This is an optimization exercise on Yosys and OpenROAD, whose aim is a short achievable clock period and few clock cycles, not a production implementation.
Only simulation tests tie the RTL to the original design; equivalence was not proved.
Some runs may be left out. An edit can pass the tests and still lose a function that they never use.
Power and IR drop assume default switching activity.

### design/flow/config.mk
export PLATFORM = sky130hd
export DESIGN_NAME = cpu
export DESIGN_NICKNAME = cpu
export VERILOG_FILES = /design/flow/design.v
export SDC_FILE = /design/flow/constraint.sdc
export NUM_CORES = 4
export LEC_CHECK = 0
export CAP_MARGIN = 20
export CORE_MARGIN = 2
export CORE_UTILIZATION = 40
export PLACE_DENSITY = 0.6
export SETUP_SLACK_MARGIN = 0.3
export SLEW_MARGIN = 20
### design/flow/constraint.sdc
create_clock -name core_clock -period 17.0 [get_ports {clk}]
set_input_delay 3.4000 -clock core_clock [delete_from_list [all_inputs] [get_ports {clk}]]
set_output_delay 3.4000 -clock core_clock [all_outputs]
set_load 0.01 [all_outputs]
### design/flow/design.v
module dff(q, d, wen, clk, rst);
    output         q;  
    input          d;  
    input 	   wen;  
    input          clk;  
    input          rst;  
    reg            state;
    assign q = state;
    always @(posedge clk) begin
      state <= rst ? 1'b0 : (wen ? d : state);
    end
endmodule
module BitCell(clk, rst, D, WriteEnable, ReadEnable1, ReadEnable2, Bitline1, Bitline2);
	input clk;
	input rst;
	input D;
	input WriteEnable;
	input ReadEnable1;
	input ReadEnable2;
	output Bitline1;
	output Bitline2;
	wire q;
	dff flipflop(.q(q), .d(D), .wen(WriteEnable), .clk(clk), .rst(rst));
	assign Bitline1 = ReadEnable1 ? 1'b0 : q;
	assign Bitline2 = ReadEnable2 ? 1'b0 : q;
endmodule
module Register(clk, rst, D, WriteReg, ReadEnable1, ReadEnable2, Bitline1, Bitline2);
	input clk;
	input rst;
	input [15:0] D;
	input WriteReg;
	input ReadEnable1;
	input ReadEnable2;
	output [15:0] Bitline1;
	output [15:0] Bitline2;
	BitCell bitcells[15:0] (.clk(clk), .rst(rst), .D(D), .WriteEnable(WriteReg),
		.ReadEnable1(ReadEnable1), .ReadEnable2(ReadEnable2), .Bitline1(Bitline1), .Bitline2(Bitline2));
endmodule
module Shifter (Shift_Out, Shift_In, Shift_Val, Mode);
	input[15:0] Shift_In;
	input[3:0] Shift_Val;
	input Mode;  
	output[15:0] Shift_Out;
		wire [15:0] shift8 = Shift_In >> 8;
	wire [15:0] bit3 = Shift_Val[3] ? (Mode ? {{8{shift8[7]}}, shift8[7:0]} : (Shift_In << 8)) : Shift_In;
		wire [15:0] shift4 = bit3 >> 4;
	wire [15:0] bit2 = Shift_Val[2] ? (Mode ? {{4{shift4[11]}}, shift4[11:0]} : (bit3 << 4)) : bit3;
		wire [15:0] shift2 = bit2 >> 2;
	wire [15:0] bit1 = Shift_Val[1] ? (Mode ? {{2{shift2[13]}}, shift2[13:0]} : (bit2 << 2)) : bit2;
		wire [15:0] shift1 = bit1 >> 1;
	wire [15:0] bit0 = Shift_Val[0] ? (Mode ? {shift1[14], shift1[14:0]} : (bit1 << 1)) : bit1;
	assign Shift_Out = bit0;
endmodule
module ReadDecoder_4_16(RegId, Wordline);
	input [3:0] RegId;
	output [15:0] Wordline;
	wire [15:0] shiftOut;
	Shifter shifter(.Shift_Out(shiftOut), .Shift_Val(RegId), .Shift_In(16'b1), .Mode(1'b0));
	assign Wordline = ~shiftOut;
endmodule
module WriteDecoder_4_16(RegId, WriteReg, Wordline);
	input [3:0] RegId;
	input WriteReg;
	output [15:0] Wordline;
	wire [15:0] shiftOut;
	Shifter shifter(.Shift_Out(shiftOut), .Shift_Val(RegId), .Shift_In(16'b1), .Mode(1'b0));
	assign Wordline = WriteReg ? shiftOut : 0;
endmodule
module RegisterFile(clk, rst, SrcReg1,  SrcReg2, DstReg, WriteReg, DstData, SrcData1, SrcData2);
	input clk;
	input rst;
	input [3:0] SrcReg1;
	input [3:0] SrcReg2;
	input [3:0] DstReg;
	input WriteReg;
	input [15:0] DstData;
	output [15:0] SrcData1;
	output [15:0] SrcData2;
	wire [15:0] rdecoded1, rdecoded2, wdecoded;
	wire [255:0] rout1, rout2;
	ReadDecoder_4_16 rdecoder1(.RegId(SrcReg1), .Wordline(rdecoded1));
	ReadDecoder_4_16 rdecoder2(.RegId(SrcReg2), .Wordline(rdecoded2));
	WriteDecoder_4_16 wdecoder(.RegId(DstReg), .WriteReg(WriteReg), .Wordline(wdecoded));
	Register registers[15:0] (.clk(clk), .rst(rst), .D(DstData), .WriteReg(wdecoded),
		.ReadEnable1(rdecoded1), .ReadEnable2(rdecoded2), .Bitline1(rout1), .Bitline2(rout2));
	assign SrcData1 = rout1[15:0] | rout1[31:16] | rout1[47:32] | rout1[63:48] |
		rout1[79:64] | rout1[95:80] | rout1[111:96] | rout1[127:112] |
		rout1[143:128] | rout1[159:144] | rout1[175:160] | rout1[191:176] |
		rout1[207:192] | rout1[223:208] | rout1[239:224] | rout1[255:240];
	assign SrcData2 = rout2[15:0] | rout2[31:16] | rout2[47:32] | rout2[63:48] |
		rout2[79:64] | rout2[95:80] | rout2[111:96] | rout2[127:112] |
		rout2[143:128] | rout2[159:144] | rout2[175:160] | rout2[191:176] |
		rout2[207:192] | rout2[223:208] | rout2[239:224] | rout2[255:240];
endmodule
module cla_4bit(
    input [3:0] a,
    input [3:0] b,
    input cin,
    input sub,
    input sat,
    output signed [3:0] sum,
    output cout
);
    wire [3:0] g, p, b_xor_sub;
    wire [4:0] c;
    wire [3:0] result;
    assign b_xor_sub = sub ? ~b : b;
    assign g = a & b_xor_sub;
    assign p = a ^ b_xor_sub;
    assign c[0] = cin | sub;
    assign c[1] = g[0] | (p[0] & c[0]);
    assign c[2] = g[1] | (p[1] & c[1]);
    assign c[3] = g[2] | (p[2] & c[2]);
    assign c[4] = g[3] | (p[3] & c[3]);
    assign result = p ^ c[3:0];
    assign cout = c[4];
    assign  sum = (sat) ? ((result[3]) ?  ((~a[3] & ~b[3]) ? 4'b0111 : result) : ((a[3] & b[3]) ? 4'b1000 : result)) : result;
endmodule
module cla_16bit(
    input [15:0] a,
    input [15:0] b,
    input sub,
    output signed [15:0] sum,
    output cout,
    output N,
    output Z,
    output V
);
    wire [15:0] g, p, b_xor_sub;
    wire [16:0] c;
    wire [15:0] result; 
    assign b_xor_sub = sub ? ~b : b;
    assign g = a & b_xor_sub;
    assign p = a ^ b_xor_sub;
    assign c[0] = sub;
    assign c[1] = g[0] | (p[0] & c[0]);
    assign c[2] = g[1] | (p[1] & c[1]);
    assign c[3] = g[2] | (p[2] & c[2]);
    assign c[4] = g[3] | (p[3] & c[3]);
    assign c[5] = g[4] | (p[4] & c[4]);
    assign c[6] = g[5] | (p[5] & c[5]);
    assign c[7] = g[6] | (p[6] & c[6]);
    assign c[8] = g[7] | (p[7] & c[7]);
    assign c[9] = g[8] | (p[8] & c[8]);
    assign c[10] = g[9] | (p[9] & c[9]);
    assign c[11] = g[10] | (p[10] & c[10]);
    assign c[12] = g[11] | (p[11] & c[11]);
    assign c[13] = g[12] | (p[12] & c[12]);
    assign c[14] = g[13] | (p[13] & c[13]);
    assign c[15] = g[14] | (p[14] & c[14]);
    assign c[16] = g[15] | (p[15] & c[15]);
    assign result = p ^ c[15:0];
    assign cout = c[16];
    assign sum = result[15] ? ((~a[15] & ~b_xor_sub[15]) ? 16'h7FFF : result)
        : ((a[15] & b_xor_sub[15]) ? 16'h8000 : result);
    assign V = result[15] ? (~a[15] & ~b_xor_sub[15]) : (a[15] & b_xor_sub[15]);
    assign N = sum[15];
    assign Z = (sum == 0);
    assign cout = c[16];
endmodule
module RED(
    input [15:0] A,
    input [15:0] B,
    output [15:0] Out
);
wire [8:0] upper, lower;
wire [11:0] upper_ext, lower_ext;
wire [12:0] final_out;
wire u0_cout, l0_cout, f0_cout, f1_cout;
cla_4bit cla_u0(.a(A[11:8]), .b(B[11:8]), .cin(1'b0), .sub(1'b0), .sat(1'b0), .sum(upper[3:0]), .cout(u0_cout));
cla_4bit cla_u1(.a(A[15:12]), .b(B[15:12]), .cin(u0_cout), .sub(1'b0), .sat(1'b0), .sum(upper[7:4]), .cout(upper[8]));
cla_4bit cla_l0(.a(A[3:0]), .b(B[3:0]), .cin(1'b0), .sub(1'b0), .sat(1'b0), .sum(lower[3:0]), .cout(l0_cout));
cla_4bit cla_l1(.a(A[7:4]), .b(B[7:4]), .cin(l0_cout), .sub(1'b0), .sat(1'b0), .sum(lower[7:4]), .cout(lower[8]));
assign upper_ext = {{3{upper[8]}}, upper};
assign lower_ext = {{3{lower[8]}}, lower};
cla_4bit cla_f0(.a(upper_ext[3:0]), .b(lower_ext[3:0]), .cin(1'b0), .sub(1'b0), .sat(1'b0), .sum(final_out[3:0]), .cout(f0_cout));
cla_4bit cla_f1(.a(upper_ext[7:4]), .b(lower_ext[7:4]), .cin(f0_cout), .sub(1'b0), .sat(1'b0), .sum(final_out[7:4]), .cout(f1_cout));
cla_4bit cla_f2(.a(upper_ext[11:8]), .b(lower_ext[11:8]), .cin(f1_cout), .sub(1'b0), .sat(1'b0), .sum(final_out[11:8]), .cout(final_out[12]));
assign Out = {{3{final_out[12]}}, final_out};
endmodule
module PADDSB(
    input [15:0] regT,
    input [15:0] regS,
    output [15:0] regD
);
wire [3:0] first, second, third, fourth;
wire ovfl1, ovfl2, ovfl3, ovfl4;
cla_4bit cla1(.a(regT[15:12]), .b(regS[15:12]), .sum(first), .cin(1'b0), .sub(1'b0), .cout(ovfl1), .sat(1'b1));
cla_4bit cla2(.a(regT[11:8]), .b(regS[11:8]), .sum(second), .cin(1'b0), .sub(1'b0), .cout(ovfl2), .sat(1'b1));
cla_4bit cla3(.a(regT[7:4]), .b(regS[7:4]), .sum(third), .cin(1'b0), .sub(1'b0), .cout(ovfl3), .sat(1'b1));
cla_4bit cla4(.a(regT[3:0]), .b(regS[3:0]), .sum(fourth), .cin(1'b0), .sub(1'b0), .cout(ovfl4), .sat(1'b1));
assign regD = {first, second, third, fourth};
endmodule
module RightRot(
    input [15:0] RR_In, 
    input [3:0] RR_Amt,
    output [15:0] RR_Out
);
wire [15:0] RR_1 = RR_Amt[0] ? {RR_In[0], RR_In[15:1]} : RR_In;
wire [15:0] RR_2 = RR_Amt[1] ? {RR_1[1:0], RR_1[15:2]} : RR_1;
wire [15:0] RR_3 = RR_Amt[2] ? {RR_2[3:0], RR_2[15:4]} : RR_2;
wire [15:0] RR_4 = RR_Amt[3] ? {RR_3[7:0], RR_3[15:8]} : RR_3;
assign RR_Out = RR_4;
endmodule
module Mem_Instr(
    input [15:0] baseReg, 
    input signed [3:0] offset,
    output [15:0] addr_out
);
    wire [15:0] regHold = baseReg & 16'hFFFE;
    wire [15:0] signExtended = ({{12{offset[3]}}, offset} << 1);
    cla_16bit cla(
        .a(regHold), 
        .b(signExtended), 
        .sub(1'b0), 
        .sum(addr_out), 
        .cout(), 
        .N(),
        .Z(),
        .V()
    );
endmodule
module ALU (clk, rst, ALU_Out, ALU_In1, ALU_In2, Opcode, N_Flag, Z_Flag, V_Flag);
    input [15:0] ALU_In1, ALU_In2;
    input [3:0] Opcode;
    input clk, rst;
    output reg [15:0] ALU_Out;
    output N_Flag, Z_Flag, V_Flag;
    wire [15:0] sum;
    wire ovfl;
    wire [15:0] shift_output;
    wire N_In, Z_In, V_In, Z_Out;
    reg Z;
    reg [2:0] NZV_wen;
    wire [15:0] RR_output;
    wire [15:0] Mem_output;
    wire [15:0] pas_output;
    wire [15:0] RED_output;
    RED reduction(.A(ALU_In1),.B(ALU_In2),.Out(RED_output));
    cla_16bit cla(.a(ALU_In1), .b(ALU_In2), .sub(Opcode[0]), .sum(sum), .cout(), .N(N_In), .Z(Z_Out), .V(V_In));
    Shifter shift(.Shift_In(ALU_In1), .Shift_Val(ALU_In2[3:0]), .Shift_Out(shift_output), .Mode(Opcode[0]));
    RightRot rr(.RR_In(ALU_In1), .RR_Amt(ALU_In2[3:0]), .RR_Out(RR_output));
    PADDSB pas(.regT(ALU_In1), .regS(ALU_In2), .regD(pas_output));
    dff N_dff(.q(N_Flag), .d(N_In), .wen(NZV_wen[2]), .clk(clk), .rst(rst));
    dff Z_dff(.q(Z_Flag), .d(Z_In), .wen(NZV_wen[1]), .clk(clk), .rst(rst));
    dff V_dff(.q(V_Flag), .d(V_In), .wen(NZV_wen[0]), .clk(clk), .rst(rst));
    Mem_Instr mem(.baseReg(ALU_In1), .offset(ALU_In2[3:0]), .addr_out(Mem_output));
    assign Z_In = (Opcode[3:1] == 3'b000) ? Z_Out : Z;
    always @* case (Opcode)
        4'b0000: begin  
            ALU_Out = sum;
            NZV_wen = 3'b111;
        end
        4'b0001: begin  
            ALU_Out = sum;
            NZV_wen = 3'b111;
        end
        4'b0010: begin  
            ALU_Out = ALU_In1 ^ ALU_In2;
            NZV_wen = 3'b010;
        end
        4'b0011: begin  
            ALU_Out = RED_output;
            NZV_wen = 3'b000;
        end
        4'b0100: begin  
            ALU_Out = shift_output;
            NZV_wen = 3'b010;
        end
        4'b0101: begin  
            ALU_Out = shift_output;
            NZV_wen = 3'b010;
        end
        4'b0110: begin  
            ALU_Out = RR_output;
            NZV_wen = 3'b010;
        end
        4'b0111: begin  
            ALU_Out = pas_output;
            NZV_wen = 3'b000;
        end
        4'b1000: begin  
            ALU_Out = Mem_output;
            NZV_wen = 3'b000;
        end
        4'b1001: begin  
            ALU_Out = Mem_output;
            NZV_wen = 3'b000;
        end
        4'b1010: begin  
            ALU_Out = ((ALU_In1 & 16'hFF00) | {8'd0, ALU_In2[7:0]});
            NZV_wen = 3'b000;
        end
        4'b1011: begin  
            ALU_Out = ((ALU_In1 & 16'h00FF) | {ALU_In2[7:0], 8'd0});
            NZV_wen = 3'b000;
        end
        4'b1100: begin  
            ALU_Out = 16'h0000;
            NZV_wen = 3'b000;
        end
        4'b1101: begin  
            ALU_Out = 16'h0000;
            NZV_wen = 3'b000;
        end
        4'b1110: begin  
            ALU_Out = 16'h0000;
            NZV_wen = 3'b000;
        end
        4'b1111: begin  
            ALU_Out = 16'h0000;
            NZV_wen = 3'b000;
        end
        default: begin
            ALU_Out = 16'h0000;
            NZV_wen = 3'b000;
        end
    endcase
    always @* Z = (ALU_Out == 16'd0) ? 1'b1 : 1'b0;
endmodule
module Control(Instruction, RegWrite, ALUSrc, 
    MemWrite, MemtoReg, MemRead, Branch, PCStore, LxB, Br, hlt, sw);
    input [3:0] Instruction;
    output RegWrite, MemWrite, MemtoReg, MemRead, Branch, ALUSrc, LxB, PCStore, Br, hlt, sw;  
    assign RegWrite = (~Instruction[3] | 
        (Instruction[3] & ~Instruction[2] & ~Instruction[1] & ~Instruction[0]) | 
        (Instruction[3] & ~Instruction[2] & Instruction[1] & ~Instruction[0]) |
        (Instruction[3] & ~Instruction[2] & Instruction[1] & Instruction[0]) | 
        (Instruction[3] & Instruction[2] & Instruction[1] & ~Instruction[0]));
    assign MemWrite = (Instruction[3] & ~Instruction[2] & ~Instruction[1] & Instruction[0]);
    assign sw = (Instruction[3] & ~Instruction[2] & ~Instruction[1] & Instruction[0]);
    assign MemRead = (Instruction[3] & ~Instruction[2] & ~Instruction[1] & ~Instruction[0]);
    assign MemtoReg = (Instruction[3] & ~Instruction[2] & ~Instruction[1] & ~Instruction[0]);
    assign Branch = (Instruction[3] & Instruction[2] & ~Instruction[1]);
    assign ALUSrc = ((~Instruction[3] & Instruction[2] & ~Instruction[1])|
        (~Instruction[3] & Instruction[2] & Instruction[1] & ~Instruction[0])|
        (Instruction[3]));
    assign LxB = (Instruction[3] & ~Instruction[2] & Instruction[1]);
    assign PCStore = (Instruction[3] & Instruction[2]);
    assign Br = Instruction[0];
    assign hlt = &Instruction;
endmodule
module PC_Updater(clk, rst, AddrSrc, InAddrReg, InAddrImm, branch, cond, Z, N, V, hlt, OutAddr, PCSOut);
	input clk, rst, branch, Z, N, V, AddrSrc, hlt;  
	input [2:0] cond;
	input [15:0] InAddrImm, InAddrReg;
	output [15:0] OutAddr, PCSOut;
	wire [15:0] pcOut, pcPlus2, shiftOut, pcBranchImm, newPc;
	reg isBranching;
	Register pc(.clk(clk), .rst(rst), .D(newPc), .WriteReg(1'b1), .ReadEnable1(1'b0), .ReadEnable2(1'b1), .Bitline1(pcOut), .Bitline2());
	cla_16bit plus2(.a(pcOut), .b(16'd2), .sub(1'b0), .sum(pcPlus2), .cout(), .N(), .Z(), .V());
	cla_16bit branchAdd(.a(pcPlus2), .b(shiftOut), .sub(1'b0), .sum(pcBranchImm), .cout(), .N(), .Z(), .V());
	Shifter ls1(.Shift_Out(shiftOut), .Shift_In(InAddrImm), .Shift_Val(4'd1), .Mode(1'b0));
	assign newPc = hlt ? pcOut : (isBranching ? (AddrSrc ? InAddrReg : pcBranchImm) : pcPlus2);
	assign OutAddr = pcOut;
	assign PCSOut = pcPlus2;
	always @* case(cond)
		3'b000: begin  
			isBranching = ~Z ? branch : 1'b0;
		end
		3'b001: begin  
			isBranching = Z ? branch : 1'b0;
		end
		3'b010: begin  
			isBranching = (Z == 1'b0 && N == 1'b0) ? branch : 1'b0;
		end
		3'b011: begin  
			isBranching = N ? branch : 1'b0;
		end
		3'b100: begin  
			isBranching = (Z | (~Z & ~N)) ? branch : 1'b0;
		end
		3'b101: begin  
			isBranching = (N | Z) ? branch : 1'b0;
		end
		3'b110: begin  
			isBranching = V ? branch : 1'b0;
		end
		3'b111: begin  
			isBranching = branch;
		end
		default: begin
			isBranching = 1'b0;
		end
	endcase
endmodule
module cpu(clk, rst_n, hlt, pc, instr, dmem_addr, dmem_wdata, dmem_re, dmem_we, dmem_rdata);
	input clk, rst_n;
	output hlt;
	output [15:0] pc;
	input [15:0] instr;           
	output [15:0] dmem_addr;      
	output [15:0] dmem_wdata;     
	output dmem_re;               
	output dmem_we;               
	input [15:0] dmem_rdata;      
	wire [15:0] pcAddr, PCSOut, wb, dstData, srcData1, srcData2, signExtImm, ALU_In2, ALU_Out, memOut;
	wire [3:0] srcReg1, srcReg2;
	wire RegWrite, ALUSrc, MemWrite, MemtoReg, MemRead, Branch, PCStore, LxB, Br, N, Z, V, hlt, enable, sw;
	PC_Updater PCU(.clk(clk), .rst(~rst_n), .AddrSrc(Br), .InAddrReg(srcData1), .InAddrImm(signExtImm), .branch(Branch), .cond(instr[11:9]), .Z(Z), .N(N), .V(V), .hlt(hlt), .OutAddr(pcAddr), .PCSOut(PCSOut));
	assign pc = pcAddr;
	assign srcReg1 = LxB ? instr[11:8] : instr[7:4];
	assign dstData = PCStore ? PCSOut : wb;
	assign srcReg2 = sw ? instr[11:8] : instr[3:0];
	RegisterFile registerFile(.clk(clk), .rst(~rst_n), .SrcReg1(srcReg1), .SrcReg2(srcReg2), .DstReg(instr[11:8]), .WriteReg(RegWrite), .DstData(dstData), .SrcData1(srcData1), .SrcData2(srcData2));
	Control control(.Instruction(instr[15:12]), .RegWrite(RegWrite), .ALUSrc(ALUSrc), .MemWrite(MemWrite), .MemtoReg(MemtoReg), .MemRead(MemRead), .Branch(Branch), .PCStore(PCStore), .LxB(LxB), .Br(Br), .hlt(hlt), .sw(sw));
	assign signExtImm = {{7{instr[8]}}, instr[8:0]};
	assign ALU_In2 = ALUSrc ? signExtImm: srcData2;
	ALU alu(.clk(clk), .rst(~rst_n), .ALU_Out(ALU_Out), .ALU_In1(srcData1), .ALU_In2(ALU_In2), .Opcode(instr[15:12]), .N_Flag(N), .Z_Flag(Z), .V_Flag(V));
	assign enable = MemRead | MemWrite;
	assign dmem_addr = ALU_Out;
	assign dmem_wdata = srcData2;
	assign dmem_re = enable & ~MemWrite;
	assign dmem_we = MemWrite & rst_n;
	assign memOut = dmem_rdata;
	assign wb = MemtoReg ? memOut : ALU_Out;
endmodule
### design/flow/run.sh
#!/bin/bash
# synth_recipe.tcl (not shown) runs the flow's synth.tcl, then flattens the netlist and writes it again
# the make line also repeats each setting of config.mk as NAME=value (left out here)
make -C /OpenROAD-flow-scripts/flow DESIGN_CONFIG=/design/flow/config.mk WORK_HOME=/design/flow/orfs CLKGATE_MAP_FILE= SYNTH_SCRIPT=/design/flow/synth_recipe.tcl finish
run_1/port_nets.png
(3 px per um)
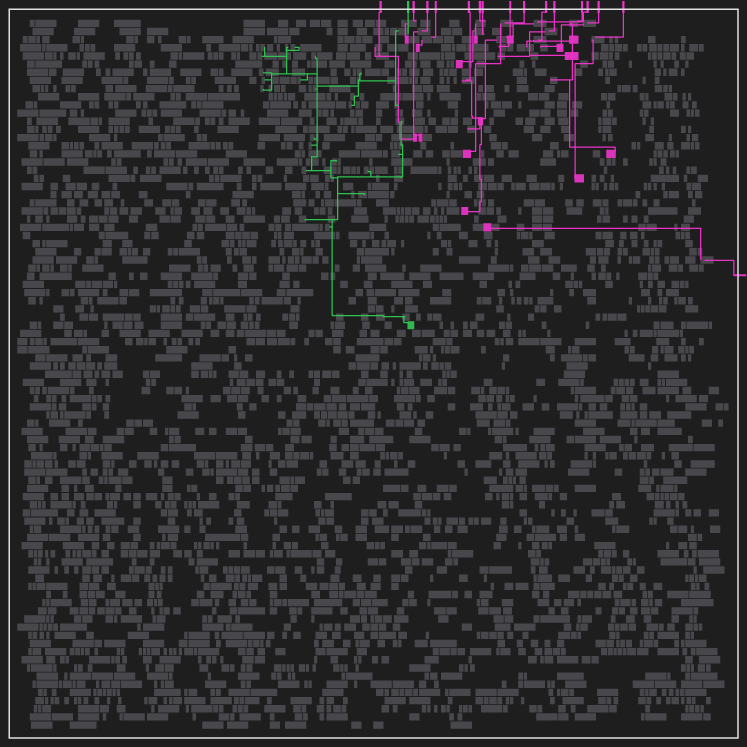
| color | port | bits | direction | end cells | buffers | wire |
|---|---|---|---|---|---|---|
| green | hlt | 1 | output | 1 | 2 | 340 um |
| magenta | dmem_addr | 16 | output | 16 | 16 | 737 um |

run_1/final_routing.png
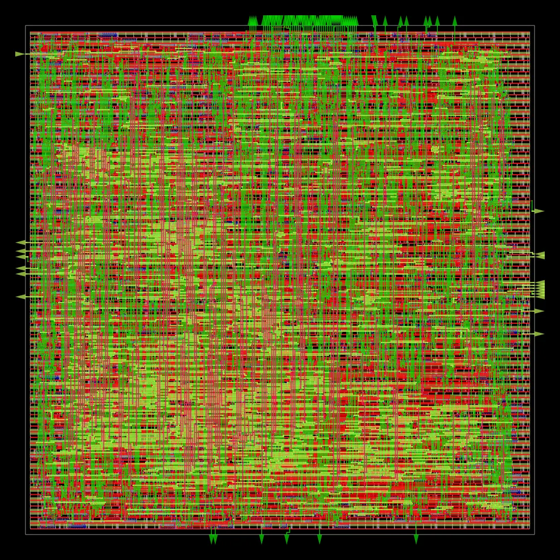
detailed-route wire length per cell: 36.07 um
met2 wire len: 56,950 um
routed wire length: 136,300 um
WL met3: 17,500 um
via count: 26,795

run_1/metal_stack.png
(2 px per um)
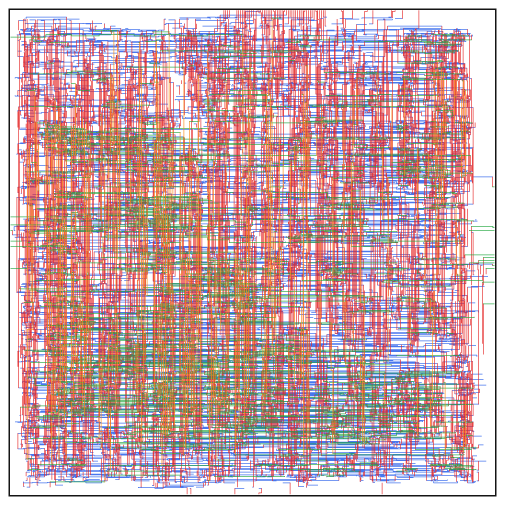
| color | layer | wire length |
|---|---|---|
| orange | met4 | 11,000 um |
| blue | met1 | 50.9 mm |
| green | met3 | 17,500 um |
| red | met2 | 56.9 mm |

run 1: registers in the layout (all words and copies together), names as in the netlist:
register                                        flops
PCU.pc.bitcells.flipflop.state                     16
alu.N_dff.state                                     1
alu.V_dff.state                                     1
alu.Z_dff.state                                     1
registerFile.registers.bitcells.flipflop.state    256
run 1: critical path, delay by kind of cell:
kind / cells / cell delay (ns)
multiplexers: 1 / 0.37
AO/OA/AOI/OAI: 8 / 1.76
adder cells (fa/ha/maj): 13 / 5.24
buffers and inverters: 9 / 1.63
AND/OR/NAND/NOR: 4 / 0.76
run 1: metrics by stage:
step	TNS, ns	hold WS, ns	setup slack (ns)	power [mW]
2_1_floorplan	0	0.4487	1.077	1.044
3_3_place_gp	-0.3725	0.4804	-0.3725	1.338
3_5_place_dp	-0.5639	0.4873	-0.4269	1.337
4_1_cts	0	0.4953	0.2645	2.040
5_1_grt	0	0.5256	0.1876	2.128
6_report	0	0.4968	0.4159	2.078
run 1: per-layer routing:
layer,GRT usage,wire [um],up-vias
li1,-,-,11040
met1,0.5568,50870,12914
met2,0.6688,56950,2203
met3,0.1320,17500,638
met4,0.2725,10960,0
met5,0,0,-
==> run_results.csv, run 1 <==
group,metric,value,unit
floorplanning,coreArea,56280,um2
clock_network,cts_sinks,275,
setup_path,endpoint,"dmem_addr[11]",
finish,mostFrequentLayoutCells,"dfxtp_1, nor2_1, buf_4, nand2_1, o21ai_0",
detailed_routing,dr.pass1.iters,7,
clock_network,numCtsBuffers,31,
power_and_ir_drop,seq-power,0.690,mW
synthesis,syn_area_per_cell,7.807,um2
synthesis,netlist_top_cells_count,"dfxtp_1, nor2_1, o21ai_0",
setup_path,rr_worst_depth,42,
clock_network,htree_levels,1,
finish,clkCellAreaFrac,0.03864,
finish,final_cells,3778,
detailed_routing,drt_iter0_drc,4225,
synthesis,yosys.area_share.simple,0.2115,
synthesis,syn_area,22740,um2
clock_network,postCtsHoldBufs,0,
synthesis,ys_warn_count,3,
clock_network,cts_root_buf,"clkbuf_16",
placement,port_buffers,84,
power_and_ir_drop,power.share.sequential,0.332,
finish,inv_count,91,
setup_path,cp_slowest_cell,"fa_1",
synthesis,syn_nets,3062,
finish,num_antenna_cells,2,
global_routing,antenna_found_initial,2,
floorplanning,fp.dieW,242.4,um
setup_path,worst_setup_path_start_kind,"input pin",
timing,drv_slew,0,
timing,period_share,0.9755,
timing,setup_violations,0,
synthesis,yosysTopAreaCell,"dfxtp_1",
power_and_ir_drop,ir_drop,0.00008947,V
finish,syn2layout_area_growth,18.17,%
placement,placed_area,25320,um2
floorplanning,num_io_pins,85,
synthesis,async_reset_ff_frac,0,
flow_run,maxCapViolCount,0,
setup_path,cp_data_required_time,13.60,ns
finish,fin_util,0.4775,
setup_path,crit_start,"instr[14]",
detailed_routing,drc,0,
timing,relSlewSlack,0.1935,
synthesis,ys_ff_latch,275,
finish,seq_cells,275,
global_routing,grt_pass1_vias,24873,
detailed_routing,post_drt_via_cell_ratio,7.092,
finish,signal_buffers,350,
finish,seq_share,0.2049,
finish,regArea,5505,um2
timing,fin_worst_skew,0.02343,ns
placement,dp_cells,3707,
power_and_ir_drop,combinationalPowerShare,0.327,
clock_network,clk_path_buf_depth,3,
timing,rsz0062_at_grt,"true",
clock_network,cts-resized-gates,35,
power_and_ir_drop,power.leakage,10.26,nW
global_routing,grtUsageTotal,0.4441,
floorplanning,taps,756,
clock_network,clkSlewWorstSetupHoldPaths,0.06,ns
setup_path,reg2reg_slack,6.31,ns
outcome,status,"finished clean",
finish,fin_area,26870,um2
power_and_ir_drop,p_int,1.303,mW
finish,largest_cell_class,"multi-input combinational cells",
finish,drive_above_1_share,0.1679,
floorplanning,die_area,58780,um2
setup_path,end_kind,"primary output",
detailed_routing,ant_nets,0,
placement,post-dp-hpwl,102400,um
finish,nNetsFinal,3146,
synthesis,synth_most_common_cell,"dfxtp_1",
global_routing,grt_max_degree,98,
finish,nMultiInputCombCells,2248,
timing,fmax,60.30,MHz
finish,clockBufferCount,40,
power_and_ir_drop,pwr-share-clk,0.341,
synthesis,synth_ff_type,"dfxtp_1",
synthesis,synth_top_area_frac,0.2421,
min_path,hold_class,"reg -> reg",
synthesis,synth_top_family_by_area,"compound AO/OA/AOI/OAI gates",
timing,tightestPinTransition,1.205,ns
synthesis,synthMuxAreaShare,0.07554,
Testbench counts for the RTL of run 1, summed over its fixed seeds: cycles 75,954.
--- run 2 (changed files replaced; the others as in run 1) ---
==> design/flow/design.v <==
module cpu(clk, rst_n, hlt, pc, instr, dmem_addr, dmem_wdata, dmem_re, dmem_we, dmem_rdata);
	input clk, rst_n;
	output hlt;
	output [15:0] pc;
	input [15:0] instr;
	output [15:0] dmem_addr;
	output [15:0] dmem_wdata;
	output dmem_re;
	output dmem_we;
	input [15:0] dmem_rdata;
	reg [15:0] ir;         
	reg        irv;        
	reg [15:0] pci;        
	reg [15:0] seq;        
	reg [15:0] opa, opb;   
	reg        fn, fz, fv;
	reg        hlt_q, we_q, re_q;
	wire [3:0] op = ir[15:12];
	wire [15:0] bx = op[0] ? ~opb : opb;
	wire [15:0] as_r = opa + bx + {15'd0, op[0]};
	wire as_pos = ~opa[15] & ~bx[15] & as_r[15];
	wire as_neg = opa[15] & bx[15] & ~as_r[15];
	wire [15:0] as_sum = as_pos ? 16'h7FFF : (as_neg ? 16'h8000 : as_r);
	wire [8:0] red_u = {1'b0, opa[15:8]} + {1'b0, opb[15:8]};
	wire [8:0] red_l = {1'b0, opa[7:0]} + {1'b0, opb[7:0]};
	wire [12:0] red_s = {1'b0, {3{red_u[8]}}, red_u} + {1'b0, {3{red_l[8]}}, red_l};
	wire [15:0] red_o = {{3{red_s[12]}}, red_s};
	wire [3:0] sh = ir[3:0];
	wire [15:0] sll_o = opa << sh;
	wire [31:0] sra_w = {{16{opa[15]}}, opa} >> sh;
	wire [15:0] sra_o = sra_w[15:0];
	wire [31:0] ror_w = {opa, opa} >> sh;
	wire [15:0] ror_o = ror_w[15:0];
	wire [15:0] pad_o;
	genvar gi;
	generate for (gi = 0; gi < 4; gi = gi + 1) begin : g_pad
		wire [3:0] a4 = opa[4*gi+3:4*gi];
		wire [3:0] b4 = opb[4*gi+3:4*gi];
		wire [3:0] r4 = a4 + b4;
		assign pad_o[4*gi+3:4*gi] = (~a4[3] & ~b4[3] & r4[3]) ? 4'b0111 :
		                            ((a4[3] & b4[3] & ~r4[3]) ? 4'b1000 : r4);
	end endgenerate
	wire [15:0] ma = {opa[15:1], 1'b0};
	wire [15:0] mo = {{11{ir[3]}}, ir[3:0], 1'b0};
	wire [15:0] ma_r = ma + mo;
	wire [15:0] maddr = (~ma[15] & ~mo[15] & ma_r[15]) ? 16'h7FFF :
	                    ((ma[15] & mo[15] & ~ma_r[15]) ? 16'h8000 : ma_r);
	reg [15:0] alu;
	always @* begin
		case (op)
			4'h0, 4'h1: alu = as_sum;
			4'h2: alu = opa ^ opb;
			4'h3: alu = red_o;
			4'h4: alu = sll_o;
			4'h5: alu = sra_o;
			4'h6: alu = ror_o;
			4'h7: alu = pad_o;
			4'hA: alu = {opa[15:8], ir[7:0]};
			4'hB: alu = {ir[7:0], opa[7:0]};
			default: alu = maddr;
		endcase
	end
	wire x_we = irv & (~op[3] | (op == 4'h8) | (op == 4'hA) | (op == 4'hB) | (op == 4'hE));
	wire [3:0] x_rd = ir[11:8];
	wire [15:0] x_wd = (op == 4'h8) ? dmem_rdata : ((op == 4'hE) ? seq : alu);
	reg cond;
	always @* begin
		case (ir[11:9])
			3'b000: cond = ~fz;
			3'b001: cond = fz;
			3'b010: cond = ~fz & ~fn;
			3'b011: cond = fn;
			3'b100: cond = fz | ~fn;
			3'b101: cond = fn | fz;
			3'b110: cond = fv;
			default: cond = 1'b1;
		endcase
	end
	wire [15:0] bo = {{6{ir[8]}}, ir[8:0], 1'b0};
	wire [15:0] bt_r = seq + bo;
	wire [15:0] btgt = (~seq[15] & ~bo[15] & bt_r[15]) ? 16'h7FFF :
	                   ((seq[15] & bo[15] & ~bt_r[15]) ? 16'h8000 : bt_r);
	wire taken = (op[3:1] == 3'b110) & cond;
	wire [15:0] npc = (op == 4'hF) ? pci : (taken ? (op[0] ? opa : btgt) : seq);
	wire [15:0] fpc = irv ? npc : 16'h0000;
	assign pc = fpc;
	assign hlt = hlt_q;
	assign dmem_addr = maddr;
	assign dmem_wdata = opb;
	assign dmem_re = re_q;
	assign dmem_we = we_q & rst_n;
	wire [15:0] rfq [0:15];
	generate for (gi = 0; gi < 16; gi = gi + 1) begin : g_rf
		reg [15:0] q;
		always @(posedge clk)
			if (!rst_n) q <= 16'h0000;
			else if (x_we && x_rd == gi) q <= x_wd;
		assign rfq[gi] = q;
	end endgenerate
	wire [3:0] fop = instr[15:12];
	wire [3:0] fs1 = (fop[3:1] == 3'b101) ? instr[11:8] : instr[7:4];
	wire [3:0] fs2 = (fop == 4'h9) ? instr[11:8] : instr[3:0];
	wire [15:0] opa_n = (x_we && x_rd == fs1) ? x_wd : rfq[fs1];
	wire [15:0] opb_n = (x_we && x_rd == fs2) ? x_wd : rfq[fs2];
	wire [15:0] fpc_r = fpc + 16'd2;
	wire [15:0] fseq = (~fpc[15] & fpc_r[15]) ? 16'h7FFF : fpc_r;
	always @(posedge clk) begin
		ir <= instr;
		pci <= fpc;
		seq <= fseq;
		opa <= opa_n;
		opb <= opb_n;
		re_q <= (fop == 4'h8);
		if (!rst_n) begin
			irv <= 1'b0;
			hlt_q <= 1'b0;
			we_q <= 1'b0;
			fn <= 1'b0;
			fz <= 1'b0;
			fv <= 1'b0;
		end else begin
			irv <= 1'b1;
			hlt_q <= (fop == 4'hF);
			we_q <= (fop == 4'h9);
			if (irv && op[3:1] == 3'b000) begin
				fn <= as_sum[15];
				fz <= (as_sum == 16'h0000);
				fv <= as_pos | as_neg;
			end else if (irv && (op == 4'h2 || op == 4'h4 || op == 4'h5 || op == 4'h6)) begin
				fz <= (alu == 16'h0000);
			end
		end
	end
endmodule
run_2/metal_stack.png
(2 px per um)
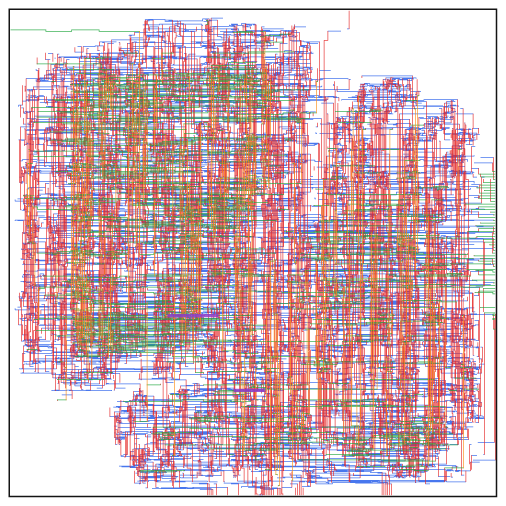
| color | layer | wire length |
|---|---|---|
| orange | met4 | 8,600 um |
| blue | met1 | 41.8 mm |
| purple | met5 | 37.7 um |
| green | met3 | 12,900 um |
| red | met2 | 46.8 mm |

==> run 2 against run 1 <==
Sequential power rose by 24%. Cell count shrank 2.1%. Still clean. Core utilization fell by 1.9 points. Largest power group unchanged. Synthesized area rose by 0.39%. Register-to-register slack improved by 4.0 ns.
==> run_results.csv, run 2 <==
group,metric,value,unit
synthesis,synth_top_area_frac,0.3008,
finish,mostFrequentLayoutCells,"nand2_1, dfxtp_1, nor2_1, a21oi_1, o21ai_0",
finish,final_cells,3698,
finish,clockBufferCount,52,
synthesis,synth_ff_type,"dfxtp_1",
timing,fin_worst_skew,0.03034,ns
setup_path,crit_start,"ir[1]",
flow_run,maxCapViolCount,0,
floorplanning,coreArea,56390,um2
clock_network,clk_path_buf_depth,3,
finish,regArea,6872,um2
global_routing,met2_usage,0.5413,
finish,nNetsFinal,3033,
floorplanning,die_area,59000,um2
synthesis,yosysTopAreaCell,"dfxtp_1",
global_routing,grtUsageTotal,0.3590,
setup_path,cp_slowest_cell,"nor2b_1",
clock_network,cts-resized-gates,0,
global_routing,grt_max_degree,103,
finish,nMultiInputCombCells,2293,
clock_network,htree_levels,2,
global_routing,antenna_found_initial,3,
clock_network,cts_sinks,343,
setup_path,critPathTopFamily,"simple AND/OR/NAND/NOR gates",
floorplanning,fp.dieW,242.9,um
power_and_ir_drop,p_total,2.373,mW
global_routing,grt-busiest-layer,"met2",
clock_network,postCtsHoldBufs,0,
synthesis,synth_most_common_cell,"nand2_1",
detailed_routing,avgRoutedWirePerCell,29.78,um
detailed_routing,vias,25169,
min_path,hold_class,"reg -> reg",
power_and_ir_drop,power.leakage,9.549,nW
finish,syn2layout_area_growth,13.14,%
placement,port_buffers,84,
finish,top_register,"g_rf.q",
timing,setup_violations,0,
finish,largest_register_ffs,256,
setup_path,cp_data_required_time,13.60,ns
clock_network,numCtsBuffers,40,
synthesis,syn_nets,3027,
setup_path,crit_cells,15,
finish,inv_count,60,
floorplanning,taps,756,
synthesis,syn_area,22830,um2
finish,fin_util,0.4581,
finish,signal_buffers,173,
synthesis,async_reset_ff_frac,0,
clock_network,clkSlewWorstSetupHoldPaths,0.06,ns
setup_path,reg2reg_slack,10.29,ns
synthesis,synth_edf_count,0,
detailed_routing,drt_iter0_drc,3274,
synthesis,netlist_top_cells_count,"nand2_1, dfxtp_1, nor2_1",
finish,num_antenna_cells,1,
floorplanning,num_io_pins,85,
timing,drv_slew,0,
synthesis,ys_warn_count,1,
floorplanning,fp.dieH,242.9,um
setup_path,end_kind,"primary output",
detailed_routing,met3_wirelength,12910,um
detailed_routing,met1Wirelength,41750,um
timing,rsz0062_at_grt,"false",
finish,seq_cells,343,
detailed_routing,drc,0,
finish,seq_share,0.2660,
power_and_ir_drop,ir_drop,0.00009919,V
setup_path,worst_setup_path_start_kind,"flip-flop",
timing,setup_ws,7.860,ns
synthesis,ys_ff_latch,343,
detailed_routing,highest-signal-layer,"met5",
detailed_routing,dr.pass1.iters,7,
finish,clkCellAreaFrac,0.05566,
clock_network,cts_root_buf,"clkbuf_16",
global_routing,grt_pass1_vias,23492,
global_routing,grtUsageMet1,0.4531,
timing,relSlewSlack,0.1884,
placement,dp_cells,3625,
synthesis,syn_area_per_cell,7.859,um2
detailed_routing,wl,110100,um
detailed_routing,ant_nets,0,
outcome,status,"finished clean",
placement,place_ws,8.518,ns
setup_path,crit_buf_inv,3,
detailed_routing,post_drt_via_cell_ratio,6.806,
timing,period_share,0.5376,
setup_path,endpoint,"dmem_addr[12]",
finish,drive_above_1_share,0.09215,
timing,min_period,9.140,ns
finish,largest_cell_class,"multi-input combinational cells",
timing,tightestPinTransition,1.214,ns
Testbench counts for the RTL of run 2, summed over its fixed seeds: cycles 76,082.
run_2/wire_density.png
(1.5 px per um) 24 x 24 tiles, from white (low) to dark blue (high), scaled to the fullest tile. Values are wire area over tile area, all layers added.
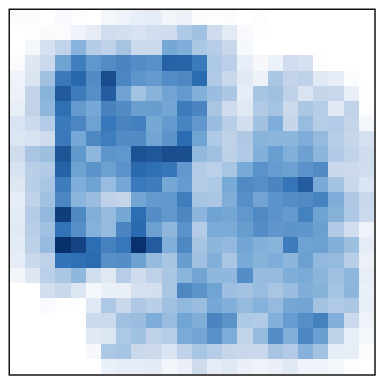
tiles over half the peak: 30%
nearly empty tiles: 12%
emptiest ninth of the die: top right
fullest tile: 0.94
densest ninth of the die: middle

-- run 2: cell count changes after synthesis, sizes merged, moves of 36 or more --
cell	delta
a221oi	+40
nor2	-50
nand2	+186
dfxtp	+68
o31ai	-41
fa	-63
mux2i	-64
ha	+36
a22o	+36
clkbuf	-40
o21ai	-55
buf	-50
mux2	-36
-- run 2: logic make-up (layout without fill, tap and decap cells) --
family | count (synthesis) | in the layout | share of synthesized area
AND/OR/NAND/NOR | 1058 | 1058 | 0.2150
AO/OA/AOI/OAI | 989 | 989 | 0.3029
flip-flops | 343 | 343 | 0.3008
buffers and inverters | 269 | 305 | 0.05141
adder cells (fa/ha/maj) | 89 | 89 | 0.05163
multiplexers | 87 | 87 | 0.05146
XOR/XNOR | 70 | 70 | 0.02686
other | 0 | 1 | 0
-- run 2: worst min path at each step --
stage	depth (start not counted)	end
floorplan	2	g_rf[13].q[1]
global placement	2	g_rf[11].q[2]
detailed placement	2	g_rf[12].q[2]
CTS	2	g_rf[12].q[13]
global route	2	g_rf[5].q[2]
finish	2	g_rf[14].q[6]
-- run 2: power breakdown --
group          internal, mW  switching [mW]  total [mW]
logic                 0.190           0.371       0.562
registers             0.826          0.0328       0.859
clock network         0.569           0.384       0.953
==> run 3: a larger rewrite; changed files in full <==
removed: design/flow/run.sh
==> design/flow/design.v <==
module cpu(clk, rst_n, hlt, pc, instr, dmem_addr, dmem_wdata, dmem_re, dmem_we, dmem_rdata);
	input clk, rst_n;
	output hlt;
	output [15:0] pc;
	input [15:0] instr;
	output [15:0] dmem_addr;
	output [15:0] dmem_wdata;
	output dmem_re;
	output dmem_we;
	input [15:0] dmem_rdata;
	reg        rst_q;      
	reg [15:0] pcf;        
	reg [15:0] ir;         
	reg        irv;        
	reg [15:0] seq;        
	reg [15:0] opa, opb;   
	reg        fn, fz, fv;
	reg        hlt_q, we_q, re_q;
	wire [3:0] op = ir[15:12];
	wire [15:0] bx = op[0] ? ~opb : opb;
	wire [15:0] as_r = opa + bx + {15'd0, op[0]};
	wire as_pos = ~opa[15] & ~bx[15] & as_r[15];
	wire as_neg = opa[15] & bx[15] & ~as_r[15];
	wire [15:0] as_sum = as_pos ? 16'h7FFF : (as_neg ? 16'h8000 : as_r);
	wire [8:0] red_u = {1'b0, opa[15:8]} + {1'b0, opb[15:8]};
	wire [8:0] red_l = {1'b0, opa[7:0]} + {1'b0, opb[7:0]};
	wire [12:0] red_s = {1'b0, {3{red_u[8]}}, red_u} + {1'b0, {3{red_l[8]}}, red_l};
	wire [15:0] red_o = {{3{red_s[12]}}, red_s};
	wire [3:0] sh = ir[3:0];
	wire [15:0] sll_o = opa << sh;
	wire [31:0] sra_w = {{16{opa[15]}}, opa} >> sh;
	wire [15:0] sra_o = sra_w[15:0];
	wire [31:0] ror_w = {opa, opa} >> sh;
	wire [15:0] ror_o = ror_w[15:0];
	wire [15:0] pad_o;
	genvar gi;
	generate for (gi = 0; gi < 4; gi = gi + 1) begin : g_pad
		wire [3:0] a4 = opa[4*gi+3:4*gi];
		wire [3:0] b4 = opb[4*gi+3:4*gi];
		wire [3:0] r4 = a4 + b4;
		assign pad_o[4*gi+3:4*gi] = (~a4[3] & ~b4[3] & r4[3]) ? 4'b0111 :
		                            ((a4[3] & b4[3] & ~r4[3]) ? 4'b1000 : r4);
	end endgenerate
	wire [15:0] ma = {opa[15:1], 1'b0};
	wire [15:0] mo = {{11{ir[3]}}, ir[3:0], 1'b0};
	wire [15:0] ma_r = ma + mo;
	wire [15:0] maddr = (~ma[15] & ~mo[15] & ma_r[15]) ? 16'h7FFF :
	                    ((ma[15] & mo[15] & ~ma_r[15]) ? 16'h8000 : ma_r);
	reg [15:0] alu;
	always @* begin
		case (op)
			4'h0, 4'h1: alu = as_sum;
			4'h2: alu = opa ^ opb;
			4'h3: alu = red_o;
			4'h4: alu = sll_o;
			4'h5: alu = sra_o;
			4'h6: alu = ror_o;
			4'h7: alu = pad_o;
			4'hA: alu = {opa[15:8], ir[7:0]};
			4'hB: alu = {ir[7:0], opa[7:0]};
			default: alu = maddr;
		endcase
	end
	wire x_we = irv & (~op[3] | (op == 4'h8) | (op == 4'hA) | (op == 4'hB) | (op == 4'hE));
	wire [3:0] x_rd = ir[11:8];
	wire [15:0] x_wd = (op == 4'h8) ? dmem_rdata : ((op == 4'hE) ? seq : alu);
	wire x_nzv = irv & (op[3:1] == 3'b000);
	wire x_z = irv & ((op == 4'h2) | (op == 4'h4) | (op == 4'h5) | (op == 4'h6));
	wire nf = x_nzv ? as_sum[15] : fn;
	wire nz = x_nzv ? (as_sum == 16'h0000) : (x_z ? (alu == 16'h0000) : fz);
	wire nv = x_nzv ? (as_pos | as_neg) : fv;
	assign hlt = hlt_q & rst_q;
	assign pc = pcf;
	assign dmem_addr = maddr;
	assign dmem_wdata = opb;
	assign dmem_re = re_q;
	assign dmem_we = we_q & rst_n;
	wire [15:0] rfq [0:15];
	generate for (gi = 0; gi < 16; gi = gi + 1) begin : g_rf
		reg [15:0] q;
		always @(posedge clk)
			if (!rst_q) q <= 16'h0000;
			else if (x_we && x_rd == gi) q <= x_wd;
		assign rfq[gi] = q;
	end endgenerate
	wire [3:0] fop = instr[15:12];
	wire [3:0] fs1 = (fop[3:1] == 3'b101) ? instr[11:8] : instr[7:4];
	wire [3:0] fs2 = (fop == 4'h9) ? instr[11:8] : instr[3:0];
	wire [15:0] opa_n = (x_we && x_rd == fs1) ? x_wd : rfq[fs1];
	wire [15:0] opb_n = (x_we && x_rd == fs2) ? x_wd : rfq[fs2];
	wire [15:0] fpc_r = pcf + 16'd2;
	wire [15:0] fseq = (~pcf[15] & fpc_r[15]) ? 16'h7FFF : fpc_r;
	wire [15:0] fbo = {{6{instr[8]}}, instr[8:0], 1'b0};
	wire [15:0] fbt_r = fseq + fbo;
	wire [15:0] fbt = (~fseq[15] & ~fbo[15] & fbt_r[15]) ? 16'h7FFF :
	                  ((fseq[15] & fbo[15] & ~fbt_r[15]) ? 16'h8000 : fbt_r);
	reg cond;
	always @* begin
		case (instr[11:9])
			3'b000: cond = ~nz;
			3'b001: cond = nz;
			3'b010: cond = ~nz & ~nf;
			3'b011: cond = nf;
			3'b100: cond = nz | ~nf;
			3'b101: cond = nf | nz;
			3'b110: cond = nv;
			default: cond = 1'b1;
		endcase
	end
	wire ftaken = (fop[3:1] == 3'b110) & cond;
	wire [15:0] npc = (fop == 4'hF) ? pcf : (ftaken ? (fop[0] ? opa_n : fbt) : fseq);
	always @(posedge clk) begin
		rst_q <= rst_n;
		ir <= instr;
		seq <= fseq;
		opa <= opa_n;
		opb <= opb_n;
		re_q <= (fop == 4'h8);
		hlt_q <= rst_q & (fop == 4'hF);
		we_q <= rst_n & rst_q & (fop == 4'h9);
		irv <= rst_q;
		if (!rst_q) begin
			pcf <= 16'h0000;
			fn <= 1'b0;
			fz <= 1'b0;
			fv <= 1'b0;
		end else begin
			pcf <= npc;
			fn <= nf;
			fz <= nz;
			fv <= nv;
		end
	end
endmodule
==> design/flow/flow/run.sh <==
#!/bin/bash
set -euo pipefail
export SETUP_SLACK_MARGIN=$(cat flow/margin.txt)
bash standard.sh > standard.log 2>&1
==> design/flow/flow/margin.txt <==
11
==> design/flow/standard.sh <==
#!/bin/bash
# synth_recipe.tcl (not shown) runs the flow's synth.tcl, then flattens the netlist and writes it again
# the make line also repeats each setting of config.mk as NAME=value (left out here)
make -C /OpenROAD-flow-scripts/flow DESIGN_CONFIG=/design/flow/config.mk WORK_HOME=/design/flow/orfs CLKGATE_MAP_FILE= SYNTH_SCRIPT=/design/flow/synth_recipe.tcl "${@:-finish}"
==> design/flow/config.mk <==
export PLATFORM = sky130hd
export DESIGN_NAME = cpu
export DESIGN_NICKNAME = cpu
export VERILOG_FILES = /design/flow/design.v
export SDC_FILE = /design/flow/constraint.sdc
export NUM_CORES = 4
export LEC_CHECK = 0
export CAP_MARGIN = 20
export CORE_MARGIN = 2
export CORE_UTILIZATION = 40
export PLACE_DENSITY = 0.6
export SLEW_MARGIN = 20
run_3/final_routing.png
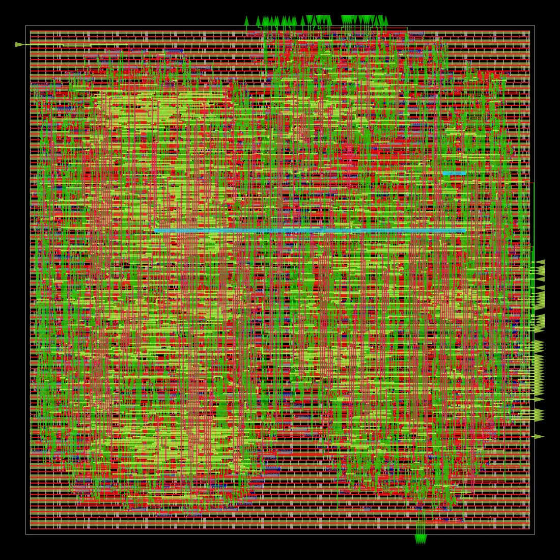
met2 wire len: 51,390 um
max layer used: met5
detailed-route wire length per cell: 30.81 um
WL met3: 14,280 um

==> run 3 against run 2 <==
Clock power shrank 14%. Core utilization grew 3.1 points. Synthesized cell count grew 3.6%. Combinational power grew 25%. Final area grew 6.5%. Sequential power grew 1%. Highest routed layer unchanged. Worst hold slack is essentially flat. Fmax grew 24%. Still clean on timing, DRC and antenna. Critical endpoint is now dmem_addr[5]. Sequential share of layout area shrank 1.4 points. Sequential cell count grew 1.
==> run_results.csv, run 3 <==
group,metric,value,unit
outcome,status,"finished clean",
timing,holdWs,0.4731,ns
detailed_routing,ant_nets,0,
synthesis,seq_area_frac_synth,0.3040,
finish,final_common_cell,"nand2_1",
timing,tightestPinTransition,1.279,ns
floorplanning,start_util,0.4033,
clock_network,worstSkewPairLatency,0.58,ns
floorplanning,coreArea,56170,um2
finish,nNetsFinal,3221,
synthesis,synthCells,3011,
finish,syn2layout_area_growth,21.37,%
clock_network,numCtsBuffers,37,
placement,place.gp.congestion,1.076,
synthesis,synthAdderAreaFrac,0.05181,
synthesis,synth_ff_type,"dfxtp_1",
finish,nFillCells,5491,
flow_run,maxCapViolCount,0,
synthesis,synth_compound_area_frac,0.2865,
clock_network,post_cts_buffers,61,
placement,dp_cells,3725,
setup_path,crit_buf_inv,5,
detailed_routing,wl,119600,um
finish,regArea,6938,um2
floorplanning,rows,87,
global_routing,grtUsageTotal,0.3936,
power_and_ir_drop,seq-power,0.870,mW
setup_path,worst_setup_path_start_kind,"flip-flop",
setup_path,cp.arrival,3.96,ns
setup_path,cp_data_required_time,13.60,ns
power_and_ir_drop,pwr-share-clk,0.343,
synthesis,syn_nets,3132,
synthesis,synth_top_area_frac,0.3040,
detailed_routing,met1Wirelength,42050,um
detailed_routing,vias,26158,
global_routing,antenna_found_initial,2,
synthesis,syn_area,22650,um2
finish,largest_register_ffs,256,
timing,drv_slew,0,
clock_network,cts_root_buf,"clkbuf_16",
synthesis,synth_most_common_cell,"nand2_1",
power_and_ir_drop,p_total,2.390,mW
global_routing,grt_max_degree,117,
power_and_ir_drop,maxPowerGroup,"registers",
finish,fin_util,0.4895,
synthesis,synthMuxAreaShare,0.05606,
timing,rsz0062_at_grt,"true",
floorplanning,num_io_pins,85,
placement,port_buffers,84,
setup_path,end_kind,"primary output",
global_routing,grt_pass1_vias,24738,
min_path,hold_class,"reg -> reg",
timing,setup_violations,0,
synthesis,yosys-top-cells-area,"dfxtp_1, nand2_1, a21oi_1, a22oi_1, ha_1",
detailed_routing,drt_iter0_drc,4027,
placement,placed_area,24520,um2
power_and_ir_drop,power.leakage,10.19,nW
detailed_routing,dr.pass1.iters,7,
placement,place_ws,8.681,ns
timing,fin_setup_tns,0,ns
power_and_ir_drop,clk-power,0.821,mW
global_routing,grt_first_pass_wirelength,170900,um
synthesis,synth_top_family_by_area,"compound AO/OA/AOI/OAI gates",
synthesis,yosysUniqueCellTypes,98,
setup_path,path_cells,"buf_12 > ha_4 > inv_2 > fa_2 > nor2b_2 > o31a_1 > o32ai_2 > o21a_1 > o21ai_2 > a21o_1 > a21o_1 > fa_2 > buf_6 > nor2b_4 > buf_8 > o31ai_4 > buf_2",
power_and_ir_drop,combinationalPowerShare,0.293,
floorplanning,die_area,58550,um2
synthesis,synth_xor_area_frac,0.03236,
synthesis,syn_area_per_cell,7.524,um2
timing,finalHoldViolations,0,
timing,fin_worst_skew,0.01618,ns
setup_path,critical_path_class,"reg -> out",
detailed_routing,drc,0,
finish,top_register,"g_rf.q",
setup_path,cp_slowest_cell,"fa_2",
clock_network,postCtsHoldBufs,0,
detailed_routing,post_drt_via_cell_ratio,6.737,
timing,relSlewSlack,0.1471,
power_and_ir_drop,power_density,86.93,nW/um2
power_and_ir_drop,ir_drop,0.00007389,V
setup_path,critPathTopFamily,"compound AO/OA/AOI/OAI gates",
synthesis,yosysTopAreaCell,"dfxtp_1",
synthesis,async_reset_ff_frac,0,
finish,multi_input_area,15550,um2
floorplanning,fp.dieH,242.0,um
floorplanning,fp.dieW,242.0,um
clock_network,clkSlewWorstSetupHoldPaths,0.06,ns
clock_network,cts_sinks,344,
power_and_ir_drop,p_int,1.552,mW
power_and_ir_drop,p_sw_frac,0.3507,
timing,setup_ws,9.643,ns
setup_path,critical-path-max-stage-delay,0.63,ns
synthesis,netlist_top_cells_count,"nand2_1, a21oi_1, dfxtp_1",
synthesis,yosys.area_share.simple,0.2195,
finish,mostFrequentLayoutCells,"nand2_1, a21oi_1, dfxtp_1, nor2_1, a22oi_1",
timing,min_period,7.357,ns
placement,post-dp-hpwl,78000,um
timing,fmax,135.9,MHz
power_and_ir_drop,p_switching,0.8382,mW
global_routing,grt-ovfl-total,0,
finish,final_cells,3883,
synthesis,ys_warn_count,1,
synthesis,synth_edf_count,0,
power_and_ir_drop,powerComb,0.700,mW
finish,drive_above_1_share,0.1558,
power_and_ir_drop,power.share.sequential,0.364,
synthesis,ys_ff_latch,344,
finish,fin_area,27500,um2
timing,period_share,0.4327,
clock_network,cts-resized-gates,255,
clock_network,clk_path_buf_depth,3,
clock_network,cts_tree,"yes",
setup_path,worstPathMaxFanout,5,
clock_network,htree_levels,2,
Testbench counts for the RTL of run 3, summed over its fixed seeds: cycles 76,210.
run_3/wire_density.png
(1.5 px per um) 24 x 24 tiles, from white (low) to dark blue (high), scaled to the fullest tile. Values are wire area over tile area, all layers added.
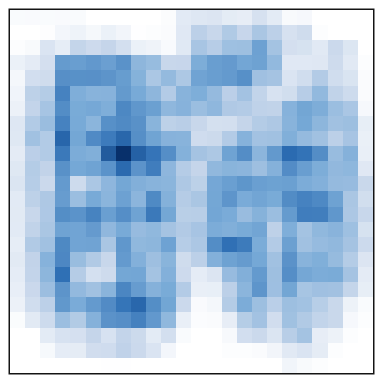
mean over tiles: 0.37
tiles over half the peak: 24%
nearly empty tiles: 11%
fullest tile: 1.1

[run 3: cell types whose count changed in the layout (fill, tap and decap cells not counted), sizes merged, moves of 18 or more]
cell	before	now
a211oi	55	30
a21oi	213	382
a221oi	85	29
a22o	80	29
a22oi	99	180
a31oi	39	21
buf	90	194
clkdlybuf4s50	83	53
nand2	418	592
nand3	159	74
nor2	220	254
nor3	41	23
o21ai	182	89
[run 3: area by class of cell]
class / instances / area share
tap: 756 / 0.03440
clock inverter: 11 / 0.003413
inverter: 61 / 0.009647
sequential: 344 / 0.2523
timing repair buffer: 265 / 0.09433
clock buffer: 53 / 0.04032
antenna: 2 / 0.0001820
multi-input combinational: 2391 / 0.5654
[run 3: metal layers]
layer	GRT usage	vias to the layer above
li1	-	11141
met1	0.4629	12272
met2	0.6066	2019
met3	0.1116	722
met4	0.3036	4
met5	0	-
[run 3: final timing paths]
check                                endpoint  depth (start not counted)  slack [ns]     startpoint
worst max register to register         pcf[1]                         20       10.84        opa[12]
worst max-delay path             dmem_addr[5]                         17        9.64          ir[0]
worst min-delay path            g_rf[7].q[13]                          2        0.47  g_rf[7].q[13]
worst min register to register  g_rf[7].q[13]                          2        0.47  g_rf[7].q[13]
## Run 4: what changed since run 3
==> design/flow/flow/margin.txt (replaced) <==
10
run_4/port_nets.png
(3 px per um)
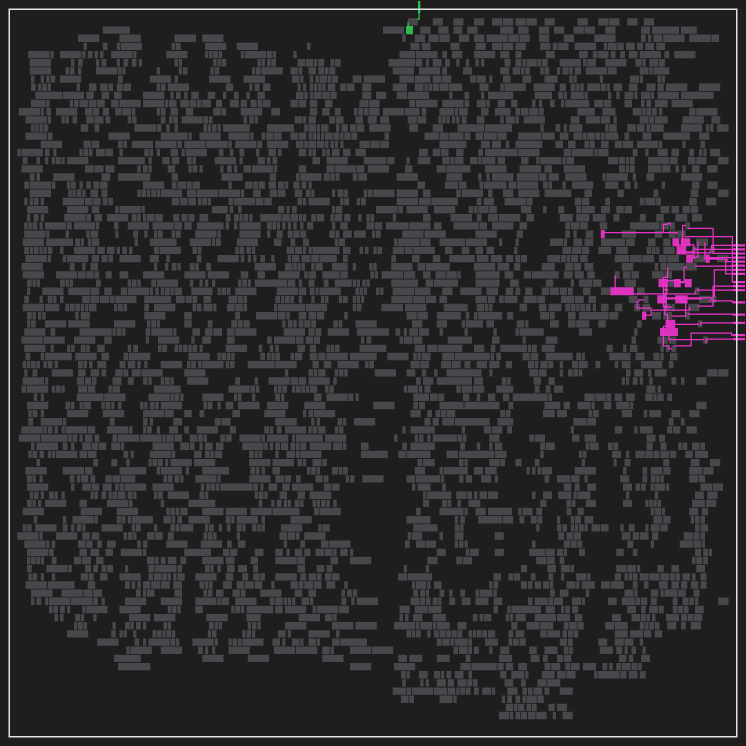
| color | port | bits | direction | end cells | buffers | wire |
|---|---|---|---|---|---|---|
| magenta | dmem_addr | 16 | output | 16 | 16 | 506 um |
| green | hlt | 1 | output | 1 | 1 | 6.40 um |

==> run 4 against run 3 <==
Still clean on timing, DRC and antenna. First-iteration DRC count is 9.2% lower. Sequential cell count stayed put. Power is 2.4% higher. Worst setup slack better by 0.023 ns. Critical endpoint is now dmem_addr[7]. Clock-buffer cell count is 1 lower. Sequential power is 1% lower. Core utilization is 1.3 points lower. Clock skew is 0.036 ns higher. Routed wire length is 3.8% lower. Die area stayed put. Clock power is 14% higher. Worst hold slack better by 0.00051 ns.
==> run_results.csv, run 4 <==
group,metric,value,unit
floorplanning,start_util,0.4033,
setup_path,path_cells,"buf_12 > ha_4 > inv_2 > fa_2 > nor2b_2 > o31a_1 > o32ai_4 > o21a_1 > o21ai_2 > a21o_1 > a21o_1 > fa_2 > buf_6 > nor2b_4 > o31a_1 > inv_2 > buf_6",
finish,nMultiInputCombCells,2389,
finish,regArea,6903,um2
synthesis,synth_edf_count,0,
timing,drv_slew,0,
detailed_routing,drc,0,
outcome,status,"finished clean",
timing,setup_violations,0,
clock_network,postCtsHoldBufs,0,
floorplanning,num_io_pins,85,
timing,fin_setup_tns,0,ns
floorplanning,taps,756,
timing,fmax,136.4,MHz
global_routing,grtUsageMet1,0.4565,
placement,place_ws,8.385,ns
detailed_routing,ant_nets,0,
setup_path,cp_data_required_time,13.60,ns
global_routing,grt_first_pass_wirelength,164600,um
setup_path,critPathTopFamily,"compound AO/OA/AOI/OAI gates",
finish,fin_area,26740,um2
min_path,hold-path-cell-count,2,
finish,final_cells,3849,
setup_path,worst_setup_path_start_kind,"flip-flop",
timing,min_period,7.334,ns
clock_network,cts-resized-gates,151,
global_routing,use_met3,0.1072,
finish,final_common_cell,"nand2_1",
finish,multi_input_area_share,0.5619,
finish,clockBufferCount,52,
timing,setup_ws,9.666,ns
finish,non_clock_buffer_area_share,0.08216,
placement,post-dp-hpwl,74660,um
finish,seq_share,0.2581,
synthesis,ys_ff_latch,344,
timing,rsz0062_at_grt,"true",
global_routing,met2_usage,0.5841,
clock_network,cts_root_buf,"clkbuf_16",
flow_run,maxCapViolCount,0,
power_and_ir_drop,power.share.sequential,0.350,
clock_network,post_cts_buffers,28,
power_and_ir_drop,p_sw_frac,0.3441,
finish,seq_cells,344,
floorplanning,fp.dieW,242.0,um
synthesis,yosys-top-cells-area,"dfxtp_1, nand2_1, a21oi_1, a22oi_1, ha_1",
clock_network,cts_sinks,344,
timing,finalHoldViolations,0,
timing,tightestPinTransition,1.257,ns
clock_network,numCtsBuffers,40,
min_path,hold_class,"reg -> reg",
finish,num_antenna_cells,1,
global_routing,grt_max_degree,102,
setup_path,r2r-start,"opb[9]",
synthesis,ys_warn_count,1,
finish,drive_above_1_share,0.1203,
finish,inv_count,61,
finish,clkCellAreaFrac,0.05273,
setup_path,r2r-end,"pcf[3]",
global_routing,antenna_found_initial,2,
synthesis,async_reset_ff_frac,0,
power_and_ir_drop,power_density,91.55,nW/um2
run_4/final_routing.png
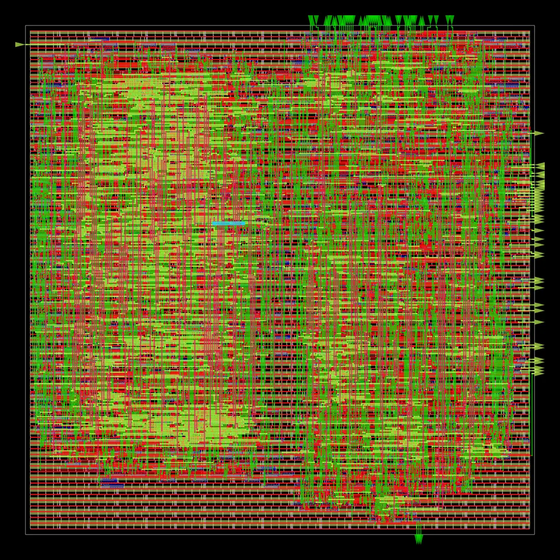
DRT met1 WL: 42,460 um
total global-route track usage: 0.3773
routed wire length: 115,100 um
WL met3: 13,890 um
via count: 25,641

## run 4: cell types whose count changed in the layout (fill, tap and decap cells not counted), moves of 8 or more
cell / change
buf_4: -23
buf_6: -21
clkdlybuf4s50_1: +10
dfxtp_1: +10
dfxtp_4: -9
ha_4: -8
nor2_1: +8
## run 4: power groups by stage
stage          registers (mW)  logic [mW]  clock network, mW
2_1_floorplan           0.864       0.355                  0
3_3_place_gp            0.873       0.582                  0
3_5_place_dp            0.873       0.586                  0
4_1_cts                 0.856       0.613              0.945
5_1_grt                 0.858       0.680              0.971
6_report                0.857       0.653              0.939
## run 4: worst max path at each step
stage	cells after the start	startpoint	to
final	17	ir[0]	dmem_addr[7]
after global routing	17	ir[0]	dmem_addr[7]
after CTS	17	ir[0]	dmem_addr[7]
after detailed placement	15	ir[1]	dmem_addr[7]
after global placement	15	ir[1]	dmem_addr[7]
after floorplan	15	ir[1]	dmem_addr[5]
## run 4: cells by family after synthesis
family	synth area share
XOR/XNOR	0.03236
AND/OR/NAND/NOR	0.2195
flip-flops	0.3040
AO/OA/AOI/OAI	0.2865
adder cells (fa/ha/maj)	0.05181
buffers and inverters	0.04976
multiplexers	0.05606
## Run 5: what changed since run 4
--- a/design/flow/design.v
+++ b/design/flow/design.v
@@ -16,6 +16,7 @@
 	reg [15:0] opa, opb;   
 	reg        fn, fz, fv;
 	reg        hlt_q, we_q, re_q;
+	reg [15:0] maddr;      
 	wire [3:0] op = ir[15:12];
 	wire [15:0] bx = op[0] ? ~opb : opb;
 	wire [15:0] as_r = opa + bx + {15'd0, op[0]};
@@ -41,11 +42,6 @@
 		assign pad_o[4*gi+3:4*gi] = (~a4[3] & ~b4[3] & r4[3]) ? 4'b0111 :
 		                            ((a4[3] & b4[3] & ~r4[3]) ? 4'b1000 : r4);
 	end endgenerate
-	wire [15:0] ma = {opa[15:1], 1'b0};
-	wire [15:0] mo = {{11{ir[3]}}, ir[3:0], 1'b0};
-	wire [15:0] ma_r = ma + mo;
-	wire [15:0] maddr = (~ma[15] & ~mo[15] & ma_r[15]) ? 16'h7FFF :
-	                    ((ma[15] & mo[15] & ~ma_r[15]) ? 16'h8000 : ma_r);
 	reg [15:0] alu;
 	always @* begin
 		case (op)
@@ -88,6 +84,11 @@
 	wire [3:0] fs2 = (fop == 4'h9) ? instr[11:8] : instr[3:0];
 	wire [15:0] opa_n = (x_we && x_rd == fs1) ? x_wd : rfq[fs1];
 	wire [15:0] opb_n = (x_we && x_rd == fs2) ? x_wd : rfq[fs2];
+	wire [15:0] ma = {opa_n[15:1], 1'b0};
+	wire [15:0] mo = {{11{instr[3]}}, instr[3:0], 1'b0};
+	wire [15:0] ma_r = ma + mo;
+	wire [15:0] maddr_n = (~ma[15] & ~mo[15] & ma_r[15]) ? 16'h7FFF :
+	                      ((ma[15] & mo[15] & ~ma_r[15]) ? 16'h8000 : ma_r);
 	wire [15:0] fpc_r = pcf + 16'd2;
 	wire [15:0] fseq = (~pcf[15] & fpc_r[15]) ? 16'h7FFF : fpc_r;
 	wire [15:0] fbo = {{6{instr[8]}}, instr[8:0], 1'b0};
@@ -115,6 +116,7 @@
 		seq <= fseq;
 		opa <= opa_n;
 		opb <= opb_n;
+		maddr <= maddr_n;
 		re_q <= (fop == 4'h8);
 		hlt_q <= rst_q & (fop == 4'hF);
 		we_q <= rst_n & rst_q & (fop == 4'h9);
run_5/final_routing.png
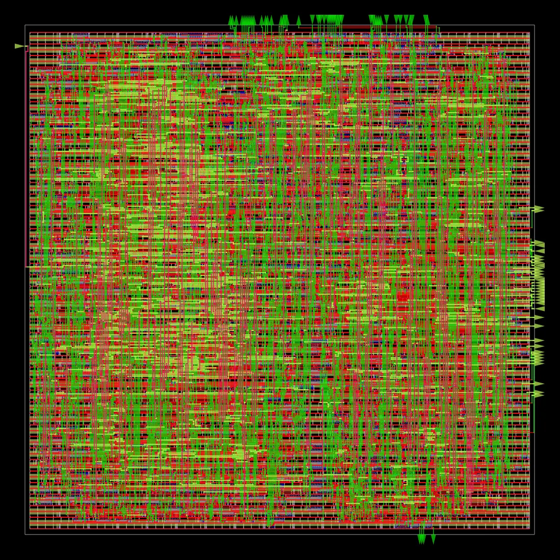
detailed-route wire length per cell: 31.00 um
total global-route track usage: 0.3967
DRT met1 WL: 42,460 um
via count: 24,841

==> run 5 against run 4 <==
Still clean. Sequential share of layout area grew 1.2 points. Cell count shrank 2.4%. Critical path depth grew 11. Sequential power grew 8.2%. Synthesized area shrank 1.5%. Highest routed layer is now met4.
==> run_results.csv, run 5 <==
group,metric,value,unit
finish,clockBufferCount,51,
min_path,hp-start,"g_rf[4].q[3]",
power_and_ir_drop,power.leakage,9.935,nW
synthesis,syn_area,22310,um2
clock_network,post_cts_buffers,61,
power_and_ir_drop,ir_drop,0.00006955,V
timing,min_period,7.504,ns
detailed_routing,post_drt_via_cell_ratio,6.612,
placement,placed_area,24270,um2
setup_path,crit_cells,28,
setup_path,worst_setup_path_start_kind,"input pin",
power_and_ir_drop,pwr-share-clk,0.369,
power_and_ir_drop,p_int,1.615,mW
clock_network,clk_path_buf_depth,3,
global_routing,use_met3,0.07463,
setup_path,critical_path_class,"in -> reg",
timing,finalHoldViolations,0,
timing,relSlewSlack,0.2052,
timing,fin_setup_tns,0,ns
synthesis,yosysTopAreaCell,"dfxtp_1",
power_and_ir_drop,seq-power,0.927,mW
synthesis,syn_area_per_cell,7.748,um2
synthesis,ys_ff_latch,360,
floorplanning,die_area,57670,um2
placement,port_buffers,84,
setup_path,worstPathMaxFanout,8,
clock_network,cts_tree,"yes",
floorplanning,num_io_pins,85,
timing,rsz0062_at_grt,"true",
setup_path,end_kind,"flip-flop",
synthesis,ys_warn_count,1,
power_and_ir_drop,maxPowerGroup,"registers",
setup_path,rr_worst_depth,30,
setup_path,cp.arrival,8.01,ns
global_routing,grt_max_degree,114,
power_and_ir_drop,p_switching,0.8203,mW
power_and_ir_drop,clk-power,0.899,mW
clock_network,numCtsBuffers,39,
finish,regArea,7211,um2
finish,fin_area,26670,um2
synthesis,yosys-top-cells-area,"dfxtp_1, nand2_1, a21oi_1, a22oi_1, ha_1",
detailed_routing,dr.pass1.iters,8,
setup_path,reg2reg_slack,9.80,ns
finish,mostFrequentLayoutCells,"nand2_1, dfxtp_1, a21oi_1, nor2_1, buf_4",
finish,largest_register_ffs,256,
power_and_ir_drop,combinationalPowerShare,0.250,
clock_network,postCtsHoldBufs,0,
outcome,status,"finished clean",
finish,seq_cells,360,
setup_path,endpoint,"maddr[5]",
clock_network,worstSkewPairLatency,0.59,ns
power_and_ir_drop,powerComb,0.609,mW
finish,largest_cell_class,"multi-input combinational cells",
setup_path,critPathTopFamily,"compound AO/OA/AOI/OAI gates",
global_routing,grt_first_pass_wirelength,165100,um
min_path,hold_class,"reg -> reg",
floorplanning,taps,748,
detailed_routing,dr_wl_met2,52960,um
detailed_routing,highest-signal-layer,"met4",
timing,tightestPinTransition,1.189,ns
min_path,hold-path-cell-count,2,
finish,seq_share,0.2703,
detailed_routing,drc,0,
timing,drv_slew,0,
power_and_ir_drop,power.share.sequential,0.380,
clock_network,htree_levels,2,
timing,period_share,0.4414,
floorplanning,fp.dieH,240.2,um
placement,post-dp-hpwl,81050,um
clock_network,cts_sinks,360,
global_routing,grt_pass1_vias,23656,
finish,non_clock_buffer_area_share,0.08585,
finish,nNetsFinal,3104,
clock_network,cts-resized-gates,118,
finish,multi_input_area_share,0.5512,
floorplanning,coreArea,55090,um2
finish,signal_buffers,254,
floorplanning,rows,86,
finish,fin_util,0.4841,
floorplanning,start_util,0.4049,
synthesis,synthCells,2879,
finish,num_antenna_cells,1,
detailed_routing,ant_nets,0,
floorplanning,fp.dieW,240.2,um
setup_path,cp_slowest_cell,"or4_1",
synthesis,synth_edf_count,0,
synthesis,synth_top_area_frac,0.3231,
synthesis,netlist_top_cells_count,"nand2_1, dfxtp_1, a21oi_1",
setup_path,cp_data_required_time,17.51,ns
synthesis,seq_area_frac_synth,0.3231,
power_and_ir_drop,power_density,91.30,nW/um2
timing,fin_worst_skew,0.01675,ns
finish,final_common_cell,"nand2_1",
timing,fmax,133.3,MHz
setup_path,critical-path-max-stage-delay,0.47,ns
finish,drive_above_1_share,0.1343,
clock_network,clkSlewWorstSetupHoldPaths,0.06,ns
setup_path,r2r-end,"maddr[5]",
finish,top_register,"g_rf.q",
power_and_ir_drop,p_sw_frac,0.3368,
timing,setup_violations,0,
flow_run,maxCapViolCount,0,
finish,clkCellAreaFrac,0.04977,
finish,nMultiInputCombCells,2275,
detailed_routing,met3_wirelength,9888,um
setup_path,crit_buf_inv,6,
finish,multi_input_area,14700,um2
finish,nFillCells,5432,
synthesis,yosysUniqueCellTypes,92,
synthesis,synth_most_common_cell,"nand2_1",
detailed_routing,drt_iter0_drc,3153,
detailed_routing,wl,116500,um
setup_path,r2r-start,"opa[0]",
Testbench counts for the RTL of run 5, summed over its fixed seeds: cycles 76,210.
run_5/registers.png
(3 px per um)
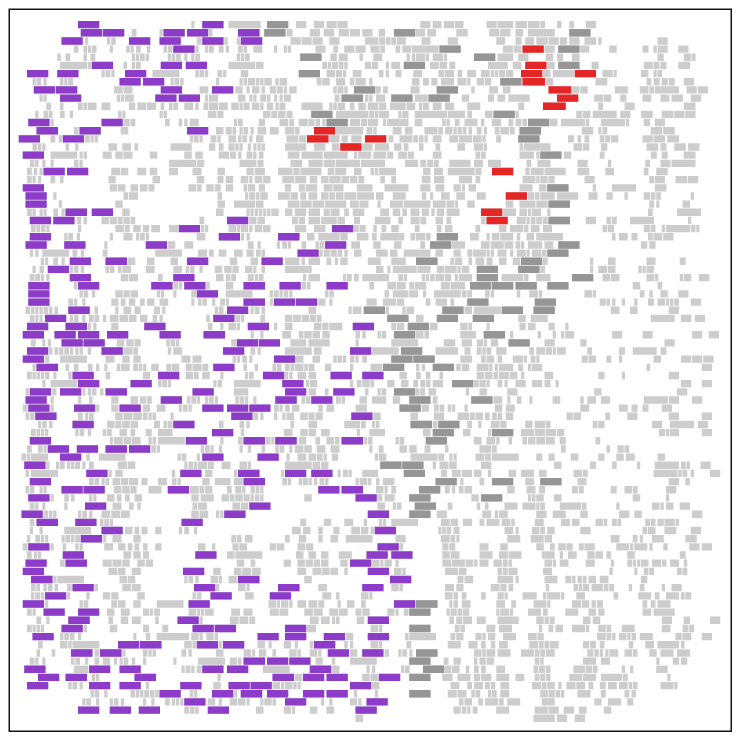
| color | name in the netlist | sequential cells |
|---|---|---|
| red | ir | 16 |
| purple | g_rf.q | 256 |
not colored: 88

run 5: kinds of logic (layout without fill, tap and decap cells):
kind of cell,after synthesis,after routing,share of synthesized area
AO/OA/AOI/OAI,952,952,0.2842
other,0,1,0
buffers and inverters,247,373,0.04347
adder cells (fa/ha/maj),89,89,0.05272
AND/OR/NAND/NOR,1053,1056,0.2111
XOR/XNOR,86,86,0.03377
multiplexers,92,92,0.05171
flip-flops,360,360,0.3231
run 5: through the flow:
| stage | instances | worst slack, ns | hold slack (ns) | total power [mW] |
|---|---|---|---|---|
| finish | 3757 | 9.496 | 0.4768 | 2.435 |
| global route | 3756 | 9.304 | 0.4931 | 2.508 |
| CTS | 3742 | 9.614 | 0.4717 | 2.406 |
| detailed placement | 3613 | 7.349 | 0.4634 | 1.491 |
| global placement | 3613 | 7.498 | 0.4562 | 1.488 |
| floorplan | 2879 | 9.129 | 0.3290 | 1.248 |
run 5: worst reg2reg max path: cells and delay by family, from the launching register on:
family                   cells  cell delay [ns]
AND/OR/NAND/NOR              9             1.71
flip-flops                   1             0.83
buffers and inverters        2             0.48
AO/OA/AOI/OAI               15             2.89
adder cells (fa/ha/maj)      3             0.99
XOR/XNOR                     1             0.21
## Run 6: what changed since run 5
--- a/design/flow/design.v
+++ b/design/flow/design.v
@@ -84,11 +84,13 @@
 	wire [3:0] fs2 = (fop == 4'h9) ? instr[11:8] : instr[3:0];
 	wire [15:0] opa_n = (x_we && x_rd == fs1) ? x_wd : rfq[fs1];
 	wire [15:0] opb_n = (x_we && x_rd == fs2) ? x_wd : rfq[fs2];
-	wire [15:0] ma = {opa_n[15:1], 1'b0};
-	wire [15:0] mo = {{11{instr[3]}}, instr[3:0], 1'b0};
-	wire [15:0] ma_r = ma + mo;
-	wire [15:0] maddr_n = (~ma[15] & ~mo[15] & ma_r[15]) ? 16'h7FFF :
-	                      ((ma[15] & mo[15] & ~ma_r[15]) ? 16'h8000 : ma_r);
+	wire [15:0] ma_rf = rfq[instr[7:4]];
+	wire [15:0] maddr_rf, maddr_fw;
+	wire [4:0] mo = {instr[3:0], 1'b0};
+	wire mneg = instr[3];
+	madd mrf(.a(ma_rf), .o(mo), .neg(mneg), .s(maddr_rf));
+	madd mfw(.a(x_wd), .o(mo), .neg(mneg), .s(maddr_fw));
+	wire [15:0] maddr_n = (x_we && x_rd == instr[7:4]) ? maddr_fw : maddr_rf;
 	wire [15:0] fpc_r = pcf + 16'd2;
 	wire [15:0] fseq = (~pcf[15] & fpc_r[15]) ? 16'h7FFF : fpc_r;
 	wire [15:0] fbo = {{6{instr[8]}}, instr[8:0], 1'b0};
@@ -134,3 +136,18 @@
 		end
 	end
 endmodule
+module madd(a, o, neg, s);
+	input [15:0] a;
+	input [4:0] o;
+	input neg;
+	output [15:0] s;
+	wire [5:0] lo = {1'b0, a[4:1], 1'b0} + {1'b0, o};
+	wire c = lo[5];
+	wire [10:0] hi = a[15:5];
+	wire [10:0] hi_inc = hi + 11'd1;
+	wire [10:0] hi_dec = hi - 11'd1;
+	wire [10:0] hi_r = neg ? (c ? hi : hi_dec) : (c ? hi_inc : hi);
+	wire pos_ovf = ~neg & c & (hi == 11'h3FF);
+	wire neg_ovf = neg & ~c & (hi == 11'h400);
+	assign s = pos_ovf ? 16'h7FFF : (neg_ovf ? 16'h8000 : {hi_r, lo[4:0]});
+endmodule
run_6/wire_density.png
(1.5 px per um) 25 x 25 tiles, from white (low) to dark blue (high), scaled to the fullest tile. Values are wire area over tile area, all layers added.
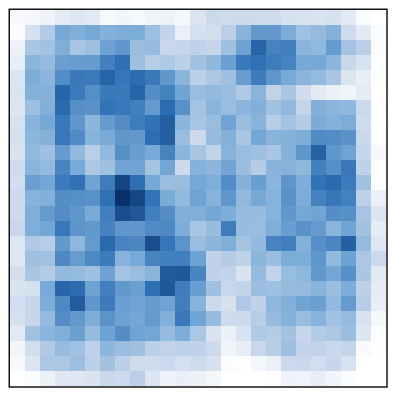
tiles over half the peak: 34%
nearly empty tiles: 3.8%
emptiest ninth of the die: bottom right

==> run 6 against run 5 <==
Still clean on timing, DRC and antenna. Clock power grew 12%. Clock skew increased by 0.018 ns. Via count up 14%. Global-route usage increased by 2.9 points. Die area rose by 9.1%. Critical path type is now in -> out. Largest power group is now clock.
==> run_results.csv, run 6 <==
group,metric,value,unit
outcome,status,"finished clean",
synthesis,ys_warn_count,1,
clock_network,cts_root_buf,"clkbuf_16",
synthesis,synth_xor_area_frac,0.03845,
finish,largest_cell_class,"multi-input combinational cells",
power_and_ir_drop,power.share.sequential,0.360,
clock_network,numCtsBuffers,43,
finish,multi_input_area,16490,um2
finish,num_antenna_cells,1,
power_and_ir_drop,combinationalPowerShare,0.244,
timing,rsz0062_at_grt,"true",
timing,finalHoldViolations,0,
synthesis,yosys-top-cells-area,"dfxtp_1, nand2_1, a21oi_1, a22oi_1, ha_1",
synthesis,yosysTopAreaCell,"dfxtp_1",
detailed_routing,vias,28377,
min_path,hold_class,"reg -> reg",
finish,final_common_cell,"nand2_1",
timing,min_period,7.124,ns
synthesis,synth_edf_count,0,
setup_path,worst_setup_path_start_kind,"input pin",
detailed_routing,avgRoutedWirePerCell,34.31,um
timing,tightestPinTransition,1.250,ns
global_routing,grt_pass1_vias,26500,
synthesis,async_reset_ff_frac,0,
power_and_ir_drop,p_int,1.686,mW
global_routing,met2_usage,0.6591,
placement,place_ws,8.170,ns
finish,seq_share,0.2532,
synthesis,synth_top_area_frac,0.2957,
floorplanning,fp.dieW,250.8,um
synthesis,synth_compound_area_frac,0.3060,
detailed_routing,met3_wirelength,16830,um
detailed_routing,wl,139800,um
global_routing,grtUsageTotal,0.4254,
synthesis,synth_top_family_by_area,"compound AO/OA/AOI/OAI gates",
finish,multi_input_area_share,0.5791,
power_and_ir_drop,power.leakage,10.36,nW
finish,nFillCells,5904,
setup_path,path_cells,"buf_6 > and2_4 > buf_6",
finish,nNetsFinal,3376,
global_routing,grt_first_pass_wirelength,194600,um
setup_path,crit_buf_inv,2,
detailed_routing,dr_wl_met2,60240,um
timing,setup_ws,9.876,ns
finish,top_register,"g_rf.q",
synthesis,synthMuxAreaShare,0.04497,
clock_network,cts_tree,"yes",
detailed_routing,post_drt_via_cell_ratio,6.967,
global_routing,grt-busiest-layer,"met2",
finish,fin_util,0.4728,
setup_path,cp.arrival,3.72,ns
setup_path,cp_slowest_cell,"and2_4",
synthesis,syn_area_per_cell,7.584,um2
placement,place.gp.congestion,1.054,
synthesis,syn_nets,3334,
finish,regArea,7212,um2
finish,non_clock_buffer_area_share,0.07134,
timing,fin_worst_skew,0.03440,ns
clock_network,postCtsHoldBufs,0,
setup_path,crit_start,"rst_n",
synthesis,netlist_top_cells_count,"nand2_1, dfxtp_1, a21oi_1",
timing,period_share,0.4191,
placement,post-dp-hpwl,95380,um
power_and_ir_drop,p_sw_frac,0.3404,
synthesis,synthCells,3214,
finish,clkCellAreaFrac,0.05355,
clock_network,cts_sinks,360,
floorplanning,rows,90,
power_and_ir_drop,pwr-share-clk,0.396,
clock_network,worstSkewPairLatency,0.61,ns
clock_network,clk_path_buf_depth,3,
power_and_ir_drop,p_total,2.556,mW
global_routing,antenna_found_initial,7,
detailed_routing,dr.pass1.iters,7,
floorplanning,taps,782,
clock_network,clkSlewWorstSetupHoldPaths,0.06,ns
finish,seq_cells,360,
finish,nMultiInputCombCells,2562,
floorplanning,coreArea,60250,um2
setup_path,cp_data_required_time,13.60,ns
setup_path,critical-path-max-stage-delay,0.12,ns
finish,drive_above_1_share,0.1191,
floorplanning,num_io_pins,85,
timing,drv_slew,0,
detailed_routing,ant_nets,0,
finish,mostFrequentLayoutCells,"nand2_1, dfxtp_1, a21oi_1, nor2_1, a22oi_1",
finish,signal_buffers,229,
global_routing,use_met3,0.1137,
timing,setup_violations,0,
detailed_routing,met1Wirelength,49460,um
flow_run,maxCapViolCount,0,
finish,fin_area,28480,um2
timing,fin_setup_tns,0,ns
min_path,hp-start,"g_rf[10].q[0]",
global_routing,grt_max_degree,113,
Testbench counts for the RTL of run 6, summed over its fixed seeds: cycles 76,210.
run_6/port_nets.png
(3 px per um)
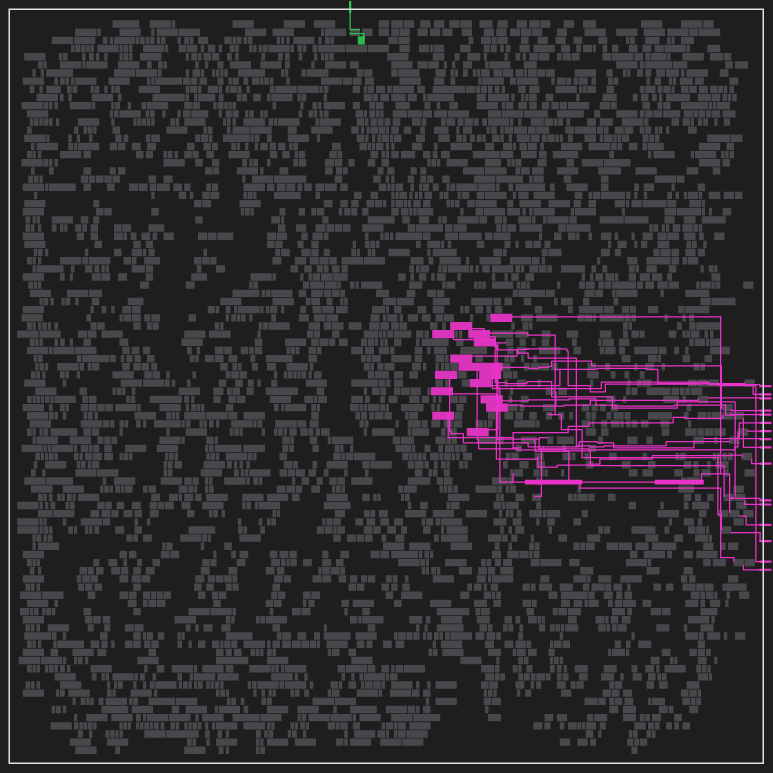
| color | port | bits | direction | end cells | buffers | wire |
|---|---|---|---|---|---|---|
| magenta | dmem_addr | 16 | output | 16 | 16 | 2,210 um |
| green | hlt | 1 | output | 1 | 1 | 16.1 um |

-- run 6: what timing repair did --
item                                    CTS  global route
buffers inserted                          8            32
endpoints found under the setup margin   40            40
gates resized for setup                  74            57
cloned                                    2             2
pin swaps                                 4            18
-- run 6: power by group through the flow --
stage,Sequential [mW],Clock [mW],Combinational (mW)
2_1_floorplan,0.916,0,0.346
3_3_place_gp,0.936,0,0.572
3_5_place_dp,0.935,0,0.575
4_1_cts,0.917,1.01,0.586
5_1_grt,0.920,1.04,0.647
6_report,0.921,1.01,0.623
-- run 6: cells by family (layout without fill, tap and decap cells) --
| kind of cell | Yosys count | after routing |
|---|---|---|
| AO/OA/AOI/OAI | 1091 | 1092 |
| XOR/XNOR | 107 | 107 |
| adder cells (fa/ha/maj) | 90 | 90 |
| buffers and inverters | 294 | 368 |
| flip-flops | 360 | 360 |
| multiplexers | 79 | 79 |
| other | 0 | 1 |
| AND/OR/NAND/NOR | 1193 | 1194 |
-- run 6: worst paths after layout --
path	end	slack [ns]	depth (start not counted)
max	dmem_we	9.88	3
min	g_rf[10].q[0]	0.47	2
max reg2reg	maddr[2]	10.30	22
min reg2reg	g_rf[10].q[0]	0.47	2
## Run 7: what changed since run 6
--- a/design/flow/design.v
+++ b/design/flow/design.v
@@ -63,7 +63,9 @@
 	wire x_nzv = irv & (op[3:1] == 3'b000);
 	wire x_z = irv & ((op == 4'h2) | (op == 4'h4) | (op == 4'h5) | (op == 4'h6));
 	wire nf = x_nzv ? as_sum[15] : fn;
-	wire nz = x_nzv ? (as_sum == 16'h0000) : (x_z ? (alu == 16'h0000) : fz);
+	wire [15:0] as_zt = (opa ^ bx) ^ {opa[14:0] | bx[14:0], op[0]};
+	wire as_z = (as_zt == 16'h0000) & ~(opa[15] & bx[15]);
+	wire nz = x_nzv ? as_z : (x_z ? (alu == 16'h0000) : fz);
 	wire nv = x_nzv ? (as_pos | as_neg) : fv;
 	assign hlt = hlt_q & rst_q;
 	assign pc = pcf;
@@ -80,10 +82,11 @@
 		assign rfq[gi] = q;
 	end endgenerate
 	wire [3:0] fop = instr[15:12];
-	wire [3:0] fs1 = (fop[3:1] == 3'b101) ? instr[11:8] : instr[7:4];
-	wire [3:0] fs2 = (fop == 4'h9) ? instr[11:8] : instr[3:0];
-	wire [15:0] opa_n = (x_we && x_rd == fs1) ? x_wd : rfq[fs1];
-	wire [15:0] opb_n = (x_we && x_rd == fs2) ? x_wd : rfq[fs2];
+	wire [15:0] r_d = (x_we && x_rd == instr[11:8]) ? x_wd : rfq[instr[11:8]];
+	wire [15:0] r_s = (x_we && x_rd == instr[7:4]) ? x_wd : rfq[instr[7:4]];
+	wire [15:0] r_t = (x_we && x_rd == instr[3:0]) ? x_wd : rfq[instr[3:0]];
+	wire [15:0] opa_n = (fop[3:1] == 3'b101) ? r_d : r_s;
+	wire [15:0] opb_n = (fop == 4'h9) ? r_d : r_t;
 	wire [15:0] ma_rf = rfq[instr[7:4]];
 	wire [15:0] maddr_rf, maddr_fw;
 	wire [4:0] mo = {instr[3:0], 1'b0};
run_7/final_routing.png
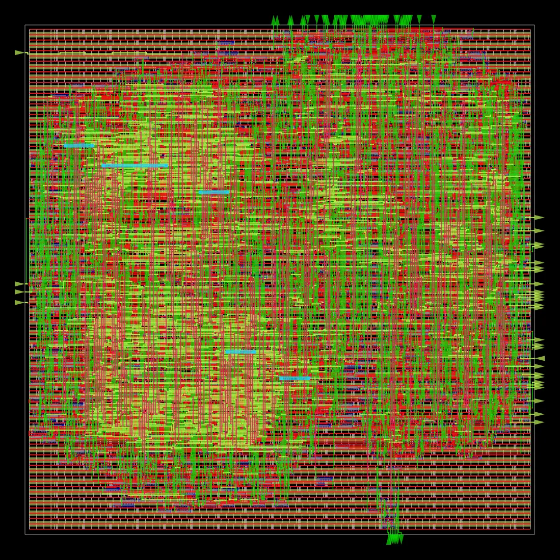
WL met3: 15,790 um
DRT met1 WL: 49,020 um
met2 wire len: 56,460 um

==> run 7 against run 6 <==
Clock power is essentially flat. Fmax hardly changed. Non-clock buffer count shrank 5. Clock skew is 0.0051 ns lower. Synthesized cell count grew 3.6%. Highest routed layer unchanged.
==> run_results.csv, run 7 <==
group,metric,value,unit
outcome,status,"finished clean",
detailed_routing,highest-signal-layer,"met5",
detailed_routing,dr.pass1.iters,10,
power_and_ir_drop,power.leakage,12.59,nW
floorplanning,fp.dieH,260.7,um
clock_network,cts_tree,"yes",
placement,place_ws,8.362,ns
finish,top_register,"g_rf.q",
synthesis,synthCells,3329,
finish,drive_above_1_share,0.1172,
timing,drv_slew,0,
setup_path,worst_setup_path_start_kind,"input pin",
setup_path,cp.arrival,3.73,ns
global_routing,grtUsageMet1,0.4642,
timing,rsz0062_at_grt,"true",
power_and_ir_drop,ir_drop,0.00006854,V
timing,setup_ws,9.875,ns
timing,relSlewSlack,0.2547,
clock_network,cts-resized-gates,45,
global_routing,grt-ovfl-total,0,
detailed_routing,vias,29294,
detailed_routing,drt_iter0_drc,4651,
finish,inv_count,80,
setup_path,critical_path_class,"in -> out",
global_routing,grt_max_degree,98,
setup_path,end_kind,"primary output",
synthesis,ys_ff_latch,360,
power_and_ir_drop,p_int,1.729,mW
power_and_ir_drop,p_switching,0.8826,mW
timing,period_share,0.4191,
timing,tightestPinTransition,1.118,ns
timing,finalHoldViolations,0,
global_routing,met2_usage,0.5816,
setup_path,cp_data_required_time,13.60,ns
finish,clockBufferCount,60,
clock_network,clkSlewWorstSetupHoldPaths,0.06,ns
power_and_ir_drop,powerComb,0.656,mW
setup_path,worstPathMaxFanout,2,
detailed_routing,ant_nets,0,
finish,largest_register_ffs,256,
finish,clkCellAreaFrac,0.05166,
global_routing,grtUsageTotal,0.3832,
synthesis,synth_edf_count,0,
clock_network,numCtsBuffers,44,
power_and_ir_drop,power.share.sequential,0.353,
synthesis,syn_area,26350,um2
finish,final_common_cell,"nand2_1",
power_and_ir_drop,seq-power,0.922,mW
clock_network,cts_sinks,360,
floorplanning,num_io_pins,85,
synthesis,synth_ff_type,"dfxtp_1",
clock_network,worstSkewPairLatency,0.61,ns
synthesis,yosysTopAreaCell,"dfxtp_1",
finish,num_antenna_cells,1,
global_routing,use_met3,0.1063,
synthesis,syn_nets,3463,
detailed_routing,post_drt_via_cell_ratio,6.945,
floorplanning,taps,864,
finish,signal_buffers,224,
timing,fmax,140.3,MHz
clock_network,cts_root_buf,"clkbuf_16",
synthesis,syn_area_per_cell,7.915,um2
power_and_ir_drop,p_total,2.611,mW
synthesis,yosysUniqueCellTypes,93,
floorplanning,rows,94,
Testbench counts for the RTL of run 7, summed over its fixed seeds: cycles 76,210.
run_7/port_nets.png
(2 px per um)
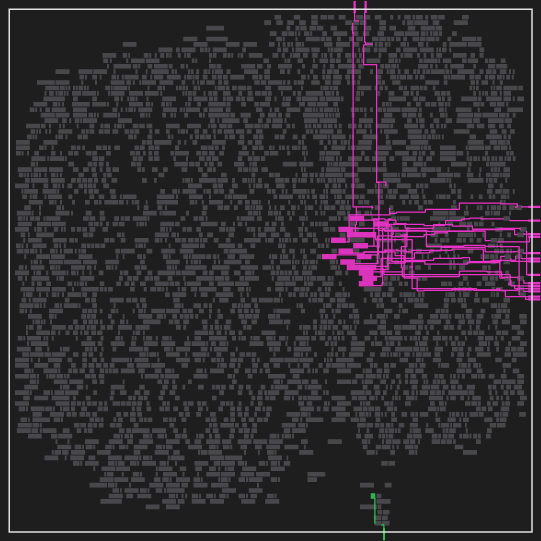
| color | port | bits | direction | end cells | buffers | wire |
|---|---|---|---|---|---|---|
| magenta | dmem_addr | 16 | output | 16 | 16 | 1,800 um |
| green | hlt | 1 | output | 1 | 1 | 17.2 um |

run 7: changes by cell type after synthesis, moves of 23 or more:
cell / change
o221ai_1: +25
a211oi_1: -31
o21ai_0: +54
nand3_1: +33
a22oi_1: +43
a21boi_0: +119
a21oi_1: -204
nand2_1: -97
clkbuf_1: +53
and2_1: +23
nor2_1: -84
o211a_1: +126
run 7: worst paths after layout:
kind | slack [ns] | endpoint | cells after the start | start
setup / recovery | 9.87 | dmem_we | 3 | rst_n
setup reg to reg | 10.21 | maddr[14] | 24 | ir[12]
hold / removal | 0.51 | g_rf[6].q[10] | 2 | g_rf[6].q[10]
hold reg to reg | 0.51 | g_rf[6].q[10] | 2 | g_rf[6].q[10]
run 7: logic make-up after synthesis:
kind of cell / Yosys count / synth area share
fa+ha+maj: 102 / 0.05109
mux: 82 / 0.04440
xor+xnor: 119 / 0.03955
flops: 360 / 0.2735
buf+inv: 360 / 0.05266
simple gates: 1118 / 0.2036
compound gates: 1188 / 0.3352
run 7: worst max-delay path, cell delays in order:
cell	delay, ns
buf_6	0.09
and2_4	0.12
buf_6	0.11

==> notes/layouts.md <==
Pictures saved along the way, in no particular order.

Where the registers sit.
image #1
(3 px per um)
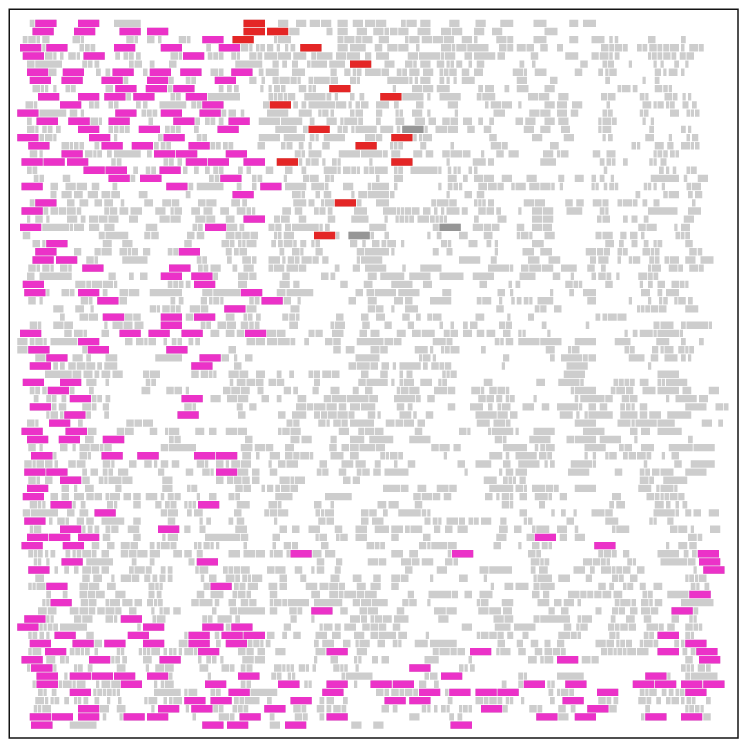
image #2
(3 px per um)
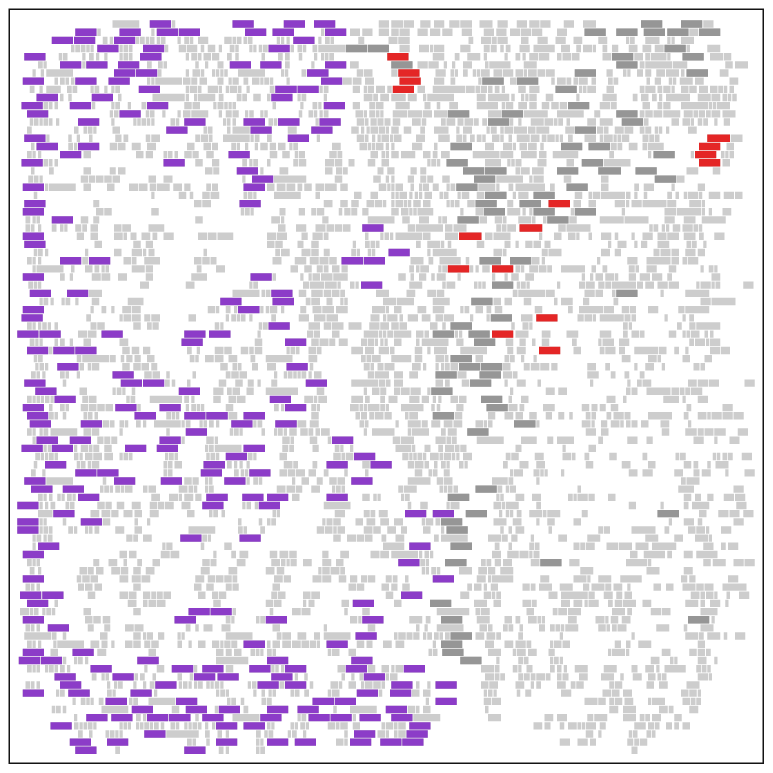
image #3
(3 px per um)
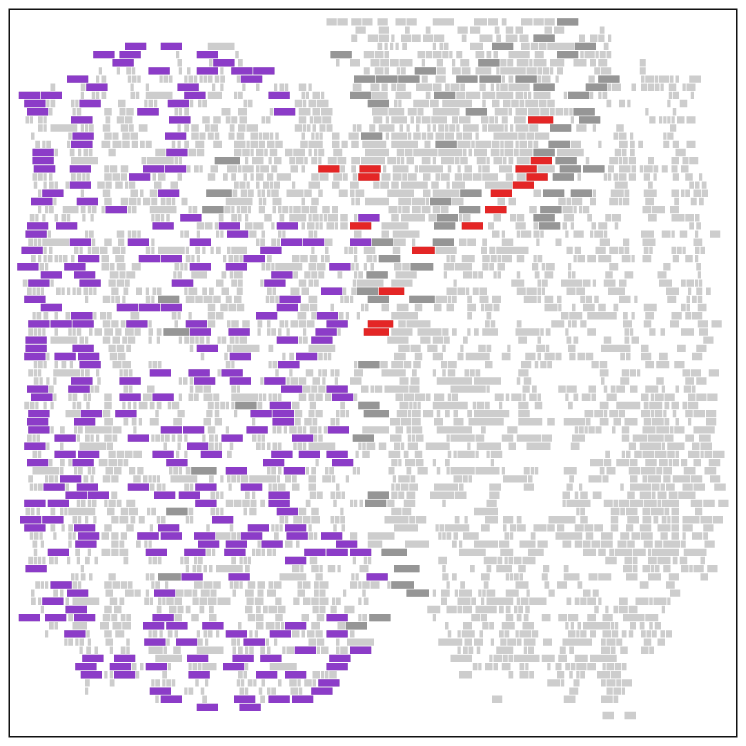
image #4
(2 px per um)
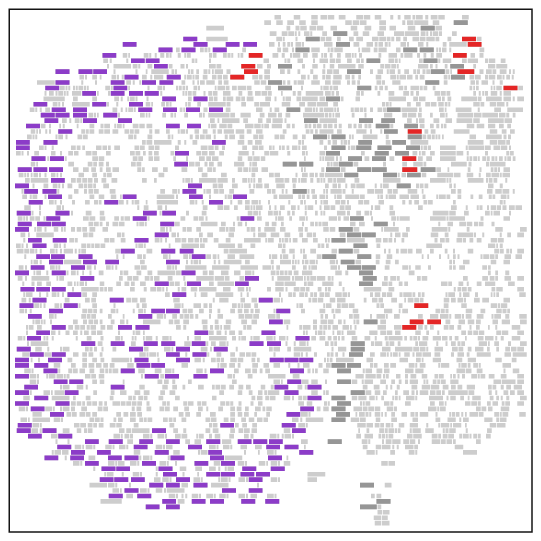
image #5
(3 px per um)
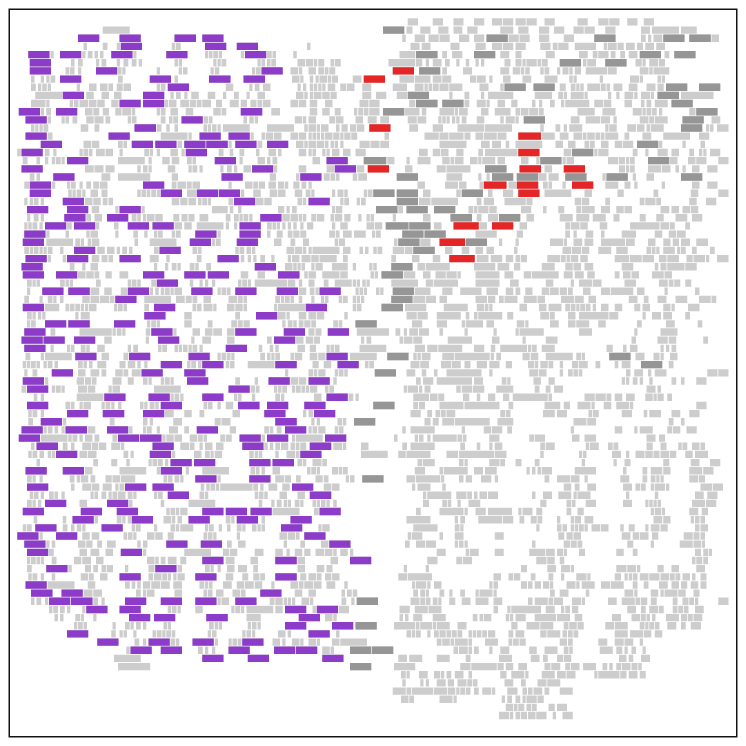
image #6
(3 px per um)
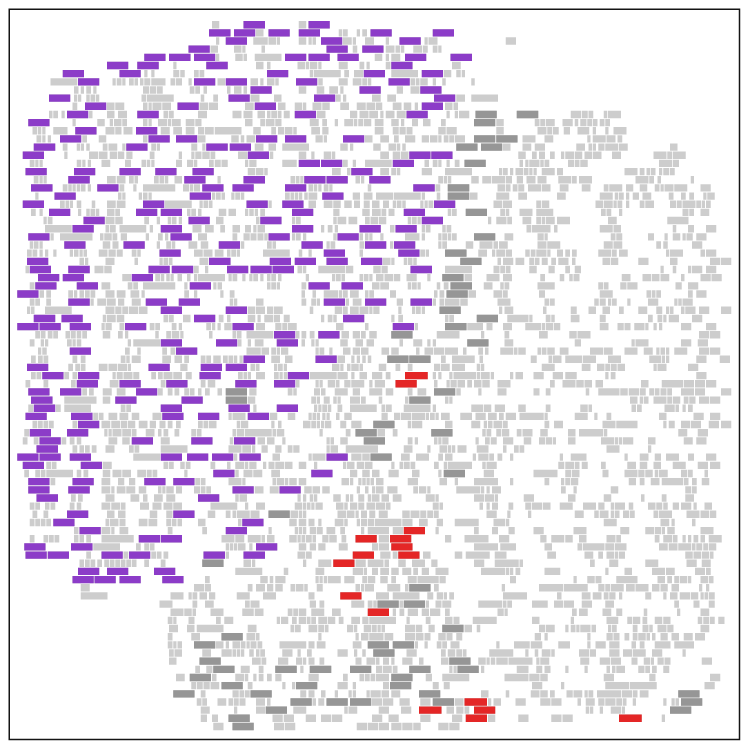
Image #3 is run 3.
Image #4 is run 7.
Image #6 is run 2.
Image #1 is run 1.
Image #2 is run 6.
Image #5 is run 4.

Key to image #5:
| color | name in the netlist | sequential cells |
|---|---|---|
| red | ir | 16 |
| purple | g_rf.q | 256 |


==> gallery <==
I/O nets highlighted.
(3 px per um)
picture 1
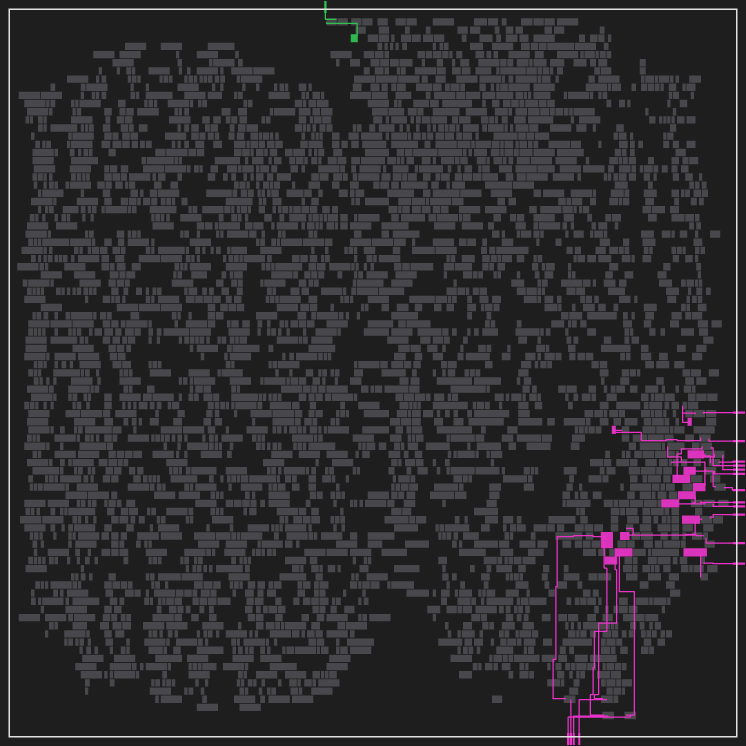
picture 2
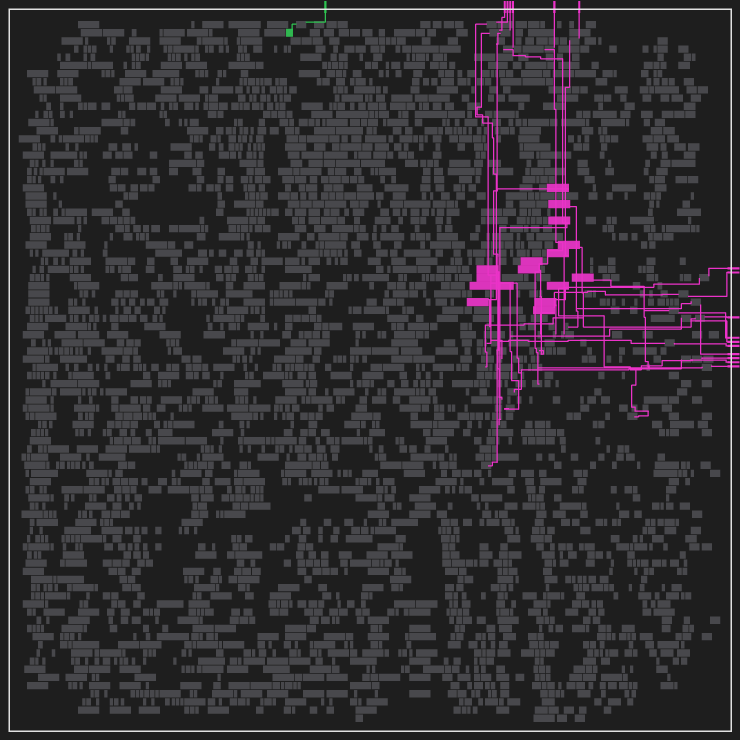
picture 3
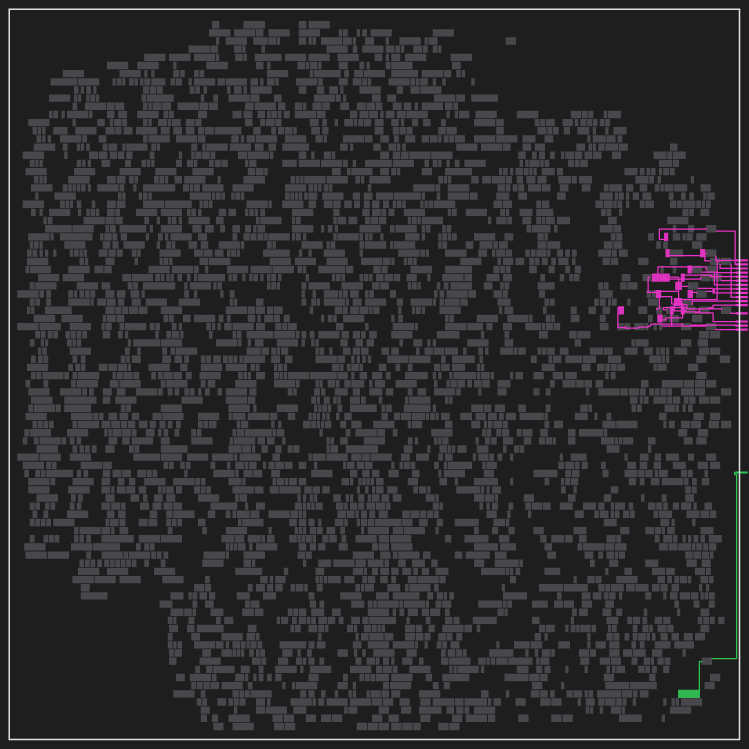
Picture 1 comes from run 3.
Picture 3 comes from run 2.
Picture 2 comes from run 5.

Key to picture 1:
| color | port | bits | direction | end cells | buffers | wire |
|---|---|---|---|---|---|---|
| magenta | dmem_addr | 16 | output | 16 | 16 | 639 um |
| green | hlt | 1 | output | 1 | 1 | 21.1 um |

[static timing again, ports no longer ideal]
No port has a modelled driver above. Below, the same layouts with a new extraction and two added sets of constraints.
Step 1 (the two cells are an assumption about what drives the block):
set clk [get_ports {clk}]
set_driving_cell -lib_cell sky130_fd_sc_hd__clkbuf_16 $clk
set_driving_cell -lib_cell sky130_fd_sc_hd__buf_2 [delete_from_list [all_inputs] $clk]
Step 2 times the ports against the registers' clock, not the clock port: input delays grow and output delays shrink by t, the midpoint of the rising clock arrivals with the driver on.
a / b / c = no drivers / after step 1 / after step 2; a / b = the first two.
run	shift t [ns]	setup slack, ns	hold slack, ns	cell pins on the clock port's net
run 1	0.669	0.416 / 0.390 / 0.390	0.497 / 0.497 / 0.497	1
run 2	0.640	7.860 / 7.802 / 8.442	0.473 / 0.473 / 0.473	1
run 3	0.634	9.643 / 9.585 / 9.828	0.473 / 0.473 / 0.473	1
run 4	0.655	9.666 / 9.600 / 9.497	0.474 / 0.474 / 0.474	1
run 5	0.636	9.496 / 9.509 / 8.873	0.477 / 0.477 / 0.477	1
run 6	0.661	9.876 / 9.843 / 9.466	0.472 / 0.472 / 0.472	1
run 7	0.655	9.875 / 9.842 / 9.485	0.505 / 0.505 / 0.505	1
After both steps setup and hold are still met in every run listed. For run 5, which loses most, drivers alone change the setup slack by +0.013 ns; drivers and shift together by -0.623 ns.
